From an optimization exercise on the open Yosys and OpenROAD flow, aimed at small area; shortcuts taken in it are not production practice.
At most, simulation tests tie the RTL to the original design; equivalence was not proved.
Not every run is shown, and edits may drop behaviour that the tests do not exercise.
No functional check of the RTL was part of runs 2 and 3.

==> design.v <==
`timescale 1ns/1ps
module alu (
    input wire [18:0] a,
    input wire [18:0] b,
    input wire [2:0] alu_op,
    output reg zero,
    output reg [18:0] result
);
localparam ADD=3'b000;
localparam SUB=3'b001;
localparam MUL=3'b010;
localparam DIV=3'b011;
localparam AND=3'b100;
localparam OR=3'b101;
localparam XOR=3'b110;
localparam NOT=3'b111;
always @(*) begin
    case (alu_op)
        ADD: result=a+b;
        SUB: result=a-b;
        MUL: result=a*b;
        DIV: result= (b==0) ?19'd0:(a/b);
        AND: result=a&b;
        OR: result =a|b;
        XOR: result =a^b;
        NOT: result=~a;
        default: result = 19'd0;
    endcase
    zero=(result==19'd0);
end
endmodule  
`timescale 1ns/1ps
module alu_control (
    input wire [1:0] types,
    input wire [2:0] alu_type,
    input wire [1:0] funct2,
    output reg [2:0] alu_op
);
localparam ADD=3'b000;
localparam SUB=3'b001;
localparam MUL=3'b010;
localparam DIV=3'b011;
localparam AND=3'b100;
localparam OR=3'b101;
localparam XOR=3'b110;
localparam NOT=3'b111;
always @(*) begin
    case (types)
        2'b00: begin   
            case (alu_type)
                ADD: alu_op=ADD;
                SUB: alu_op=SUB;
                MUL: alu_op=MUL;
                DIV: alu_op=DIV;
                AND:alu_op=AND;
                OR:alu_op=OR;
                XOR:alu_op=XOR;
                NOT:alu_op=NOT;
                default:alu_op=ADD;
            endcase
        end
        2'b01: begin
            case (funct2)
                2'b00: alu_op = ADD; 
                2'b01: alu_op = SUB; 
                2'b10: alu_op = NOT;
                2'b11: alu_op = ADD;
                default: alu_op = ADD;
            endcase
        end
default: alu_op = ADD; 
    endcase
end
endmodule 
`timescale 1ns/1ps
module branch (
    input wire [1:0] types,
    input wire [3:0] opcode,
    input wire [18:0] readdata1,
    input wire [18:0] readdata2,
    input wire [18:0] pc_current,
    input wire [10:0] jump_addr,
    input wire [7:0] branch_addr,
    input wire [18:0] subroutine_pc_next,
    input wire subroutine_pc_src,
    input wire program_end,
    output reg [18:0] pc_next,
    output reg pc_src
);
always @(*) begin
    pc_src=1'b0;
    pc_next=pc_current+19'd1;
    if(!program_end) begin
    if(subroutine_pc_src)begin  
    pc_src=1'b1;
    pc_next=subroutine_pc_next;
    end
    else
        begin
case (types)
    2'b10:begin  
    if(opcode==4'b0011) begin
        pc_src=1'b1;
        pc_next={8'd0,jump_addr};
    end
    end
    2'b11: begin  
        if(opcode==4'b0100) begin
            if(branch_addr[0]==1'b0) begin
                if(readdata1==readdata2) begin
                    pc_src=1'b1;
                    pc_next={12'd0,branch_addr[7:1]};
                end
            end else if(branch_addr[0]==1'b1) begin
                if(readdata1!=readdata2) begin
                    pc_src=1'b1;
                    pc_next={12'd0,branch_addr[7:1]};
                end
            end
        end
    end
    default: begin
        pc_src=1'b0;
    end
endcase
        end
    end
    else
        begin
            pc_src=1'b0;
            pc_next=pc_current;  
        end
end
endmodule  
`timescale 1ns/1ps
module control (
    input wire [3:0] opcode,
    input wire program_end,
 output reg alu_use,
    output reg regwrite,
    output reg jump_en,
    output reg branch_en,
    output reg call_en,
    output reg ret_en,
    output reg mem_read,
    output reg mem_write,
    output reg encr_en,
    output reg decr_en,
    output reg fft_en
);
always @(*) begin
regwrite = 1'b0;
 alu_use=1'b0;
jump_en=1'b0;
branch_en=1'b0;
ret_en=1'b0;
call_en=1'b0;
mem_read=1'b0;
mem_write=1'b0;
encr_en=1'b0;
decr_en=1'b0;
fft_en=1'b0;
if(!program_end) begin
    case (opcode)
        4'b0001: begin  
            regwrite=1'b1;
            alu_use=1'b1;
        end
        4'b0010: begin  
            regwrite=1'b1;
            alu_use=1'b1;
        end
        4'b0011: begin  
            jump_en=1'b1;
        end
        4'b0100: begin  
            branch_en=1'b1;
        end
        4'b0101: begin  
            regwrite=1'b1;  
            mem_read=1'b1;
        end
        4'b0110: begin  
            mem_write=1'b1;
        end
        4'b0111: begin  
            call_en=1'b1;
        end
        4'b1000: begin  
           ret_en=1'b1;
        end
    4'b1001: begin  
        mem_read=1'b1;
        mem_write=1'b1;
        encr_en=1'b1;
    end
    4'b1010: begin  
        mem_read=1'b1;
        mem_write=1'b1;
        decr_en=1'b1;
    end
    4'b1011: begin  
        mem_read=1'b1;
        mem_write=1'b1;
        fft_en=1'b1;
    end
         default: begin
            regwrite = 1'b0;
            alu_use  = 1'b0;
        end
    endcase
end
end
endmodule  
`timescale 1ns/1ps
module data_memory (
    input wire clk,
    input wire reset,
    input wire [3:0] addr,
    input wire [18:0] write_data,
    input wire mem_write,
    input wire mem_read,
    output reg [18:0] read_data
);
reg [18:0] data_mem [0:15];
integer i;
always @(posedge clk or posedge reset) begin
    if (reset) begin
        for (i = 0; i < 16; i = i + 1) begin
            data_mem[i] <= 19'd0;
        end
        data_mem[0] <= 19'd5;
        data_mem[1] <= 19'b0011010001010110110;
        data_mem[2] <= 19'd0;
        data_mem[3] <= 19'd0;
        data_mem[4] <= 19'd3;
    end else if (mem_write) begin
        data_mem[addr] <= write_data;
    end
end
always @(*) begin
    if (mem_read) begin
        read_data = data_mem[addr];
    end else begin
        read_data = 19'd0;
    end
end
endmodule
`timescale 1ns/1ps
module encrdecr (
    input wire [18:0] a,
    input wire encr_en,
    input wire decr_en,
    output reg [18:0] result
);
parameter [18:0] key = 19'h1A2B3;
always @(*) begin
    result = 19'd0; 
    if (encr_en) begin
        result = a ^ key;
    end
    else if (decr_en) begin
        result = a ^ key; 
    end
end
endmodule
`timescale 1ns/1ps
module fft (
    input wire [18:0] a,
    input wire fft_en,
    output reg [18:0] fft_result
);
reg signed [18:0] real_part;
reg signed [18:0] temp_calc;
reg [2:0] freq_bin;
always @(*) begin
    fft_result = 19'd0;
    real_part = 19'd0;
    temp_calc = 19'd0;
    freq_bin = 3'd0;
    if(fft_en) begin
        real_part = $signed(a);
        freq_bin = real_part[2:0];
        case (freq_bin)
            3'b000: begin
                fft_result = real_part;
            end
            3'b001: begin
                temp_calc = (real_part * 707) / 1000;
                fft_result = temp_calc[18:0];
            end
            3'b010: begin
                fft_result = real_part;
            end
            3'b011: begin
                temp_calc = (real_part * 707) / 1000;
                fft_result = temp_calc[18:0];
            end
            3'b100: begin
                fft_result = ~real_part;
            end
            3'b101: begin
                temp_calc = (real_part * 707) / 1000;
                fft_result = ~temp_calc[18:0];
            end
            3'b110: begin
                fft_result = real_part;
            end
            3'b111: begin
                temp_calc = (real_part * 707) / 1000;
                fft_result = ~temp_calc[18:0];
            end
            default: begin
                fft_result = real_part;
            end
        endcase
        if(fft_result[18] == 1'b1) begin
            fft_result = ~fft_result + 1'b1;
        end
    end
    else begin
        fft_result = 19'd1;
    end
end
endmodule  
`timescale 1ns/1ps
module instr_parser (
    input wire [18:0] instr,
    output reg [3:0] opcode,
    output reg  [3:0] rs1,
    output reg  [3:0] rs2,
    output reg  [3:0] rd,
    output reg [1:0] funct2,
    output reg [2:0] alu_type,
    output reg [10:0] jump_addr,
    output reg [7:0] branch_addr,
    output reg [7:0] mem_addr,
    output reg [10:0] call_addr
);
always @(*) begin
    opcode =instr[18:15];
rs1=4'd0;
rs2=4'd0;
rd=4'd0;
alu_type=3'd0;
funct2=2'd0;
jump_addr=11'd0;
call_addr=11'd0;
branch_addr=8'd0;
mem_addr=8'd0;
case (opcode)
    4'b0001: begin  
rs1=instr[14:11];
rs2=instr[10:7];
rd=instr[6:3];
alu_type=instr[2:0];
    end
    4'b0010: begin 
rs1=instr[14:11];
funct2=instr[10:9];
rd=instr[6:3];
    end
    4'b0011: begin 
    jump_addr=instr[10:0];
    end
    4'b0100: begin 
rs1=instr[14:11];
rs2=instr[10:7];
branch_addr=instr[7:0];
    end
    4'b0101: begin  
rd=instr[14:11];
mem_addr=instr[7:0];
    end
     4'b0110: begin  
rs1=instr[14:11];
mem_addr=instr[7:0];
    end
     4'b0111: begin  
        call_addr=instr[10:0];
    end
    4'b1000: begin  
    end
    4'b1001: begin  
        rs1=instr[14:11];
mem_addr=instr[7:0];
    end
    4'b1010: begin  
rs1=instr[14:11];
mem_addr=instr[7:0];
    end
    4'b1011: begin  
       rs1=instr[14:11];
mem_addr=instr[7:0]; 
    end
    default: begin
rs1=instr[14:11];
rs2=instr[10:7];
rd=instr[6:3];
alu_type=instr[2:0];
    end
endcase
end
endmodule  
`timescale 1ns/1ps
module pc (
    input wire clk,
    input wire reset,
    input wire [18:0] pc_in,
    output reg [18:0] pc_out
);
always @(posedge clk or posedge reset) begin
    if (reset) begin
        pc_out <= 19'd0;
    end else begin
        pc_out <= pc_in;
    end
end
endmodule
`timescale 1ns/1ps
module register_file (
    input wire clk,
    input wire reset,
    input wire [3:0] rs1,
    input wire [3:0] rs2,
    input wire [3:0] rd,
    input wire [18:0] write_data,
    input wire regwrite,
    output wire [18:0] readdata1,
    output wire [18:0] readdata2
);
reg [18:0] mem [0:15];
integer i;
always @(posedge clk or posedge reset) begin
    if (reset) begin
        for (i = 0; i < 16; i = i + 1) begin
            mem[i] <= 19'd0;
        end
    end else if (regwrite) begin
        if (rd != 4'd0) begin  
            mem[rd] <= write_data;
        end
    end
end
assign readdata1 = (rs1 == 4'd0) ? 19'd0 : mem[rs1];
assign readdata2 = (rs2 == 4'd0) ? 19'd0 : mem[rs2];
endmodule
`timescale 1ns/1ps
module stack (
    input wire clk,
    input wire reset,
    input wire [18:0] push_data,
    input wire push,
    input wire pop,
    output reg [18:0] pop_data,
    output reg [3:0] sp,
    output wire stack_empty,
    output wire stack_full
);
integer i;
reg [18:0] stack_mem [0:15];
always @(posedge clk or posedge reset) begin
    if(reset) begin
        sp <= 4'd15;
        for(i = 0; i < 16; i = i + 1) begin
            stack_mem[i] <= 19'd0;
        end
    end
    else begin
        if(push && !stack_full) begin
            sp <= sp - 4'd1;
            stack_mem[sp - 4'd1] <= push_data;
        end
        else if(pop && !stack_empty) begin
            sp <= sp + 4'd1;
        end
    end
end
always @(*) begin
    if (!stack_empty) begin
        pop_data = stack_mem[sp];
    end
    else
        pop_data = 19'd0;
end
assign stack_empty = (sp >= 4'd15);
assign stack_full = (sp == 4'd0);
endmodule
`timescale 1ns/1ps
module subroutine (
    input wire clk,
    input wire reset,
    input wire [3:0] opcode,
    input wire [18:0] pc_current,
    input wire [10:0] call_addr,
    input wire call_en,
    input wire ret_en,
    input wire program_end,
    output reg [18:0] pc_next,
    output reg pc_src,   
    output wire [18:0] stack_top,   
    output wire [3:0] sp_out,       
    output wire stack_empty,
    output wire stack_full
);
wire [18:0] pop_data;
reg [18:0] push_data;
reg push, pop;
stack stack_inst (
    .clk(clk),
    .reset(reset),
    .push_data(push_data),
    .push(push),
    .pop(pop),
    .pop_data(pop_data),
    .sp(sp_out),
    .stack_empty(stack_empty),
    .stack_full(stack_full)
);
assign stack_top = pop_data;
always @(*) begin
    pc_src = 1'b0;
    pc_next = pc_current + 19'd1;
    push = 1'b0;
    pop = 1'b0;
    push_data = 19'd0;
    if (!program_end) begin
        if (opcode == 4'b0111 && call_en) begin 
            if (!stack_full) begin
                pc_src = 1'b1;
                pc_next = {8'd0, call_addr}; 
                push = 1'b1;
                push_data = pc_current + 19'd1; 
            end
        end else if (opcode == 4'b1000 && ret_en) begin 
            if (!stack_empty) begin
                pc_src = 1'b1;
                pc_next = pop_data;  
                pop = 1'b1;
            end
        end
    end else begin
        pc_next = pc_current;
    end
end
endmodule
`timescale 1ns/1ps
module type_decode (
    input wire [3:0] opcode,
    output reg [1:0] types
);
always @(*) begin
    case (opcode)
        4'b0001: types = 2'b00;   
        4'b0101: types = 2'b00;   
        4'b0110: types = 2'b00;   
4'b1001: types=2'b00;
4'b1010: types=2'b00;
4'b1011: types=2'b00;
        4'b0010: types = 2'b01;  
        4'b0011: types=2'b10;  
        4'b0111: types=2'b10;  
        4'b1000: types=2'b10;  
        4'b0100:types=2'b11;  
        default: types = 2'b00; 
    endcase
end
endmodule  
`timescale 1ns/1ps
module cpu (
    input wire clk,
    input wire reset,
    input wire [18:0] instr,
    output wire [18:0] pc,
    output wire halted,
    output wire rf_we,
    output wire [3:0] rf_waddr,
    output wire [18:0] rf_wdata,
    output wire dm_we,
    output wire [3:0] dm_waddr,
    output wire [18:0] dm_wdata
);
    wire [18:0] instruction;
    wire [3:0]  opcode, rs1, rs2, rd;
    wire [2:0]  alu_type, alu_op;
    wire [1:0]  funct2, types;
    wire [10:0] jump_addr, call_addr;
    wire [7:0]  branch_addr, mem_addr;
    wire [18:0] readdata1, readdata2, result, alu_b, mem_data, write_data;
    wire regwrite, alu_use, branch_en, jump_en, mem_read, mem_write, call_en, ret_en, pc_src, zero;
    wire [18:0] pc_out_internal, pc_next, pc_in;
    wire [18:0] subroutine_pc_next;
    wire subroutine_pc_src;
    wire [18:0] encr_result,fft_result;
    wire encr_en_out, decr_en_out, fft_en_out;
    wire [18:0] stack_top_out;
    wire [3:0] sp_out;
    wire stack_empty_out, stack_full_out;
    wire [18:0] dm_write_data;
    assign dm_write_data = (encr_en_out || decr_en_out) ? encr_result : ((fft_en_out) ? fft_result : readdata1);
    reg program_end;
pc p1 (
        .clk(clk),
        .reset(reset),
        .pc_in(pc_in),
        .pc_out(pc_out_internal)
    );
    always @(*) begin
        program_end = (pc_out_internal > 19'd31);
    end
    assign instruction = instr;
instr_parser instr_parser1 (
        .instr(instruction),
        .opcode(opcode),
        .rs1(rs1),
        .rs2(rs2),
        .rd(rd),
        .alu_type(alu_type),
        .funct2(funct2),
        .jump_addr(jump_addr),
        .branch_addr(branch_addr),
        .mem_addr(mem_addr),
        .call_addr(call_addr)
    );
    type_decode type_decoder1 (
        .opcode(opcode),
        .types(types)
    );
    alu_control alu_control1 (
        .types(types),
        .alu_type(alu_type),
        .funct2(funct2),
        .alu_op(alu_op)
    );
    register_file register_file1 (
        .clk(clk),
        .reset(reset),
        .rs1(rs1),
        .rs2(rs2),
        .rd(rd),
        .write_data(write_data),
        .regwrite(regwrite && !program_end),
        .readdata1(readdata1),
        .readdata2(readdata2)
    );
    data_memory data_mem1 (
        .clk(clk),
        .reset(reset),
        .addr(mem_addr[3:0]), 
        .write_data(dm_write_data),
        .mem_write(mem_write && !program_end),  
        .mem_read(mem_read),   
        .read_data(mem_data)   
    );
    subroutine subroutine1 (
        .clk(clk),
        .reset(reset),
        .opcode(opcode),
        .pc_current(pc_out_internal),
        .call_addr(call_addr),
        .call_en(call_en),
        .ret_en(ret_en),
        .program_end(program_end),
        .pc_next(subroutine_pc_next),
        .pc_src(subroutine_pc_src),
        .stack_top(stack_top_out),
        .sp_out(sp_out),
        .stack_empty(stack_empty_out),
        .stack_full(stack_full_out)
    );
    assign alu_b = (types == 2'b01 && (funct2 == 2'b00 || funct2 == 2'b01)) ? 19'd1 : readdata2;
    alu alu1 (
        .alu_op(alu_op),
        .a(readdata1),
        .b(alu_b),
        .result(result),
        .zero(zero)
    );
    branch branch1 (
        .types(types),
        .opcode(opcode),
        .readdata1(readdata1),
        .readdata2(readdata2),
        .pc_current(pc_out_internal),
        .jump_addr(jump_addr),
        .branch_addr(branch_addr),
        .subroutine_pc_next(subroutine_pc_next),
        .subroutine_pc_src(subroutine_pc_src),
        .pc_next(pc_next),
        .pc_src(pc_src),
        .program_end(program_end)
    );
    control control1 (
        .opcode(opcode),
        .regwrite(regwrite),
        .alu_use(alu_use),
        .branch_en(branch_en),
        .jump_en(jump_en),
        .mem_read(mem_read),
        .mem_write(mem_write),
        .call_en(call_en),
        .ret_en(ret_en),
        .program_end(program_end),
        .encr_en(encr_en_out),
        .decr_en(decr_en_out),
        .fft_en(fft_en_out)
    );
   encrdecr encrdecr1(
        .a(mem_data),
        .encr_en(encr_en_out),
        .decr_en(decr_en_out),
        .result(encr_result)
    );
fft fft1(
    .a(mem_data),
    .fft_en(fft_en_out),
    .fft_result(fft_result)
);
    assign write_data = (opcode == 4'b0101) ? mem_data : 
                       ((encr_en_out || decr_en_out) ? encr_result : ((fft_en_out) ? fft_result : result));
    assign pc_in = program_end ? pc_out_internal : (pc_src ? pc_next : (pc_out_internal + 19'd1));
    assign pc = pc_out_internal;
    assign halted = program_end;
    assign rf_we = regwrite && !program_end && (rd != 4'd0);
    assign rf_waddr = rd;
    assign rf_wdata = write_data;
    assign dm_we = mem_write && !program_end;
    assign dm_waddr = mem_addr[3:0];
    assign dm_wdata = dm_write_data;
endmodule
==> run.sh <==
#!/bin/bash
# synth_recipe.tcl (not shown) runs the flow's synth.tcl, then flattens the netlist and writes it again
# the make line also repeats each setting of config.mk as NAME=value (left out here)
make -C /OpenROAD-flow-scripts/flow DESIGN_CONFIG=/design/flow/config.mk WORK_HOME=/design/flow/orfs CLKGATE_MAP_FILE= SYNTH_SCRIPT=/design/flow/synth_recipe.tcl finish
==> config.mk <==
export PLATFORM = sky130hd
export DESIGN_NAME = cpu
export DESIGN_NICKNAME = cpu
export VERILOG_FILES = /design/flow/design.v
export SDC_FILE = /design/flow/constraint.sdc
export NUM_CORES = 4
export LEC_CHECK = 0
export CAP_MARGIN = 20
export CORE_MARGIN = 2
export CORE_UTILIZATION = 40
export SLEW_MARGIN = 20
==> constraint.sdc <==
create_clock -name core_clock -period 250.0 [get_ports {clk}]
set_input_delay 50.0000 -clock core_clock [delete_from_list [all_inputs] [get_ports {clk}]]
set_output_delay 50.0000 -clock core_clock [all_outputs]
set_load 0.01 [all_outputs]
==> results.sh, run 1 <==
export IMPL_status="timing/DRC/antenna clean"
export IMPL_grt_util_met3=0.0553
export IMPL_cts_hold_buf=0
export IMPL_grt_antenna_before_repair=9
export IMPL_r2r_start="register_file1.mem[13][12]"
export IMPL_cp_start_kind="input port"
export IMPL_cp_num_buf_inv=12
export IMPL_top_register="data_mem1.data_mem"
export IMPL_buffer_area_frac=0.0359
export IMPL_io_pins=89
export IMPL_largest_reg_flops=304
export IMPL_clkCellAreaFrac=0.0446
export IMPL_fin_crit_ns=153.04
export IMPL_synth_compound_area_frac=0.248
export IMPL_postCtsSetupRepairBufs=0
export IMPL_nClkBuffers=142
export IMPL_cts_made_buffers=96
export IMPL_synthArstFlopShare=1.00
export IMPL_fillers=16900
export IMPL_dieArea_sq_mm=0.177
export IMPL_placedCellCount=10200
export IMPL_cp_num_cells=248
export IMPL_finalHoldViolCount=0
export IMPL_seq_cells=915
export IMPL_grt_usage=0.287
export IMPL_grt_first_pass_wirelength_mm=391
export IMPL_min_delay_start="data_mem1.data_mem[1][7]"
export IMPL_areaGrowthSynthToFinish_pct=10.7
export IMPL_num_tap_cells=2310
export IMPL_buffers=327
export IMPL_holdPathStages=2
export IMPL_htree_levels=3
export IMPL_vias=64000
export IMPL_synth_xor_area_share=0.0362
export IMPL_cap_violations=0
export IMPL_overflow=0
export IMPL_drtPass1Iterations=10
export IMPL_yosysSeqAreaShare=0.330
## run 1: cell families (layout without fill, tap and decap cells)
kind of cell / count (synthesis) / in the layout
buf+inv: 914 / 959
mux: 193 / 193
flops: 915 / 915
other cells: 0 / 3
xor+xnor: 284 / 284
fa+ha+maj: 584 / 584
simple gates: 2658 / 2658
compound gates: 2510 / 2510
## run 1: cells in the final DEF (no fill, tap or decap), types with 125 or more instances in the layout
| master | instances |
|---|---|
| nand2_1 | 1083 |
| dfrtp_1 | 898 |
| o21ai_0 | 631 |
| nor2_1 | 566 |
| inv_1 | 445 |
| ha_1 | 407 |
| a21oi_1 | 279 |
| and2_1 | 265 |
| a22oi_1 | 250 |
| buf_4 | 231 |
| xnor2_1 | 210 |
| nor3_1 | 183 |
| fa_1 | 173 |
| o21a_1 | 160 |
| o21ai_1 | 149 |
| a31oi_1 | 136 |
| nand3_1 | 125 |
## run 1: worst reg2reg max path, delay by kind of cell, from the launching register on
kind / cells / cell delay, ns
simple gates: 42 / 9.01
mux: 14 / 4.15
buf+inv: 7 / 2.30
fa+ha+maj: 18 / 5.63
flops: 1 / 0.43
xor+xnor: 1 / 0.07
compound gates: 157 / 29.71
Fig. 1: run 1, local utilization
Bar = 100 um. The die is cut into 21 by 21 equal tiles; black is low, pale yellow is high, 0 to 100% covered.
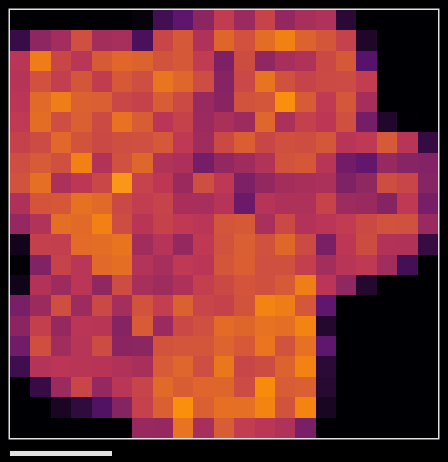
nearly empty tiles = 17%
densest ninth of the die = bottom middle
tiles over 75% full = 0.70%
fullest tile = 77%
emptiest ninth of the die = bottom right
mean over tiles = 42%
Core ar.: 0.172 sq mm
Initial Util: 0.404

Fig. 2: run 1, sequential cells colored by netlist name
Bar = 100 um. Other sequential cells in the stronger gray, the rest of the logic in the fainter gray.
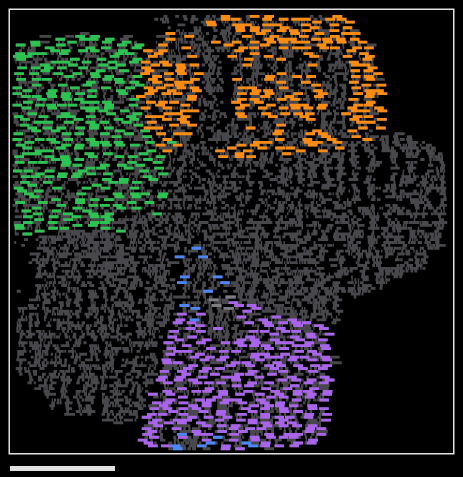
p1.pc_out -> blue  # placed flops 19
data_mem1.data_mem -> green  # placed flops 304
register_file1.mem -> orange  # placed flops 285
subroutine1.stack_inst.stack_mem -> purple  # placed flops 303, where bottom middle
Register Area: 0.0229 sq mm

Fig. 3: run 1, I/O pins on the die edge
Pins as bars across the die edge, other pins in gray.
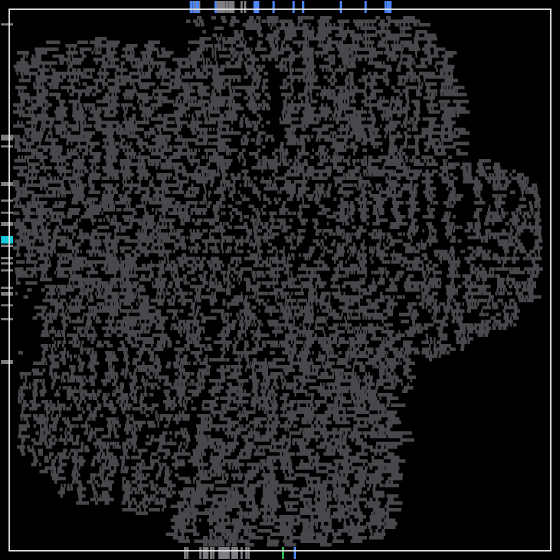
dm_waddr -> cyan  # pins 4, direction output, edge left
reset -> green  # pins 1, direction input, edge bottom
rf_wdata -> blue  # pins 19, direction output, edge 18 top, 1 bottom
Port Buffers: 88
chip width: 421 um
height of the die: 421 um

Fig. 4: run 1, routing congestion
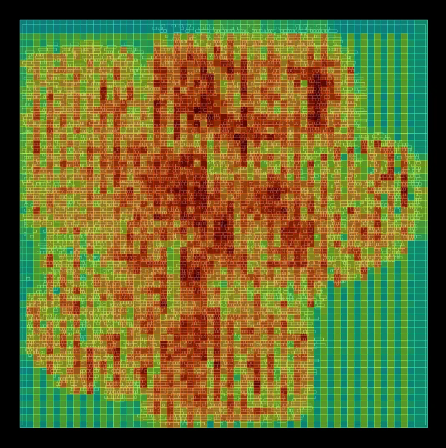

--- run 2: outline of the changes from run 1 ---
design.v: 730 -> 1178 lines; modules unchanged: 0
  muldiv: new, 518 lines
  fftq: new, 499 lines
  cpu: edited, 161 -> 160 lines
  removed: alu, alu_control, branch, control, data_memory, encrdecr, fft, instr_parser, pc, register_file, stack, subroutine, type_decode
==> module cpu as of run 2 <==
module cpu (
    input wire clk,
    input wire reset,
    input wire [18:0] instr,
    output wire [18:0] pc,
    output wire halted,
    output wire rf_we,
    output wire [3:0] rf_waddr,
    output wire [18:0] rf_wdata,
    output wire dm_we,
    output wire [3:0] dm_waddr,
    output wire [18:0] dm_wdata
);
    reg [10:0] pcr;
    wire halt = |pcr[10:5];
    wire run = ~halt;
    assign pc = {8'd0, pcr};
    assign halted = halt;
    wire [3:0] op = instr[18:15];
    wire op_r   = (op == 4'b0001);
    wire op_i   = (op == 4'b0010);
    wire op_j   = (op == 4'b0011);
    wire op_b   = (op == 4'b0100);
    wire op_ld  = (op == 4'b0101);
    wire op_st  = (op == 4'b0110);
    wire op_cal = (op == 4'b0111);
    wire op_ret = (op == 4'b1000);
    wire op_enc = (op == 4'b1001) | (op == 4'b1010);
    wire op_fft = (op == 4'b1011);
    wire [2:0] f  = instr[2:0];
    wire [1:0] f2 = instr[10:9];
    reg [18:0] rf [1:15];
    reg [15:1] rv;
    wire [3:0] ra1 = instr[14:11];
    wire [3:0] ra2 = instr[10:7];
    wire [3:0] wa  = op_ld ? instr[14:11] : instr[6:3];
    reg [18:0] rd1, rd2;
    integer j;
    always @(*) begin
        rd1 = 19'd0; rd2 = 19'd0;
        for (j = 1; j < 16; j = j + 1) begin
            rd1 = rd1 | (rf[j] & {19{rv[j] & (ra1 == j)}});
            rd2 = rd2 | (rf[j] & {19{rv[j] & (ra2 == j)}});
        end
    end
    wire rf_wen = run & (op_r | op_i | op_ld) & (wa != 4'd0);
    reg [18:0] dm [0:15];
    reg [15:0] dv;
    wire [3:0] da = instr[3:0];
    reg [18:0] dinit;
    always @(*) begin
        case (da)
            4'd0: dinit = 19'd5;
            4'd1: dinit = 19'h1A2B6;
            4'd4: dinit = 19'd3;
            default: dinit = 19'd0;
        endcase
    end
    reg [18:0] dmr;
    integer m;
    always @(*) begin
        dmr = dinit & {19{~dv[da]}};
        for (m = 0; m < 16; m = m + 1)
            dmr = dmr | (dm[m] & {19{dv[m] & (da == m)}});
    end
    wire dm_wen = run & (op_st | op_enc | op_fft);
    wire a_sub = op_b | f[0];
    wire [18:0] ay = op_i ? {19{f2 == 2'b01}} : (rd2 ^ {19{a_sub}});
    wire acin = op_i ? (f2 == 2'b00) : a_sub;
    wire [19:0] ac;
    wire [18:0] asum;
    assign ac[0] = acin;
    genvar k;
    generate
        for (k = 0; k < 19; k = k + 1) begin : add
            assign asum[k] = rd1[k] ^ ay[k] ^ ac[k];
            assign ac[k+1] = (rd1[k] & ay[k]) | (ac[k] & (rd1[k] ^ ay[k]));
        end
    endgenerate
    wire [18:0] prod, quot;
    muldiv md (.a(rd1), .b(rd2), .div(f[0]), .mul(~f[0]), .p(prod), .q(quot));
    wire bnz = |rd2;
    reg [18:0] alu;
    always @(*) begin
        if (op_i) alu = (f2 == 2'b10) ? ~rd1 : asum;
        else case (f)
            3'b000, 3'b001: alu = asum;
            3'b010: alu = prod;
            3'b011: alu = bnz ? quot : 19'd0;
            3'b100: alu = rd1 & rd2;
            3'b101: alu = rd1 | rd2;
            3'b110: alu = rd1 ^ rd2;
            default: alu = ~rd1;
        endcase
    end
    wire fs = dmr[18];
    wire [18:0] fv = dmr ^ {19{fs}};           
    wire [17:0] fq;
    fftq fq0 (.m({fv[17:1], 1'b1}), .q(fq));   
    wire f_odd = dmr[0];
    wire f_inv = dmr[2] & (dmr[0] | ~dmr[1]);
    wire [18:0] fb = f_odd ? {1'b0, fq} : fv;
    wire f_m1 = &dmr;                           
    wire f_dec = f_odd & f_inv & fs & ~f_m1;
    wire f_inc = f_odd ? (f_inv & (~fs | f_m1)) : (fs ^ f_inv);
    wire [19:0] ft;
    wire [18:0] fres;
    assign ft[0] = f_inc | f_dec;
    generate
        for (k = 0; k < 19; k = k + 1) begin : fid
            assign fres[k] = fb[k] ^ ft[k];
            assign ft[k+1] = ft[k] & (fb[k] ^ f_dec);
        end
    endgenerate
    reg [3:0] sp;
    reg [4:0] stk [0:14];
    wire s_full = (sp == 4'd0);
    wire s_empty = (sp == 4'd15);
    wire [4:0] stop = stk[sp];
    wire do_call = run & op_cal & ~s_full;
    wire do_ret  = run & op_ret & ~s_empty;
    wire eq = ~|asum;
    wire taken = op_b & (instr[0] ? ~eq : eq);
    wire [4:0] ib = (op_ret & ~s_empty) ? stop : pcr[4:0];
    wire [5:0] inc = {&ib, ib[4:0] ^ {&ib[3:0], &ib[2:0], &ib[1:0], ib[0], 1'b1}};
    wire [10:0] pnext = (op_j | (op_cal & ~s_full)) ? instr[10:0] :
                        taken ? {4'd0, instr[7:1]} : {5'd0, inc};
    always @(posedge clk or posedge reset) begin
        if (reset) pcr <= 11'd0;
        else if (run) pcr <= pnext;
    end
    always @(posedge clk or posedge reset) begin
        if (reset) sp <= 4'd15;
        else if (do_call) sp <= sp - 4'd1;
        else if (do_ret) sp <= sp + 4'd1;
    end
    always @(posedge clk) begin
        if (do_call) stk[sp - 4'd1] <= pcr[4:0];
    end
    always @(posedge clk or posedge reset) begin
        if (reset) rv <= 15'd0;
        else if (rf_wen) rv[wa] <= 1'b1;
    end
    always @(posedge clk) begin
        if (rf_wen) rf[wa] <= rf_wdata;
    end
    always @(posedge clk or posedge reset) begin
        if (reset) dv <= 16'd0;
        else if (dm_wen) dv[da] <= 1'b1;
    end
    always @(posedge clk) begin
        if (dm_wen) dm[da] <= dm_wdata;
    end
    assign rf_we = rf_wen;
    assign rf_waddr = wa;
    assign rf_wdata = op_ld ? dmr : alu;
    assign dm_we = dm_wen;
    assign dm_waddr = da;
    assign dm_wdata = op_enc ? (dmr ^ 19'h1A2B3) : op_fft ? fres : rd1;
endmodule
--- a/config.mk
+++ b/config.mk
@@ -8,4 +8,5 @@
 export CAP_MARGIN = 20
 export CORE_MARGIN = 2
-export CORE_UTILIZATION = 40
+export CORE_UTILIZATION = 65
+export CTS_BUF_LIST = sky130_fd_sc_hd__clkbuf_8
 export SLEW_MARGIN = 20
Fig. 5: run 2, routing congestion
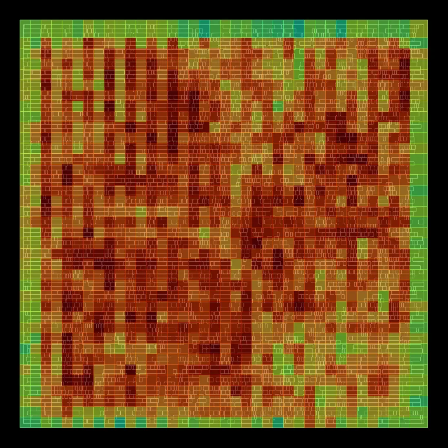
met3 global-route usage: 0.177
GRT Util Overall: 0.476
routed wire length per instance: 33.4 um
utilization after layout: 0.723

Fig. 6: run 2, sequential cells colored by netlist name
Bar = 100 um. Other sequential cells in the stronger gray, the rest of the logic in the fainter gray.
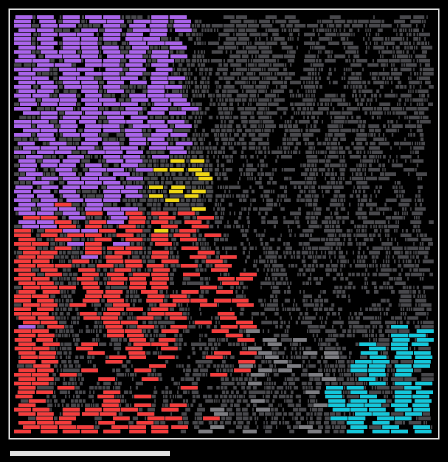
dm -> purple  # placed flops 304
stk -> cyan  # placed flops 75, where bottom right
rf -> red  # placed flops 285
dv -> yellow  # placed flops 16, where middle
sequential share of cell area: 0.426
Register Area: 0.0211 sq mm

==> run 2 against run 1 <==
Die area down 60%. Count of clock-buffer cells in the layout fell by 36. Utilization is 28 points higher. Routed wire length decreased by 35%. Hold slack improved by 0.0023 ns. Sequential share of layout area is 13 points higher. Critical path type unchanged. Worst setup slack worse by 34 ns. Still clean on timing, DRC and antenna. Synthesized area is 35% lower.
==> results.sh, run 2 <==
export IMPL_status="timing/DRC/antenna clean"
export IMPL_r2r_start="rv[13]"
export IMPL_overflow=0
export IMPL_cap_violations=0
export IMPL_yosysSeqAreaShare=0.470
export IMPL_synthArstFlopShare=0.0648
export IMPL_synthAdderAreaFrac=0.156
export IMPL_die_y_um=267
export IMPL_placedCellCount=4846
export IMPL_drtPass1Iterations=13
export IMPL_layout_common_cells="edfxtp_1 (664), nand2_1 (427), nor2_1 (367), fa_1 (291), inv_1 (237)"
export IMPL_cts_made_buffers=105
export IMPL_synth_xor_area_share=0.0174
export IMPL_top_regs="dm x304, rf x285, stk x75"
export IMPL_grt_first_pass_wirelength_mm=246
export IMPL_synth_area_leaders="edfxtp_1 (44%), fa_1 (13%), a22oi_1 (3.6%), nand2_1 (3.6%), nor2_1 (3.2%)"
export IMPL_die_w_um=267
export IMPL_cts_hold_buf=0
export IMPL_cp_start_kind="input port"
export IMPL_vias=37800
export IMPL_finalHoldViolCount=0
export IMPL_dieArea_sq_mm=0.0712
export IMPL_fin_crit_ns=187.35
export IMPL_grt_pass1_vias=38200
export IMPL_fmax_mhz=5.34
export IMPL_layout_commonest_cell="edfxtp_1"
export IMPL_root_buffer="clkbuf_8"
export IMPL_initial_core_util=0.656
export IMPL_top_register="dm"
export IMPL_postCtsSetupRepairBufs=0
export IMPL_min_delay_start="dv[15]"
export IMPL_io_pins=89
export IMPL_htree_levels=3
export IMPL_holdPathStages=1
export IMPL_core_sq_mm=0.0685
export IMPL_arrival_ns=137.35
export IMPL_synth_compound_area_frac=0.142
export IMPL_largest_reg_flops=304
export IMPL_areaGrowthSynthToFinish_pct=10.2
export IMPL_cp_end_kind="output pin"
export IMPL_grt_antenna_before_repair=5
run 2: final cells by class:
| cell class | instances | area [sq um] |
|---|---|---|
| Timing Repair Buffer | 256 | 2110 |
| Clock inverter | 82 | 596 |
| Inverter | 222 | 835 |
| Clock buffer | 106 | 1460 |
| Fill cell | 4584 | 18900 |
| Sequential cell | 710 | 21100 |
| Antenna cell | 5 | 12.5 |
| Multi-Input combinational cell | 2776 | 22300 |
| Tap cell | 882 | 1100 |
run 2: metrics by stage:
step,worst slack (ns),instance area (sq um)
6_report,62.65,49500
5_1_grt,58.69,49500
3_5_place_dp,63.37,47400
3_3_place_gp,65.96,47400
4_1_cts,63.35,49500
2_1_floorplan,72.43,45000
run 2: worst max-delay path: cells and delay by family:
| kind | cells | cell delay [ns] |
|---|---|---|
| compound gates | 27 | 7.56 |
| buf+inv | 46 | 5.87 |
| mux | 12 | 3.40 |
| fa+ha+maj | 171 | 63.07 |
| simple gates | 27 | 7.21 |
## Run 3: what changed since run 2
--- a/config.mk
+++ b/config.mk
@@ -8,5 +8,5 @@
 export CAP_MARGIN = 20
 export CORE_MARGIN = 2
 export CORE_UTILIZATION = 65
-export CTS_BUF_LIST = sky130_fd_sc_hd__clkbuf_8
+export CTS_BUF_LIST = sky130_fd_sc_hd__clkbuf_4
 export SLEW_MARGIN = 20
==> run 3 against run 2 <==
Global-route usage is essentially flat. Via count grew 1.4%. Sequential cell count is the same. Routed wire length grew 0.10%. Utilization grew 0.29 points. First-iteration DRC count shrank 2.3%. Critical path type unchanged. Synthesized area is the same. Still clean on timing, DRC and antenna.
==> results.sh, run 3 <==
export IMPL_status="timing/DRC/antenna clean"
export IMPL_layout_commonest_cell="edfxtp_1"
export IMPL_core_sq_mm=0.0685
export IMPL_drtPass1Iterations=14
export IMPL_finalHoldViolCount=0
export IMPL_areaGrowthSynthToFinish_pct=10.7
export IMPL_r2r_start="rv[1]"
export IMPL_synthArstFlopShare=0.0648
export IMPL_postCtsSetupRepairBufs=0
export IMPL_placedCellCount=4846
export IMPL_fin_crit_ns=187.38
export IMPL_holdPathStages=1
export IMPL_synth_xor_area_share=0.0174
export IMPL_cp_num_buf_inv=44
export IMPL_io_pins=89
export IMPL_min_delay_start="dv[15]"
export IMPL_top_register="dm"
export IMPL_grt_antenna_before_repair=7
export IMPL_fmax_mhz=5.34
export IMPL_root_buffer="clkbuf_4"
export IMPL_grt_util_met3=0.177
export IMPL_synth_compound_area_frac=0.142
export IMPL_synthAdderAreaFrac=0.156
export IMPL_grt_pass1_vias=38700
export IMPL_cap_violations=0
export IMPL_cp_num_cells=281
export IMPL_overflow=0
export IMPL_largest_reg_flops=304
export IMPL_cpLargestDelayFamily="adder cells"
export IMPL_synth_area_leaders="edfxtp_1 (44%), fa_1 (13%), a22oi_1 (3.6%), nand2_1 (3.6%), nor2_1 (3.2%)"
export IMPL_vias=38300
run 3: stage by stage:
stage	util	instance area, sq um	worst slack (ns)	hold slack (ns)
after global placement	0.693	47400	65.96	0.447
after detailed placement	0.693	47400	63.37	0.448
after floorplan	-	45000	72.43	0.430
final	0.726	49700	62.62	0.465
after CTS	0.726	49700	63.36	0.465
after global routing	0.726	49700	58.76	0.485
run 3: layer usage:
| layer | vias to the layer above | routed length, um |
|---|---|---|
| met5 | - | 43 |
| met4 | 6 | 13200 |
| met3 | 1029 | 27400 |
| met2 | 3835 | 73300 |
| met1 | 18300 | 54600 |
| li1 | 15100 | - |
run 3: cell type report:
cell class | instances | area (sq um) | area share
tap | 882 | 1100 | 0.0222
inverter | 222 | 835 | 0.0168
antenna | 6 | 15.0 | 0.000302
clock inverter | 63 | 504 | 0.0101
multi-input combinational | 2776 | 22300 | 0.449
sequential | 710 | 21100 | 0.424
clock buffer | 233 | 1750 | 0.0352
timing repair buffer | 256 | 2110 | 0.0424
Fig. 7: run 3, routing congestion
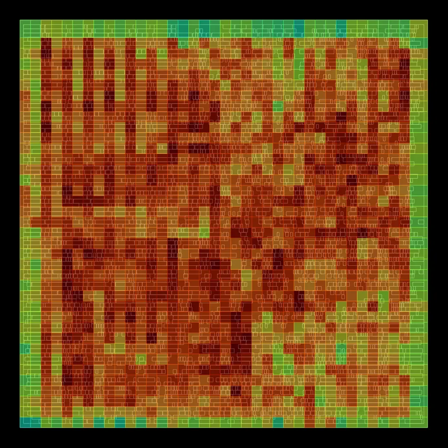
GRT Util Overall: 0.476
GR peak layer: met2

Fig. 8: run 3, I/O pins on the die edge
Pins as bars across the die edge, other pins in gray.
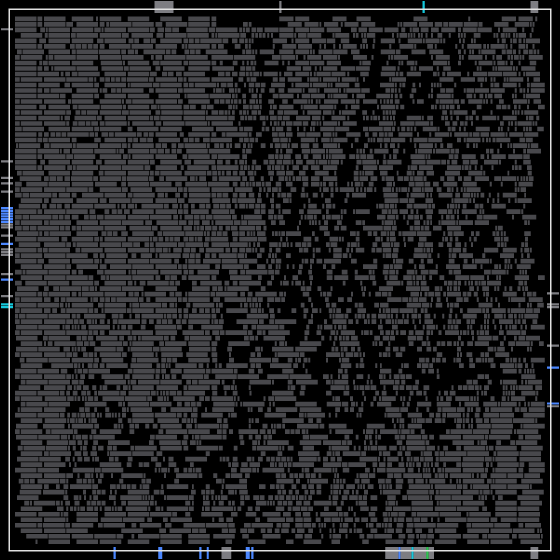
dm_waddr -> cyan  # pins 4, direction output, edge 2 left, 1 top, 1 bottom
rf_wdata -> blue  # pins 19, direction output, edge 9 bottom, 8 left, 2 right
reset -> green  # pins 1, direction input, edge bottom
all pins by edge = 43 bottom, 23 left, 16 top, 7 right
Port Buffers: 80
height of the die: 267 um
chip width: 267 um

## Run 4: what changed since run 3
--- a/design.v
+++ b/design.v
@@ -514,7 +514,7 @@
   assign c0[19] = (x0[18] & y0[18]) | (c0[18] & (x0[18] ^ y0[18]));
   assign q[0] = c0[19] & 1'b1;
   assign r0 = (mul | q[0]) ? s0 : x0;
-  assign p = s0;
+  assign p = r0;
 endmodule
 module fftq(input [17:0] m, output [17:0] q);
 wire fq1;
@@ -1052,15 +1052,9 @@
     wire [3:0] ra1 = instr[14:11];
     wire [3:0] ra2 = instr[10:7];
     wire [3:0] wa  = op_ld ? instr[14:11] : instr[6:3];
-    reg [18:0] rd1, rd2;
-    integer j;
-    always @(*) begin
-        rd1 = 19'd0; rd2 = 19'd0;
-        for (j = 1; j < 16; j = j + 1) begin
-            rd1 = rd1 | (rf[j] & {19{rv[j] & (ra1 == j)}});
-            rd2 = rd2 | (rf[j] & {19{rv[j] & (ra2 == j)}});
-        end
-    end
+    wire [15:0] rvx = {rv, 1'b0};
+    wire [18:0] rd1 = rvx[ra1] ? rf[ra1] : 19'd0;
+    wire [18:0] rd2 = rvx[ra2] ? rf[ra2] : 19'd0;
     wire rf_wen = run & (op_r | op_i | op_ld) & (wa != 4'd0);
     reg [18:0] dm [0:15];
     reg [15:0] dv;
@@ -1074,17 +1068,10 @@
             default: dinit = 19'd0;
         endcase
     end
-    reg [18:0] dmr;
-    integer m;
-    always @(*) begin
-        dmr = dinit & {19{~dv[da]}};
-        for (m = 0; m < 16; m = m + 1)
-            dmr = dmr | (dm[m] & {19{dv[m] & (da == m)}});
-    end
+    wire [18:0] dmr = dv[da] ? dm[da] : dinit;
     wire dm_wen = run & (op_st | op_enc | op_fft);
-    wire a_sub = op_b | f[0];
-    wire [18:0] ay = op_i ? {19{f2 == 2'b01}} : (rd2 ^ {19{a_sub}});
-    wire acin = op_i ? (f2 == 2'b00) : a_sub;
+    wire [18:0] ay = op_r ? (rd2 ^ {19{f[0]}}) : {19{f2 == 2'b01}};
+    wire acin = op_r ? f[0] : (f2 == 2'b00);
     wire [19:0] ac;
     wire [18:0] asum;
     assign ac[0] = acin;
@@ -1121,15 +1108,7 @@
     wire f_m1 = &dmr;                           
     wire f_dec = f_odd & f_inv & fs & ~f_m1;
     wire f_inc = f_odd ? (f_inv & (~fs | f_m1)) : (fs ^ f_inv);
-    wire [19:0] ft;
-    wire [18:0] fres;
-    assign ft[0] = f_inc | f_dec;
-    generate
-        for (k = 0; k < 19; k = k + 1) begin : fid
-            assign fres[k] = fb[k] ^ ft[k];
-            assign ft[k+1] = ft[k] & (fb[k] ^ f_dec);
-        end
-    endgenerate
+    wire [18:0] fres = f_dec ? (fb - 19'd1) : (fb + {18'd0, f_inc});
     reg [3:0] sp;
     reg [4:0] stk [0:14];
     wire s_full = (sp == 4'd0);
@@ -1137,10 +1116,10 @@
     wire [4:0] stop = stk[sp];
     wire do_call = run & op_cal & ~s_full;
     wire do_ret  = run & op_ret & ~s_empty;
-    wire eq = ~|asum;
+    wire eq = (rd1 == rd2);
     wire taken = op_b & (instr[0] ? ~eq : eq);
     wire [4:0] ib = (op_ret & ~s_empty) ? stop : pcr[4:0];
-    wire [5:0] inc = {&ib, ib[4:0] ^ {&ib[3:0], &ib[2:0], &ib[1:0], ib[0], 1'b1}};
+    wire [5:0] inc = {1'b0, ib} + 6'd1;
     wire [10:0] pnext = (op_j | (op_cal & ~s_full)) ? instr[10:0] :
                         taken ? {4'd0, instr[7:1]} : {5'd0, inc};
     always @(posedge clk or posedge reset) begin
--- a/config.mk
+++ b/config.mk
@@ -7,6 +7,5 @@
 export LEC_CHECK = 0
 export CAP_MARGIN = 20
 export CORE_MARGIN = 2
-export CORE_UTILIZATION = 65
-export CTS_BUF_LIST = sky130_fd_sc_hd__clkbuf_4
+export CORE_UTILIZATION = 40
 export SLEW_MARGIN = 20
Fig. 9: run 4, I/O pins on the die edge
Pins as bars across the die edge, other pins in gray.
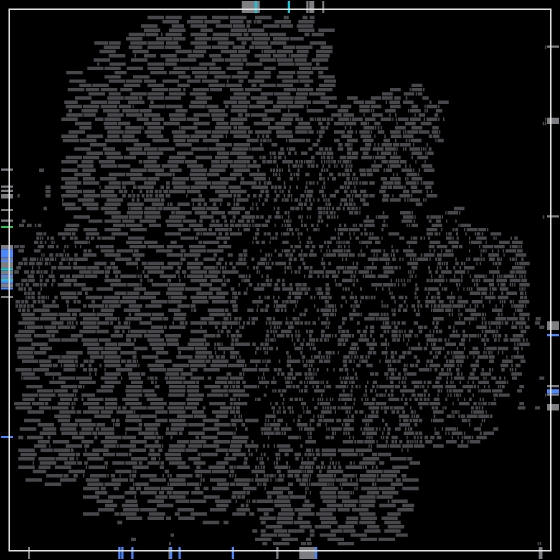
dm_waddr -> cyan  # pins 4, direction output, edge 2 left, 2 top
reset -> green  # pins 1, direction input, edge left
rf_wdata -> blue  # pins 19, direction output, edge 9 left, 7 bottom, 3 right
all pins by edge = 31 left, 23 bottom, 18 top, 17 right
chip width: 346 um
height of the die: 346 um

==> run 4 against run 3 <==
Non-clock buffer count is 34 lower. Utilization is 28 points lower. Hold slack worse by 0.011 ns. Final cell count is 3.3% higher. Sequential cell count stayed put. Synthesized cell count is 7.6% lower. Count of clock-buffer cells in the layout is 141 lower.
==> results.sh, run 4 <==
export IMPL_status="timing/DRC/antenna clean"
export IMPL_areaGrowthSynthToFinish_pct=11.0
export IMPL_largest_reg_flops=304
export IMPL_grt_antenna_before_repair=1
export IMPL_inv_count=219
export IMPL_holdPathStages=1
export IMPL_overflow=0
export IMPL_hold_slack_ns=0.453
export IMPL_layout_area_seq_sq_mm=0.0211
export IMPL_min_delay_start="dv[5]"
export IMPL_dr_wl_met2_mm=65.7
export IMPL_synth_compound_area_frac=0.0934
export IMPL_postCtsSetupRepairBufs=0
export IMPL_grt_pass1_vias=32200
export IMPL_fin_area_sq_mm=0.0520
export IMPL_buffer_area_frac=0.0354
export IMPL_grt_usage=0.243
export IMPL_io_pins=89
export IMPL_fmax_mhz=5.45
export IMPL_clkCellAreaFrac=0.0430
export IMPL_r2r_start="rv[6]"
export IMPL_vias=32000
export IMPL_buffers=222
export IMPL_multi_input_area_share=0.463
export IMPL_grt_util_met3=0.0494
export IMPL_seq_cells=710
export IMPL_placed_area_sq_mm=0.0497
export IMPL_synthArstFlopShare=0.0648
export IMPL_num_tap_cells=1524
export IMPL_port_buffers=80
export IMPL_core_sq_mm=0.116
export IMPL_drtPass1Iterations=6
export IMPL_top_layer_used="met4"
export IMPL_num_multi_input_gates=2511
export IMPL_diodes=0
export IMPL_layout_commonest_cell="edfxtp_1"
Fig. 10: run 4, sequential cells colored by netlist name
Bar = 100 um. Other sequential cells in the stronger gray, the rest of the logic in the fainter gray.
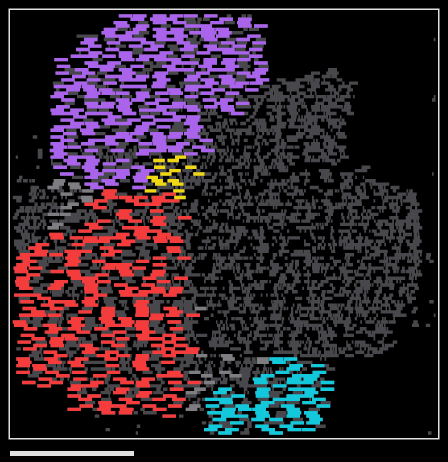
rf -> red  # placed flops 285
dv -> yellow  # placed flops 16
dm -> purple  # placed flops 304
stk -> cyan  # placed flops 75
not colored = 30
utilization after layout: 0.447
sequential share of cell area: 0.406

==> run 4: cell types whose count changed after synthesis, moves of 34 or more <==
cell      previous run  this run
mux2i_1             49        91
mux4_2              22       252
nand2_1            427       315
clkbuf_1           180       118
nand4_1             49        15
a222oi_1            65         4
a22oi_1            215        24
and3_1              78        15
==> run 4: critical path: cells and delay by family <==
kind	cells	cell delay, ns
buffers and inverters	40	5.74
AOI/OAI and AO/OA	37	8.15
muxes	7	2.58
adders and majority gates	171	62.01
and+or+nand+nor	28	4.89
==> run 4: metrics by stage <==
step / utilization / setup WS, ns
2_1_floorplan: - / 73.54
3_3_place_gp: 0.428 / 68.17
3_5_place_dp: 0.428 / 66.73
4_1_cts: 0.447 / 66.70
5_1_grt: 0.447 / 62.09
6_report: 0.447 / 66.41
==> run 5: too many edits to list; what changed since run 4 <==
design.v: 1157 -> 1178 lines; modules unchanged: 1
  muldiv: edited, 518 -> 518 lines
  cpu: edited, 139 -> 160 lines
==> module cpu as of run 5 <==
module cpu (
    input wire clk,
    input wire reset,
    input wire [18:0] instr,
    output wire [18:0] pc,
    output wire halted,
    output wire rf_we,
    output wire [3:0] rf_waddr,
    output wire [18:0] rf_wdata,
    output wire dm_we,
    output wire [3:0] dm_waddr,
    output wire [18:0] dm_wdata
);
    reg [10:0] pcr;
    wire halt = |pcr[10:5];
    wire run = ~halt;
    assign pc = {8'd0, pcr};
    assign halted = halt;
    wire [3:0] op = instr[18:15];
    wire op_r   = (op == 4'b0001);
    wire op_i   = (op == 4'b0010);
    wire op_j   = (op == 4'b0011);
    wire op_b   = (op == 4'b0100);
    wire op_ld  = (op == 4'b0101);
    wire op_st  = (op == 4'b0110);
    wire op_cal = (op == 4'b0111);
    wire op_ret = (op == 4'b1000);
    wire op_enc = (op == 4'b1001) | (op == 4'b1010);
    wire op_fft = (op == 4'b1011);
    wire [2:0] f  = instr[2:0];
    wire [1:0] f2 = instr[10:9];
    reg [18:0] rf [1:15];
    reg [15:1] rv;
    wire [3:0] ra1 = instr[14:11];
    wire [3:0] ra2 = instr[10:7] & {4{~op_i}};    
    wire [3:0] wa  = op_ld ? instr[14:11] : instr[6:3];
    reg [15:1] s1, s2;
    reg [18:0] t1 [0:4];
    reg [18:0] t2 [0:4];
    reg [18:0] rd1, rd2;
    integer j;
    always @(*) begin
        for (j = 1; j < 16; j = j + 1) begin
            s1[j] = rv[j] & (ra1 == j);
            s2[j] = rv[j] & (ra2 == j);
        end
        for (j = 0; j < 5; j = j + 1) begin
            t1[j] = ~((rf[3*j+1] & {19{s1[3*j+1]}}) | (rf[3*j+2] & {19{s1[3*j+2]}}) | (rf[3*j+3] & {19{s1[3*j+3]}}));
            t2[j] = ~((rf[3*j+1] & {19{s2[3*j+1]}}) | (rf[3*j+2] & {19{s2[3*j+2]}}) | (rf[3*j+3] & {19{s2[3*j+3]}}));
        end
        rd1 = ~(t1[0] & t1[1] & t1[2] & t1[3] & t1[4]);
        rd2 = ~(t2[0] & t2[1] & t2[2] & t2[3] & t2[4]);
    end
    wire rf_wen = run & (op_r | op_i | op_ld) & (wa != 4'd0);
    reg [18:0] dm [0:15];
    reg [15:0] dv;
    wire [3:0] da = instr[3:0];
    reg [18:0] dinit;
    always @(*) begin
        case (da)
            4'd0: dinit = 19'd5;
            4'd1: dinit = 19'h1A2B6;
            4'd4: dinit = 19'd3;
            default: dinit = 19'd0;
        endcase
    end
    reg [18:0] dmr;
    integer m;
    always @(*) begin
        dmr = dinit & {19{~dv[da]}};
        for (m = 0; m < 16; m = m + 1)
            dmr = dmr | (dm[m] & {19{dv[m] & (da == m)}});
    end
    wire dm_wen = run & (op_st | op_enc | op_fft);
    genvar k;
    wire a_inv = op_i ? (f2 == 2'b01) : (op_b | f[0]);
    wire a_cin = op_i ? (f2 == 2'b00) : (op_b | f[0]);
    wire a_add = ~(op_r & f[1] & ~f[2]);
    wire [18:0] prod, quot, asum;
    muldiv md (.a(rd1), .b(rd2), .div(f[0]), .add(a_add), .inv(a_inv), .cin(a_cin),
               .p(prod), .q(quot), .s(asum));
    wire bnz = |rd2;
    reg [18:0] alu;
    always @(*) begin
        if (op_i) alu = (f2 == 2'b10) ? ~rd1 : asum;
        else case (f)
            3'b000, 3'b001: alu = asum;
            3'b010: alu = prod;
            3'b011: alu = bnz ? quot : 19'd0;
            3'b100: alu = rd1 & rd2;
            3'b101: alu = rd1 | rd2;
            3'b110: alu = rd1 ^ rd2;
            default: alu = ~rd1;
        endcase
    end
    wire fs = dmr[18];
    wire [18:0] fv = dmr ^ {19{fs}};           
    wire [17:0] fq;
    fftq fq0 (.m({fv[17:1], 1'b1}), .q(fq));   
    wire f_odd = dmr[0];
    wire f_inv = dmr[2] & (dmr[0] | ~dmr[1]);
    wire [18:0] fb = f_odd ? {1'b0, fq} : fv;
    wire f_m1 = &dmr;                           
    wire f_dec = f_odd & f_inv & fs & ~f_m1;
    wire f_inc = f_odd ? (f_inv & (~fs | f_m1)) : (fs ^ f_inv);
    wire [19:0] ft;
    wire [18:0] fres;
    assign ft[0] = f_inc | f_dec;
    generate
        for (k = 0; k < 19; k = k + 1) begin : fid
            assign fres[k] = fb[k] ^ ft[k];
            assign ft[k+1] = ft[k] & (fb[k] ^ f_dec);
        end
    endgenerate
    reg [3:0] sp;
    reg [4:0] stk [0:14];
    wire s_full = (sp == 4'd0);
    wire s_empty = (sp == 4'd15);
    wire [4:0] stop = stk[sp];
    wire do_call = run & op_cal & ~s_full;
    wire do_ret  = run & op_ret & ~s_empty;
    wire eq = ~|asum;
    wire taken = op_b & (instr[0] ? ~eq : eq);
    wire [4:0] ib = (op_ret & ~s_empty) ? stop : pcr[4:0];
    wire [5:0] inc = {&ib, ib[4:0] ^ {&ib[3:0], &ib[2:0], &ib[1:0], ib[0], 1'b1}};
    wire [10:0] pnext = (op_j | (op_cal & ~s_full)) ? instr[10:0] :
                        taken ? {4'd0, instr[7:1]} : {5'd0, inc};
    always @(posedge clk or posedge reset) begin
        if (reset) pcr <= 11'd0;
        else if (run) pcr <= pnext;
    end
    always @(posedge clk or posedge reset) begin
        if (reset) sp <= 4'd15;
        else if (do_call) sp <= sp - 4'd1;
        else if (do_ret) sp <= sp + 4'd1;
    end
    always @(posedge clk) begin
        if (do_call) stk[sp - 4'd1] <= pcr[4:0];
    end
    always @(posedge clk or posedge reset) begin
        if (reset) rv <= 15'd0;
        else if (rf_wen) rv[wa] <= 1'b1;
    end
    always @(posedge clk) begin
        if (rf_wen) rf[wa] <= rf_wdata;
    end
    always @(posedge clk or posedge reset) begin
        if (reset) dv <= 16'd0;
        else if (dm_wen) dv[da] <= 1'b1;
    end
    always @(posedge clk) begin
        if (dm_wen) dm[da] <= dm_wdata;
    end
    assign rf_we = rf_wen;
    assign rf_waddr = wa;
    assign rf_wdata = op_ld ? dmr : alu;
    assign dm_we = dm_wen;
    assign dm_waddr = da;
    assign dm_wdata = op_enc ? (dmr ^ 19'h1A2B3) : op_fft ? fres : rd1;
endmodule
Fig. 11: run 5, I/O pins on the die edge
Pins as bars across the die edge, other pins in gray.
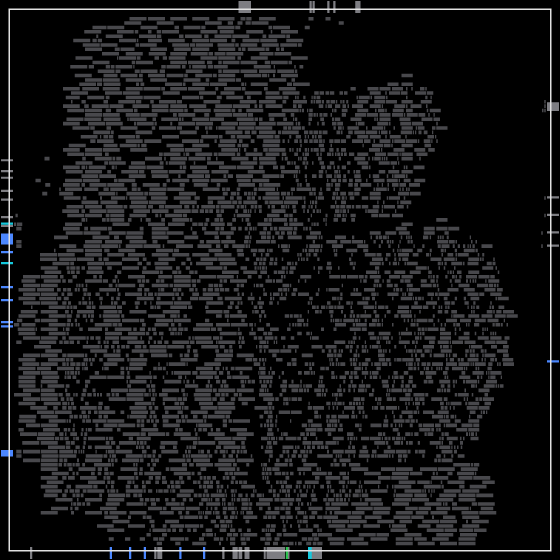
dm_waddr -> cyan  # pins 4, direction output, edge 2 bottom, 2 left
rf_wdata -> blue  # pins 19, direction output, edge 13 left, 5 bottom, 1 right
reset -> green  # pins 1, direction input, edge bottom
chip width: 336 um
height of the die: 336 um

Fig. 12: run 5, sequential cells colored by netlist name
Bar = 100 um. Other sequential cells in the stronger gray, the rest of the logic in the fainter gray.
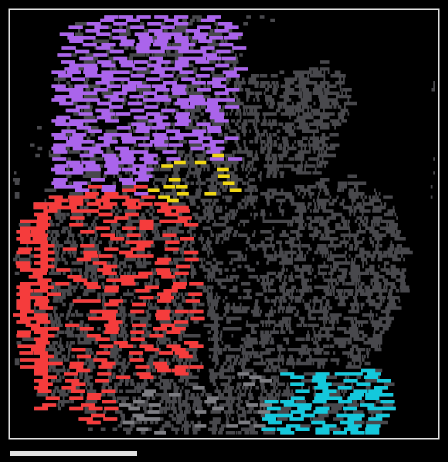
dm -> purple  # placed flops 304
rf -> red  # placed flops 285
dv -> yellow  # placed flops 16, where middle
stk -> cyan  # placed flops 75, where bottom right
not colored = 30
utilization after layout: 0.458

==> run 5 against run 4 <==
Via count grew 8.2%. Die area down 5.8%. Final cell count down 0.55%. Critical endpoint is now rf_wdata[18]. Highest routed layer is now met5.
==> results.sh, run 5 <==
export IMPL_status="timing/DRC/antenna clean"
export IMPL_vias=34600
export IMPL_fmax_mhz=5.40
export IMPL_syn_area_per_cell_sq_um=11.9
export IMPL_overflow=0
export IMPL_timing_critical_path_mode_cell="fa_1"
export IMPL_io_pins=89
export IMPL_layout_commonest_cell="edfxtp_1"
export IMPL_tightest_slew_ns=1.08
export IMPL_areaGrowthSynthToFinish_pct=13.4
export IMPL_rsz0062_at_grt="no"
export IMPL_r2r_start="rv[10]"
export IMPL_synth_compound_area_frac=0.158
export IMPL_synthArstFlopShare=0.0648
export IMPL_holdPathStages=1
export IMPL_setup_viol=0
export IMPL_grt_usage=0.291
export IMPL_placedCellCount=5146
export IMPL_layout_area_seq_sq_mm=0.0211
export IMPL_largest_reg_flops=304
export IMPL_drtPass1Iterations=10
export IMPL_top_layer_used="met5"
export IMPL_gr_usage_met2=0.429
export IMPL_grt_pass1_vias=33700
export IMPL_hold_slack_ns=0.467
export IMPL_critPathMaxStageDelay_ns=0.94
export IMPL_ctsLongestPathBuffers=3
export IMPL_grt_antenna_before_repair=6
export IMPL_core_sq_mm=0.109
export IMPL_port_buffers=80
export IMPL_postCtsSetupRepairBufs=0
export IMPL_dr_wl_met2_mm=71.0
export IMPL_wl_per_cell_um=31.4
export IMPL_setup_slack_ns=64.96
export IMPL_fin_area_sq_mm=0.0500
export IMPL_grt_util_met3=0.0802
export IMPL_placed_area_sq_mm=0.0473
export IMPL_crit_type="input port to output pin"
export IMPL_syn_area_sq_mm=0.0441
export IMPL_arrival_ns=135.04
export IMPL_pre_cts_slack_ns=65.21
export IMPL_synth_top_family_by_area="compound AO/OA/AOI/OAI gates"
export IMPL_cp_start_kind="input port"
==> run 5: worst max-delay path: cells and delay by family <==
kind                     cells  cell delay, ns
adder cells (fa/ha/maj)    164           62.57
AO/OA/AOI/OAI               34            8.56
AND/OR/NAND/NOR             31            7.78
buffers and inverters       25            3.69
multiplexers                 6            2.03
XOR/XNOR                     2            0.31
==> run 5: worst min path at each step <==
| stage | start | endpoint | slack [ns] |
|---|---|---|---|
| after global routing | dv[14] | dv[14] | 0.47 |
| after global placement | dv[14] | dv[14] | 0.44 |
| final | dv[14] | dv[14] | 0.47 |
| after floorplan | dv[8] | dv[8] | 0.43 |
| after CTS | dv[8] | dv[8] | 0.47 |
| after detailed placement | dv[8] | dv[8] | 0.45 |
==> run 5: area by class of cell <==
| cell class | instances | area share |
|---|---|---|
| Antenna cell | 2 | 0.000100 |
| Clock buffer | 91 | 0.0396 |
| Clock inverter | 48 | 0.0131 |
| Inverter | 210 | 0.0158 |
| Multi-Input combinational cell | 2533 | 0.428 |
| Sequential cell | 710 | 0.422 |
| Tap cell | 1414 | 0.0354 |
| Timing Repair Buffer | 279 | 0.0455 |
## Run 6: what changed since run 5
--- a/design.v
+++ b/design.v
@@ -1,4 +1,4 @@
-module muldiv(input [18:0] a, input [18:0] b, input div, input add, input inv, input cin,
+module muldiv(input [18:0] a, input [18:0] ax, input [18:0] b, input div, input add, input inv, input cin,
               output [18:0] p, output [18:0] q, output [18:0] s);
   wire [18:0] bx = b ^ {19{inv}};
   wire [18:0] hz;   
@@ -472,7 +472,7 @@
   assign e1 = div ? q[1] : a[1];
   assign r1 = e1 ? s1 : x1;
   wire [18:0] x0, s0, r0; wire [19:0] c0; wire e0;
-  assign x0 = add ? a : {r1[17:0], div & a[0]};
+  assign x0 = add ? ax : {r1[17:0], div & a[0]};
   assign c0[0] = cin;
   assign s0[0] = x0[0] ^ bx[0] ^ c0[0];
   assign c0[1] = (x0[0] & bx[0]) | (c0[0] & (x0[0] ^ bx[0]));
@@ -1050,7 +1050,7 @@
     reg [18:0] rf [1:15];
     reg [15:1] rv;
     wire [3:0] ra1 = instr[14:11];
-    wire [3:0] ra2 = instr[10:7] & {4{~op_i}};    
+    wire [3:0] ra2 = instr[10:7] & {4{~(op_i | op_fft)}};    
     wire [3:0] wa  = op_ld ? instr[14:11] : instr[6:3];
     reg [15:1] s1, s2;
     reg [18:0] t1 [0:4];
@@ -1090,12 +1090,22 @@
             dmr = dmr | (dm[m] & {19{dv[m] & (da == m)}});
     end
     wire dm_wen = run & (op_st | op_enc | op_fft);
+    wire fs = dmr[18];
+    wire [18:0] fv = dmr ^ {19{fs}};           
+    wire [17:0] fq;
+    fftq fq0 (.m({fv[17:1], 1'b1}), .q(fq));   
+    wire f_odd = dmr[0];
+    wire f_inv = dmr[2] & (dmr[0] | ~dmr[1]);
+    wire [18:0] fb = f_odd ? {1'b0, fq} : fv;
+    wire f_m1 = &dmr;                           
+    wire f_dec = f_odd & f_inv & fs & ~f_m1;
+    wire f_inc = f_odd ? (f_inv & (~fs | f_m1)) : (fs ^ f_inv);
     genvar k;
-    wire a_inv = op_i ? (f2 == 2'b01) : (op_b | f[0]);
-    wire a_cin = op_i ? (f2 == 2'b00) : (op_b | f[0]);
+    wire a_inv = op_fft ? f_dec : op_i ? (f2 == 2'b01) : (op_b | f[0]);
+    wire a_cin = op_fft ? f_inc : op_i ? (f2 == 2'b00) : (op_b | f[0]);
     wire a_add = ~(op_r & f[1] & ~f[2]);
     wire [18:0] prod, quot, asum;
-    muldiv md (.a(rd1), .b(rd2), .div(f[0]), .add(a_add), .inv(a_inv), .cin(a_cin),
+    muldiv md (.a(rd1), .ax(op_fft ? fb : rd1), .b(rd2), .div(f[0]), .add(a_add), .inv(a_inv), .cin(a_cin),
                .p(prod), .q(quot), .s(asum));
     wire bnz = |rd2;
     reg [18:0] alu;
@@ -1111,25 +1121,6 @@
             default: alu = ~rd1;
         endcase
     end
-    wire fs = dmr[18];
-    wire [18:0] fv = dmr ^ {19{fs}};           
-    wire [17:0] fq;
-    fftq fq0 (.m({fv[17:1], 1'b1}), .q(fq));   
-    wire f_odd = dmr[0];
-    wire f_inv = dmr[2] & (dmr[0] | ~dmr[1]);
-    wire [18:0] fb = f_odd ? {1'b0, fq} : fv;
-    wire f_m1 = &dmr;                           
-    wire f_dec = f_odd & f_inv & fs & ~f_m1;
-    wire f_inc = f_odd ? (f_inv & (~fs | f_m1)) : (fs ^ f_inv);
-    wire [19:0] ft;
-    wire [18:0] fres;
-    assign ft[0] = f_inc | f_dec;
-    generate
-        for (k = 0; k < 19; k = k + 1) begin : fid
-            assign fres[k] = fb[k] ^ ft[k];
-            assign ft[k+1] = ft[k] & (fb[k] ^ f_dec);
-        end
-    endgenerate
     reg [3:0] sp;
     reg [4:0] stk [0:14];
     wire s_full = (sp == 4'd0);
@@ -1174,5 +1165,5 @@
     assign rf_wdata = op_ld ? dmr : alu;
     assign dm_we = dm_wen;
     assign dm_waddr = da;
-    assign dm_wdata = op_enc ? (dmr ^ 19'h1A2B3) : op_fft ? fres : rd1;
+    assign dm_wdata = op_enc ? (dmr ^ 19'h1A2B3) : op_fft ? asum : rd1;
 endmodule
--- a/config.mk
+++ b/config.mk
@@ -5,6 +5,7 @@
 export SDC_FILE = /design/flow/constraint.sdc
 export NUM_CORES = 4
 export LEC_CHECK = 0
+export ABC_AREA = 1
 export CAP_MARGIN = 20
 export CORE_MARGIN = 2
 export CORE_UTILIZATION = 40
==> run 6 against run 5 <==
Hold slack better by 0.020 ns. Non-clock buffer count down 61. Synthesized cell count up 18%. Still clean on timing, DRC and antenna. Critical path type unchanged.
==> results.sh, run 6 <==
export IMPL_status="timing/DRC/antenna clean"
export IMPL_fmax_mhz=5.43
export IMPL_cp_start_kind="input port"
export IMPL_pre_cts_slack_ns=65.63
export IMPL_synthArstFlopShare=0.0648
export IMPL_hold_slack_ns=0.487
export IMPL_io_pins=89
export IMPL_layout_commonest_cell="nand2_1"
export IMPL_grt_antenna_before_repair=4
export IMPL_cp_num_cells=297
export IMPL_grt_pass1_vias=34000
export IMPL_syn_area_per_cell_sq_um=10.0
export IMPL_critPathMaxStageDelay_ns=0.83
export IMPL_arrival_ns=134.29
export IMPL_die_w_um=334
export IMPL_port_buffers=80
export IMPL_drtPass1Iterations=9
export IMPL_largest_reg_flops=304
export IMPL_wl_per_cell_um=26.4
export IMPL_core_sq_mm=0.109
export IMPL_min_delay_start="pcr[10]"
export IMPL_postCtsSetupRepairBufs=0
export IMPL_placedCellCount=5838
export IMPL_fin_area_sq_mm=0.0496
export IMPL_ctsLongestPathBuffers=3
export IMPL_hold_end="pcr[10]"
export IMPL_r2r_start="dv[7]"
export IMPL_grt_usage=0.280
export IMPL_placed_area_sq_mm=0.0468
export IMPL_crit_type="input port to output pin"
export IMPL_timing_critical_path_mode_cell="fa_1"
export IMPL_die_y_um=334
export IMPL_syn_area_sq_mm=0.0436
export IMPL_synth_area_leaders="edfxtp_1 (46%), fa_1 (12%), nand2_1 (8.2%), inv_1 (4.3%), nor2_1 (3.1%)"
export IMPL_cp_num_buf_inv=34
export IMPL_tightest_slew_ns=1.18
run 6: cells by family (layout without fill, tap and decap cells):
group / Yosys count / count (layout) / synth area share
and+or+nand+nor: 1785 / 1785 / 0.178
AOI/OAI and AO/OA: 755 / 755 / 0.114
DFF: 710 / 710 / 0.483
buffers and inverters: 686 / 893 / 0.0628
adders and majority gates: 369 / 369 / 0.153
xor gates and xnor gates: 45 / 45 / 0.00903
other: 1 / 9 / 0.0000859
muxes: 1 / 1 / 0.000229
run 6: final cells by class:
cell class | count | area (sq um)
Clock buffer | 90 | 1990
Fill cell | 10200 | 59000
Clock inverter | 52 | 726
Timing Repair Buffer | 218 | 1830
Tap cell | 1414 | 1770
Multi-Input combinational cell | 2963 | 20100
Inverter | 533 | 2000
Sequential cell | 710 | 21100
Antenna cell | 1 | 2.50
run 6: per-layer routing:
metal  share of wire  wire length, um  up-vias  track usage
met5        0.000082               13        -            0
met4           0.054             8470        2        0.133
met3            0.10            15900      504       0.0544
met2            0.45            71000     2107        0.439
met1            0.39            62300    17100        0.374
li1                -                -    15200            -
Fig. 13: run 6, routing congestion
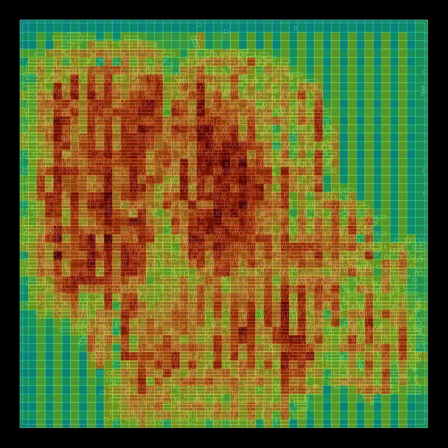
utilization after layout: 0.456
met1 GRT Util: 0.374

Fig. 14: run 6, sequential cells colored by netlist name
Bar = 100 um. Other sequential cells in the stronger gray, the rest of the logic in the fainter gray.
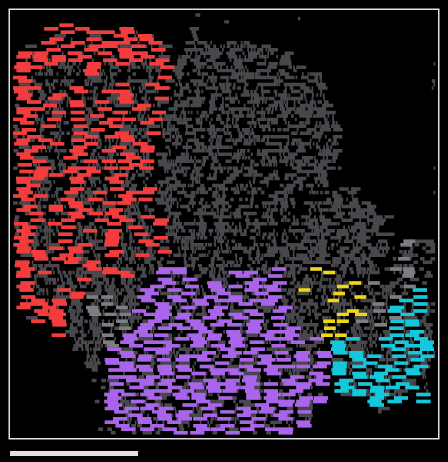
dv -> yellow  # placed flops 16
stk -> cyan  # placed flops 75, where bottom right
rf -> red  # placed flops 285
dm -> purple  # placed flops 304, where bottom middle
sequential share of cell area: 0.426

## Run 7: what changed since run 6
--- a/design.v
+++ b/design.v
@@ -1,6 +1,6 @@
 module muldiv(input [18:0] a, input [18:0] ax, input [18:0] b, input div, input add, input inv, input cin,
-              output [18:0] p, output [18:0] q, output [18:0] s);
-  wire [18:0] bx = b ^ {19{inv}};
+              output [18:0] p, output [18:0] q, output [18:0] s, output [18:0] bx);
+  assign bx = b ^ {19{inv}};
   wire [18:0] hz;   
   assign hz[18] = ~b[18];
   assign hz[17] = hz[18] & ~b[17];
@@ -1050,7 +1050,7 @@
     reg [18:0] rf [1:15];
     reg [15:1] rv;
     wire [3:0] ra1 = instr[14:11];
-    wire [3:0] ra2 = instr[10:7] & {4{~(op_i | op_fft)}};    
+    wire [3:0] ra2 = instr[10:7] & {4{~(op_i | op_fft | (op_r & (f == 3'b111)))}};    
     wire [3:0] wa  = op_ld ? instr[14:11] : instr[6:3];
     reg [15:1] s1, s2;
     reg [18:0] t1 [0:4];
@@ -1101,24 +1101,23 @@
     wire f_dec = f_odd & f_inv & fs & ~f_m1;
     wire f_inc = f_odd ? (f_inv & (~fs | f_m1)) : (fs ^ f_inv);
     genvar k;
-    wire a_inv = op_fft ? f_dec : op_i ? (f2 == 2'b01) : (op_b | f[0]);
+    wire a_inv = op_fft ? f_dec : op_i ? (f2[0] ^ f2[1]) : (op_b | f[0]);
     wire a_cin = op_fft ? f_inc : op_i ? (f2 == 2'b00) : (op_b | f[0]);
     wire a_add = ~(op_r & f[1] & ~f[2]);
-    wire [18:0] prod, quot, asum;
+    wire [18:0] prod, quot, asum, bx;
     muldiv md (.a(rd1), .ax(op_fft ? fb : rd1), .b(rd2), .div(f[0]), .add(a_add), .inv(a_inv), .cin(a_cin),
-               .p(prod), .q(quot), .s(asum));
+               .p(prod), .q(quot), .s(asum), .bx(bx));
     wire bnz = |rd2;
     reg [18:0] alu;
     always @(*) begin
-        if (op_i) alu = (f2 == 2'b10) ? ~rd1 : asum;
+        if (op_i) alu = (f2 == 2'b10) ? (rd1 ^ bx) : asum;
         else case (f)
             3'b000, 3'b001: alu = asum;
             3'b010: alu = prod;
             3'b011: alu = bnz ? quot : 19'd0;
             3'b100: alu = rd1 & rd2;
             3'b101: alu = rd1 | rd2;
-            3'b110: alu = rd1 ^ rd2;
-            default: alu = ~rd1;
+            default: alu = rd1 ^ bx;
         endcase
     end
     reg [3:0] sp;
==> flow/run.sh (new file) <==
#!/bin/bash
# The standard ORFS flow (standard.sh), with three changes to how the layout is made:
#  - port buffers use the smallest buffer (sky130_fd_sc_hd__buf_1);
#  - clock-tree sink clusters of up to 30 flip-flops within 70 um;
#  - no CTS dummy loads.
# make's output goes to standard.log; ORFS's per-step logs stay under orfs/logs.
set -e
cat >> config.mk <<'EOC'
export BUFFER_PORTS_ARGS = -buffer_cell sky130_fd_sc_hd__buf_1
export CTS_ARGS = -sink_clustering_enable -repair_clock_nets -dont_use_dummy_load -sink_clustering_size 30 -sink_clustering_max_diameter 70
EOC
bash standard.sh > standard.log 2>&1
==> standard.sh (new file) <==
#!/bin/bash
# synth_recipe.tcl (not shown) runs the flow's synth.tcl, then flattens the netlist and writes it again
# the make line also repeats each setting of config.mk as NAME=value (left out here)
make -C /OpenROAD-flow-scripts/flow DESIGN_CONFIG=/design/flow/config.mk WORK_HOME=/design/flow/orfs CLKGATE_MAP_FILE= SYNTH_SCRIPT=/design/flow/synth_recipe.tcl "${@:-finish}"
--- a/config.mk
+++ b/config.mk
@@ -5,8 +5,9 @@
 export SDC_FILE = /design/flow/constraint.sdc
 export NUM_CORES = 4
 export LEC_CHECK = 0
-export ABC_AREA = 1
 export CAP_MARGIN = 20
 export CORE_MARGIN = 2
 export CORE_UTILIZATION = 40
 export SLEW_MARGIN = 20
+export BUFFER_PORTS_ARGS = -buffer_cell sky130_fd_sc_hd__buf_1
+export CTS_ARGS = -sink_clustering_enable -repair_clock_nets -dont_use_dummy_load -sink_clustering_size 30 -sink_clustering_max_diameter 70
removed: run.sh
==> run 7 against run 6 <==
Count of clock-buffer cells in the layout fell by 43. Sequential cell count did not move. Non-clock buffer count rose by 32. Routed wire length rose by 4.6%. Critical path depth fell by 26. Still clean. Highest routed layer unchanged. Sequential share of layout area rose by 2.2 points. Via count fell by 4.3%. First-iteration DRC count rose by 20%. Utilization fell by 1.7 points. Die area fell by 0.78%. Fmax fell by 1.1%.
==> results.sh, run 7 <==
export IMPL_synthMuxAreaShare=0.0354
export IMPL_fillers=9916
export IMPL_cp_start_kind="input port"
export IMPL_cp_num_cells=271
export IMPL_fin_area_sq_mm=0.0472
export IMPL_top_register="dm"
export IMPL_timing_critical_path_mode_cell="fa_1"
export IMPL_crit_type="input port to output pin"
export IMPL_layout_area_seq_sq_mm=0.0211
export IMPL_synthArstFlopShare=0.0648
export IMPL_synth_top_family_by_area="compound AO/OA/AOI/OAI gates"
export IMPL_synth_common_cells="edfxtp_1 (664), nand2_1 (273), fa_1 (272), nor2_1 (224), a22oi_1 (184)"
export IMPL_placedCellCount=5019
export IMPL_synth_cells=3595
export IMPL_hold_end="dv[11]"
export IMPL_drt_iter0_drc=5522
export IMPL_root_buffer="clkbuf_16"
export IMPL_core_sq_mm=0.107
export IMPL_synth_compound_area_frac=0.161
export IMPL_die_w_um=333
export IMPL_syn_area_per_cell_sq_um=12.0
export IMPL_dp_hpwl_mm=112
export IMPL_placed_area_sq_mm=0.0459
export IMPL_min_delay_start="dv[11]"
export IMPL_areaGrowthSynthToFinish_pct=8.90
export IMPL_io_pins=89
export IMPL_status="timing/DRC/antenna clean"
export IMPL_crit_start="instr[0]"
export IMPL_critPathMaxStageDelay_ns=0.79
export IMPL_die_y_um=333
export IMPL_grt_max_degree=73
export IMPL_arrival_ns=136.43
export IMPL_finalCritPeriodShare=0.746
export IMPL_synth_xor_area_share=0.0142
export IMPL_grt_antenna_before_repair=5
export IMPL_ctsLongestPathBuffers=3
export IMPL_grt_pass1_vias=32800
export IMPL_postCtsSetupRepairBufs=0
export IMPL_hold_slack_ns=0.468
export IMPL_yosys_area_share_simple=0.119
export IMPL_layout_commonest_cell="edfxtp_1"
export IMPL_synth_area_leaders="edfxtp_1 (46%), fa_1 (13%), a22oi_1 (3.2%), dfrtp_1 (2.4%), nand2_1 (2.4%)"
export IMPL_largest_reg_flops=304
export IMPL_pre_cts_slack_ns=63.91
export IMPL_port_buffers=80
export IMPL_multiInputGateArea_sq_mm=0.0208
export IMPL_cp_num_buf_inv=27
==> run 7: cell types whose count changed after synthesis, sizes merged, moves of 36 or more <==
cell    change
nor2      -173
nand3     -147
o21ai     -172
and2       +51
mux2i      +52
nand2     -717
o22ai      -44
clkbuf     +66
inv       -335
a222oi     +68
and3       +42
a22oi     +151
mux2       +44
ha         -36
==> run 7: per-layer routing <==
layer,vias to the layer above,part of all wire,GRT usage
li1,13800,-,-
met5,-,0.00024,0
met4,6,0.058,0.147
met3,486,0.11,0.0727
met1,16800,0.38,0.389
met2,2274,0.45,0.450
==> run 7: layout make-up <==
| cell class | count | area share |
|---|---|---|
| Sequential cell | 710 | 0.447 |
| Multi-Input combinational cell | 2472 | 0.442 |
| Tap cell | 1403 | 0.0372 |
| Timing Repair Buffer | 250 | 0.0337 |
| Clock buffer | 47 | 0.0249 |
| Inverter | 185 | 0.0148 |
| Antenna cell | 1 | 0.0000531 |
==> run 7: worst register-to-register path, delay by kind of cell, from the launching register on <==
kind	cells	cell delay, ns
AOI/OAI and AO/OA	26	4.91
DFF	1	0.40
xor gates and xnor gates	3	0.63
muxes	13	3.72
adders and majority gates	169	65.44
buffers and inverters	22	2.14
and+or+nand+nor	37	9.89
Fig. 15: run 7, metal layers overlaid
Only two layers are drawn.
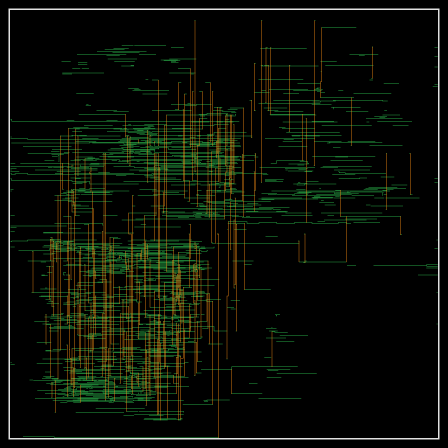
M3 -> green  # wire length 18300 um
M4 -> orange  # wire length 9540 um
routed wire length per instance: 32.6 um
vias: 33400
GRT Util Overall: 0.294
wirelength, routed: 165 mm

Fig. 16: run 7, routing congestion
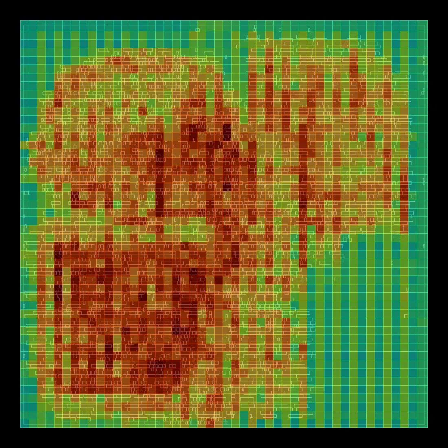
routing usage on met2: 0.450
utilization after layout: 0.440
met1 GRT Util: 0.389
met3 global-route usage: 0.0727

Fig. 17: run 7, I/O pins on the die edge
Pins as bars across the die edge, other pins in gray.
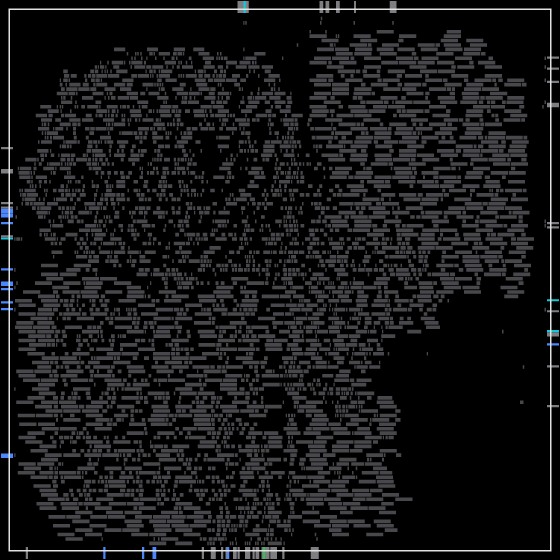

## Run 8: what changed since run 7
--- a/config.mk
+++ b/config.mk
@@ -7,7 +7,7 @@
 export LEC_CHECK = 0
 export CAP_MARGIN = 20
 export CORE_MARGIN = 2
-export CORE_UTILIZATION = 40
+export CORE_UTILIZATION = 50
 export SLEW_MARGIN = 20
 export BUFFER_PORTS_ARGS = -buffer_cell sky130_fd_sc_hd__buf_1
 export CTS_ARGS = -sink_clustering_enable -repair_clock_nets -dont_use_dummy_load -sink_clustering_size 30 -sink_clustering_max_diameter 70
Fig. 18: run 8, I/O pins on the die edge
Pins as bars across the die edge, other pins in gray.
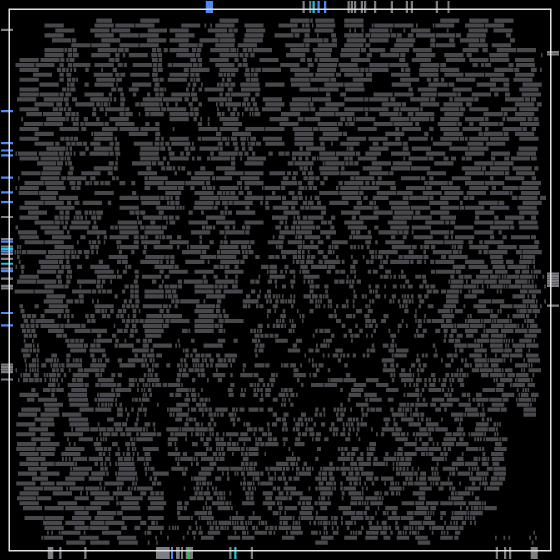
reset -> green  # pins 1, direction input, edge bottom
dm_waddr -> cyan  # pins 4, direction output, edge 2 left, 1 bottom, 1 top
rf_wdata -> blue  # pins 19, direction output, edge 12 left, 6 top, 1 bottom
all pins by edge = 31 bottom, 29 left, 20 top, 9 right
height of the die: 298 um
chip width: 298 um

Fig. 19: run 8, sequential cells colored by netlist name
Bar = 100 um. Other sequential cells in the stronger gray, the rest of the logic in the fainter gray.
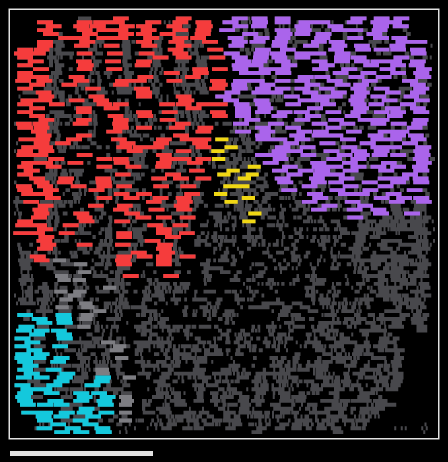
dm -> purple  # placed flops 304
rf -> red  # placed flops 285
stk -> cyan  # placed flops 75, where bottom left
dv -> yellow  # placed flops 16, where middle
not colored = 30
sequential share of cell area: 0.452

==> run 8 against run 7 <==
Fmax is 0.42% lower. Final area is 1.0% lower. Synthesized area stayed put. Non-clock buffer count increased by 18. Count of clock-buffer cells in the layout decreased by 11. Largest cell class unchanged. Critical endpoint is now rf_wdata[16].
==> results.sh, run 8 <==
export IMPL_status="timing/DRC/antenna clean"
export IMPL_synth_compound_area_frac=0.161
export IMPL_dp_hpwl_mm=115
export IMPL_port_buffers=80
export IMPL_grt_usage=0.377
export IMPL_synth_cells=3595
export IMPL_grt_pass1_vias=33600
export IMPL_synth_common_cells="edfxtp_1 (664), nand2_1 (273), fa_1 (272), nor2_1 (224), a22oi_1 (184)"
export IMPL_timing_critical_path_mode_cell="fa_1"
export IMPL_cp_num_buf_inv=28
export IMPL_multiInputGateArea_sq_mm=0.0208
export IMPL_arrival_ns=137.22
export IMPL_synthMuxAreaShare=0.0354
export IMPL_core_sq_mm=0.0855
export IMPL_wl_met1_mm=63.0
export IMPL_crit_type="input port to output pin"
export IMPL_syn_area_per_cell_sq_um=12.0
export IMPL_layout_area_seq_sq_mm=0.0211
export IMPL_wl_per_cell_um=35.0
export IMPL_routed_wirelength_mm=169
export IMPL_ctsLongestPathBuffers=3
export IMPL_synth_xor_area_share=0.0142
export IMPL_critPathMaxStageDelay_ns=0.93
export IMPL_root_buffer="clkbuf_16"
export IMPL_grt_antenna_before_repair=4
export IMPL_dr_wl_met3_mm=19.7
export IMPL_dr_wl_met2_mm=75.4
export IMPL_areaGrowthSynthToFinish_pct=7.76
export IMPL_synth_area_leaders="edfxtp_1 (46%), fa_1 (13%), a22oi_1 (3.2%), dfrtp_1 (2.4%), nand2_1 (2.4%)"
export IMPL_top_register="dm"
export IMPL_drt_iter0_drc=5317
export IMPL_grt_max_degree=66
export IMPL_finalCritPeriodShare=0.749
export IMPL_placedCellCount=4778
export IMPL_layout_commonest_cell="edfxtp_1"
## run 8: path summary, 6_finish.rpt
path / start / end / cells past startpoint
max: instr[0] / rf_wdata[16] / 272
min: dv[11] / dv[11] / 1
max reg2reg: dv[3] / pcr[5] / 271
min reg2reg: dv[11] / dv[11] / 1
max in group asynchronous: reset / dv[0] / 2
min in group asynchronous: reset / pcr[6] / 2
## run 8: per-stage QoR
step	hold WS, ns	utilization	setup slack, ns	area (sq um)
after global placement	0.453	0.535	65.16	45700
after detailed placement	0.458	0.535	63.46	45700
after global routing	0.512	0.545	58.49	46700
after CTS	0.481	0.545	63.14	46600
final	0.483	0.545	62.78	46700
after floorplan	0.435	-	68.88	43300
## run 8: layout make-up
| type | count | area share |
|---|---|---|
| flip-flops and latches | 710 | 0.452 |
| multi-input cells | 2472 | 0.446 |
| repair buffers | 268 | 0.0369 |
| well taps | 1144 | 0.0307 |
| clock buffers | 36 | 0.0193 |
| inverters | 185 | 0.0149 |
| diodes | 4 | 0.000215 |
## run 8: routing by layer
layer / vias up / GRT usage
met5: - / 0
met4: 2 / 0.191
met3: 576 / 0.0901
met2: 2505 / 0.576
met1: 17300 / 0.504
li1: 13800 / -
## Run 9: what changed since run 8
--- a/config.mk
+++ b/config.mk
@@ -8,6 +8,7 @@
 export CAP_MARGIN = 20
 export CORE_MARGIN = 2
 export CORE_UTILIZATION = 50
+export PLACE_DENSITY = 0.75
 export SLEW_MARGIN = 20
 export BUFFER_PORTS_ARGS = -buffer_cell sky130_fd_sc_hd__buf_1
 export CTS_ARGS = -sink_clustering_enable -repair_clock_nets -dont_use_dummy_load -sink_clustering_size 30 -sink_clustering_max_diameter 70
==> run 9 against run 8 <==
Register-to-register slack improved by 1.1 ns. Hold slack got worse by 0.0089 ns. Non-clock buffer count decreased by 17. Final area decreased by 0.30%. Sequential cell count unchanged. First-iteration DRC count increased by 28%. Utilization decreased by 0.17 points. Clock skew decreased by 0.0027 ns. Largest cell class unchanged.
==> results.sh, run 9 <==
export IMPL_placed_area_sq_mm=0.0456
export IMPL_syn_area_sq_mm=0.0433
export IMPL_die_w_um=298
export IMPL_dp_hpwl_mm=108
export IMPL_cp_num_buf_inv=25
export IMPL_fin_area_sq_mm=0.0465
export IMPL_critPathMaxStageDelay_ns=1.09
export IMPL_nets=4009
export IMPL_hold_slack_ns=0.474
export IMPL_r2r_start="dv[4]"
export IMPL_pre_cts_slack_ns=63.66
export IMPL_areaGrowthSynthToFinish_pct=7.44
export IMPL_yosysSeqAreaShare=0.487
export IMPL_root_buffer="clkbuf_16"
export IMPL_largest_reg_flops=304
export IMPL_top_register="dm"
export IMPL_yosysWarnings=3
export IMPL_grt_antenna_before_repair=10
export IMPL_instances_no_fill=4805
export IMPL_synth_cells=3595
export IMPL_ctsLongestPathBuffers=3
export IMPL_synthMuxAreaShare=0.0354
export IMPL_io_pins=89
export IMPL_setup_slack_ns=63.01
export IMPL_synth_xor_area_share=0.0142
export IMPL_status="timing/DRC/antenna clean"
export IMPL_placedCellCount=4762
export IMPL_wl_met1_mm=57.0
export IMPL_synth_common_cells="edfxtp_1 (664), nand2_1 (273), fa_1 (272), nor2_1 (224), a22oi_1 (184)"
export IMPL_cts_made_buffers=35
export IMPL_synth_area_leaders="edfxtp_1 (46%), fa_1 (13%), a22oi_1 (3.2%), dfrtp_1 (2.4%), nand2_1 (2.4%)"
export IMPL_dr_wl_met2_mm=68.2
export IMPL_synth_top_area_share=0.461
export IMPL_grt_max_degree=73
export IMPL_syn_area_per_cell_sq_um=12.0
export IMPL_crit_type="input port to output pin"
export IMPL_grt_pass1_vias=33700
export IMPL_port_buffers=80
export IMPL_cts_sinks=710
export IMPL_dr_wl_met3_mm=22.2
export IMPL_required_ns=200.00
export IMPL_finalCritPeriodShare=0.748
export IMPL_die_y_um=298
export IMPL_drt_iter0_drc=6793
export IMPL_timing_critical_path_mode_cell="fa_1"
export IMPL_synth_compound_area_frac=0.161
export IMPL_layout_commonest_cell="edfxtp_1"
export IMPL_min_delay_start="dv[12]"
export IMPL_synth_top_family_by_area="compound AO/OA/AOI/OAI gates"
## run 9: area by class of cell
cell class	count	area, sq um	area share
flip-flops and latches	710	21100	0.453
multi-input cells	2472	20800	0.447
well taps	1144	1430	0.0308
inverters	185	694	0.0149
clock buffers	35	876	0.0188
diodes	8	20.0	0.000430
repair buffers	251	1590	0.0343
## run 9: worst paths after layout
path / endpoint / slack [ns] / cells past startpoint
min: dv[12] / 0.47 / 1
min reg2reg: dv[12] / 0.47 / 1
max in group asynchronous: dv[12] / 199.92 / 3
min in group asynchronous: pcr[10] / 49.52 / 3
max: rf_wdata[18] / 63.01 / 273
max reg2reg: pcr[4] / 162.84 / 274
## run 9: per-layer routing
layer,vias to the layer above,track usage
li1,13800,-
met1,16800,0.469
met2,3015,0.519
met3,674,0.100
met4,6,0.195
met5,-,0
Fig. 20: run 9, sequential cells colored by netlist name
Bar = 100 um. Other sequential cells in the stronger gray, the rest of the logic in the fainter gray.
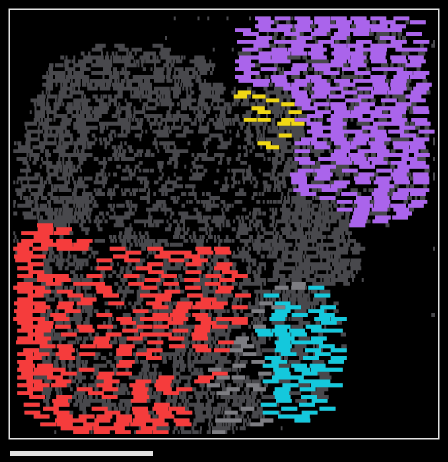
rf -> red  # placed flops 285
dv -> yellow  # placed flops 16, where top middle
dm -> purple  # placed flops 304, where top right
stk -> cyan  # placed flops 75
not colored = 30
sequential share of cell area: 0.453
utilization after layout: 0.544

Fig. 21: run 9, metal layers overlaid
Only two layers are drawn.
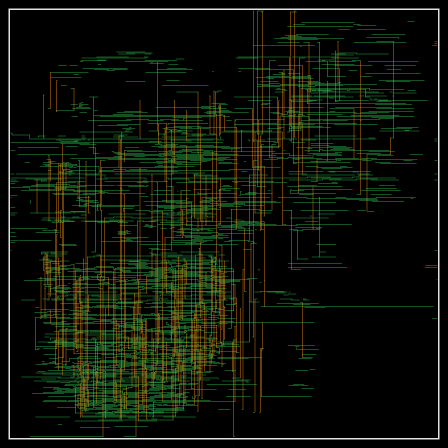
M3 -> green  # wire length 22.2 mm
M4 -> orange  # wire length 10900 um
GRT Util Overall: 0.352
wirelength, routed: 158 mm
routed wire length per instance: 33.0 um
vias: 34300


==> gallery <==
Metal layers overlaid.
Only two layers are drawn.
image #1
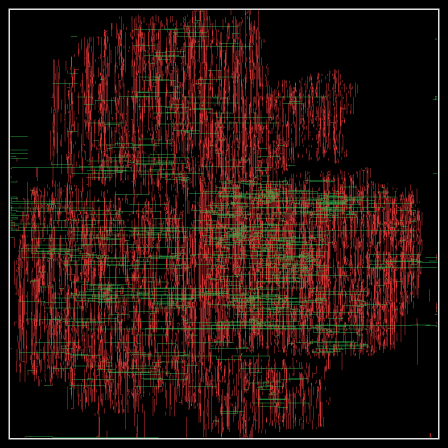
image #2
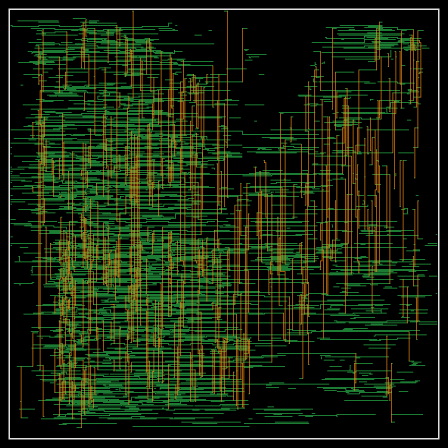
image #3
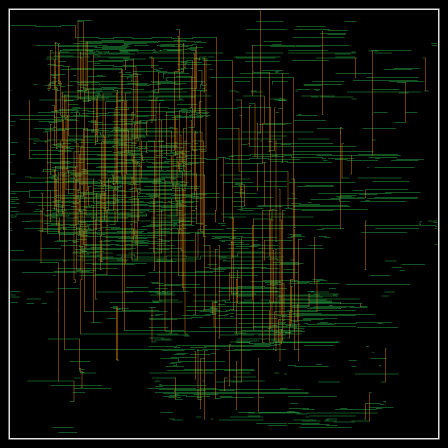
image #4
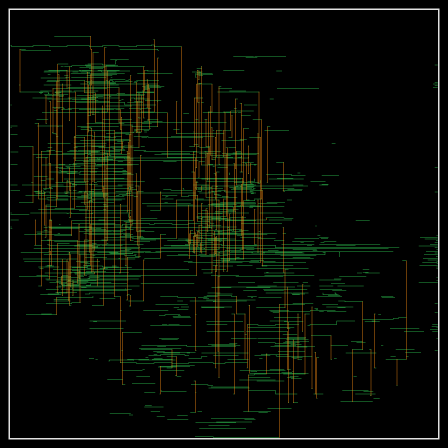
image #5
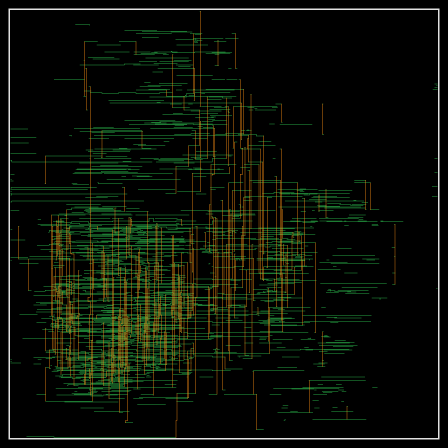
run 8: image #3
run 2: image #2
run 4: image #1
run 5: image #5
run 6: image #4


==> screenshots <==
Routing congestion.
Plate I
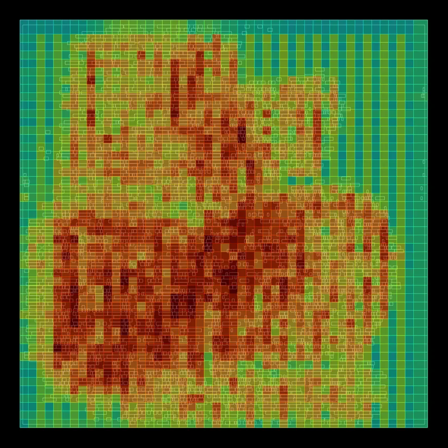
Plate II
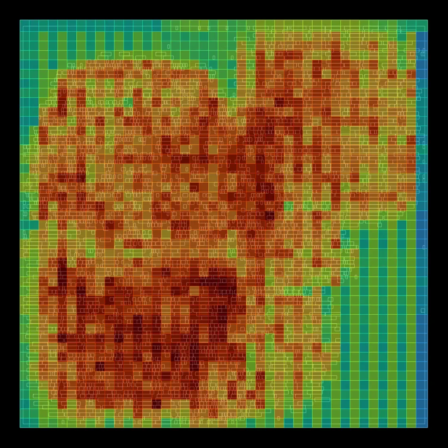
Plate III
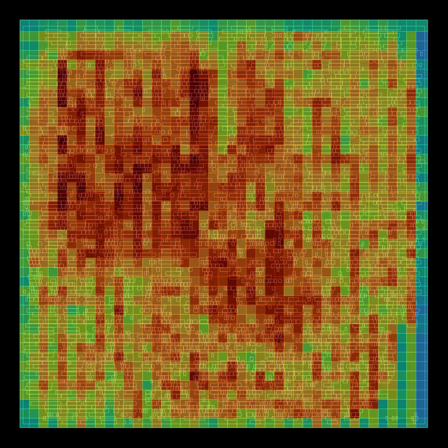
Plate IV
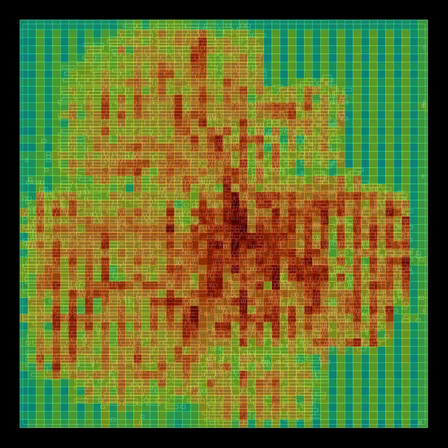
| from | picture |
|---|---|
| run 8 | Plate III |
| run 4 | Plate IV |
| run 5 | Plate I |
| run 9 | Plate II |
- lowest track usage: Plate IV

what the ideal ports hide:
The flow's constraints put no driver on any port. The routed layouts listed below were extracted and timed again, unchanged, in two steps. Step 1: set_driving_cell puts a clkbuf_16 on clk and a buf_2 on each other input, an assumption about the parent block. Step 2, shift: input delay + t, output delay - t, t = (earliest + latest rising clock arrival at the registers) / 2. This alone moves slack from input paths to output paths. Slacks: no drivers / after step 1 / after step 2; pairs: no drivers / after step 1.
| run | shift t [ns] | slack for setup (ns) | hold slack, ns | worst setup path at the end |
|---|---|---|---|---|
| run 1 | 0.807 | 96.963 / 96.838 / 96.838 | 0.463 / 0.463 / 0.463 | input to output |
| run 2 | 0.804 | 62.649 / 62.628 / 62.628 | 0.465 / 0.465 / 0.465 | input to output |
| run 3 | 1.096 | 62.621 / 62.594 / 62.594 | 0.465 / 0.465 / 0.465 | input to output |
| run 4 | 0.684 | 66.413 / 66.369 / 66.369 | 0.453 / 0.453 / 0.453 | input to output |
| run 5 | 0.716 | 64.960 / 64.925 / 64.925 | 0.467 / 0.467 / 0.467 | input to output |
| run 6 | 0.739 | 65.712 / 65.648 / 65.648 | 0.487 / 0.487 / 0.487 | input to output |
| run 7 | 0.701 | 63.571 / 63.543 / 63.543 | 0.468 / 0.468 / 0.468 | input to output |
| run 8 | 0.639 | 62.778 / 62.750 / 62.750 | 0.483 / 0.483 / 0.483 | input to output |
| run 9 | 0.654 | 63.012 / 62.989 / 62.989 | 0.474 / 0.474 / 0.474 | input to output |
After both steps every run listed still meets setup and hold. The setup slack of run 1, which loses most, moves by -0.125 ns with the drivers and by -0.125 ns with both steps.
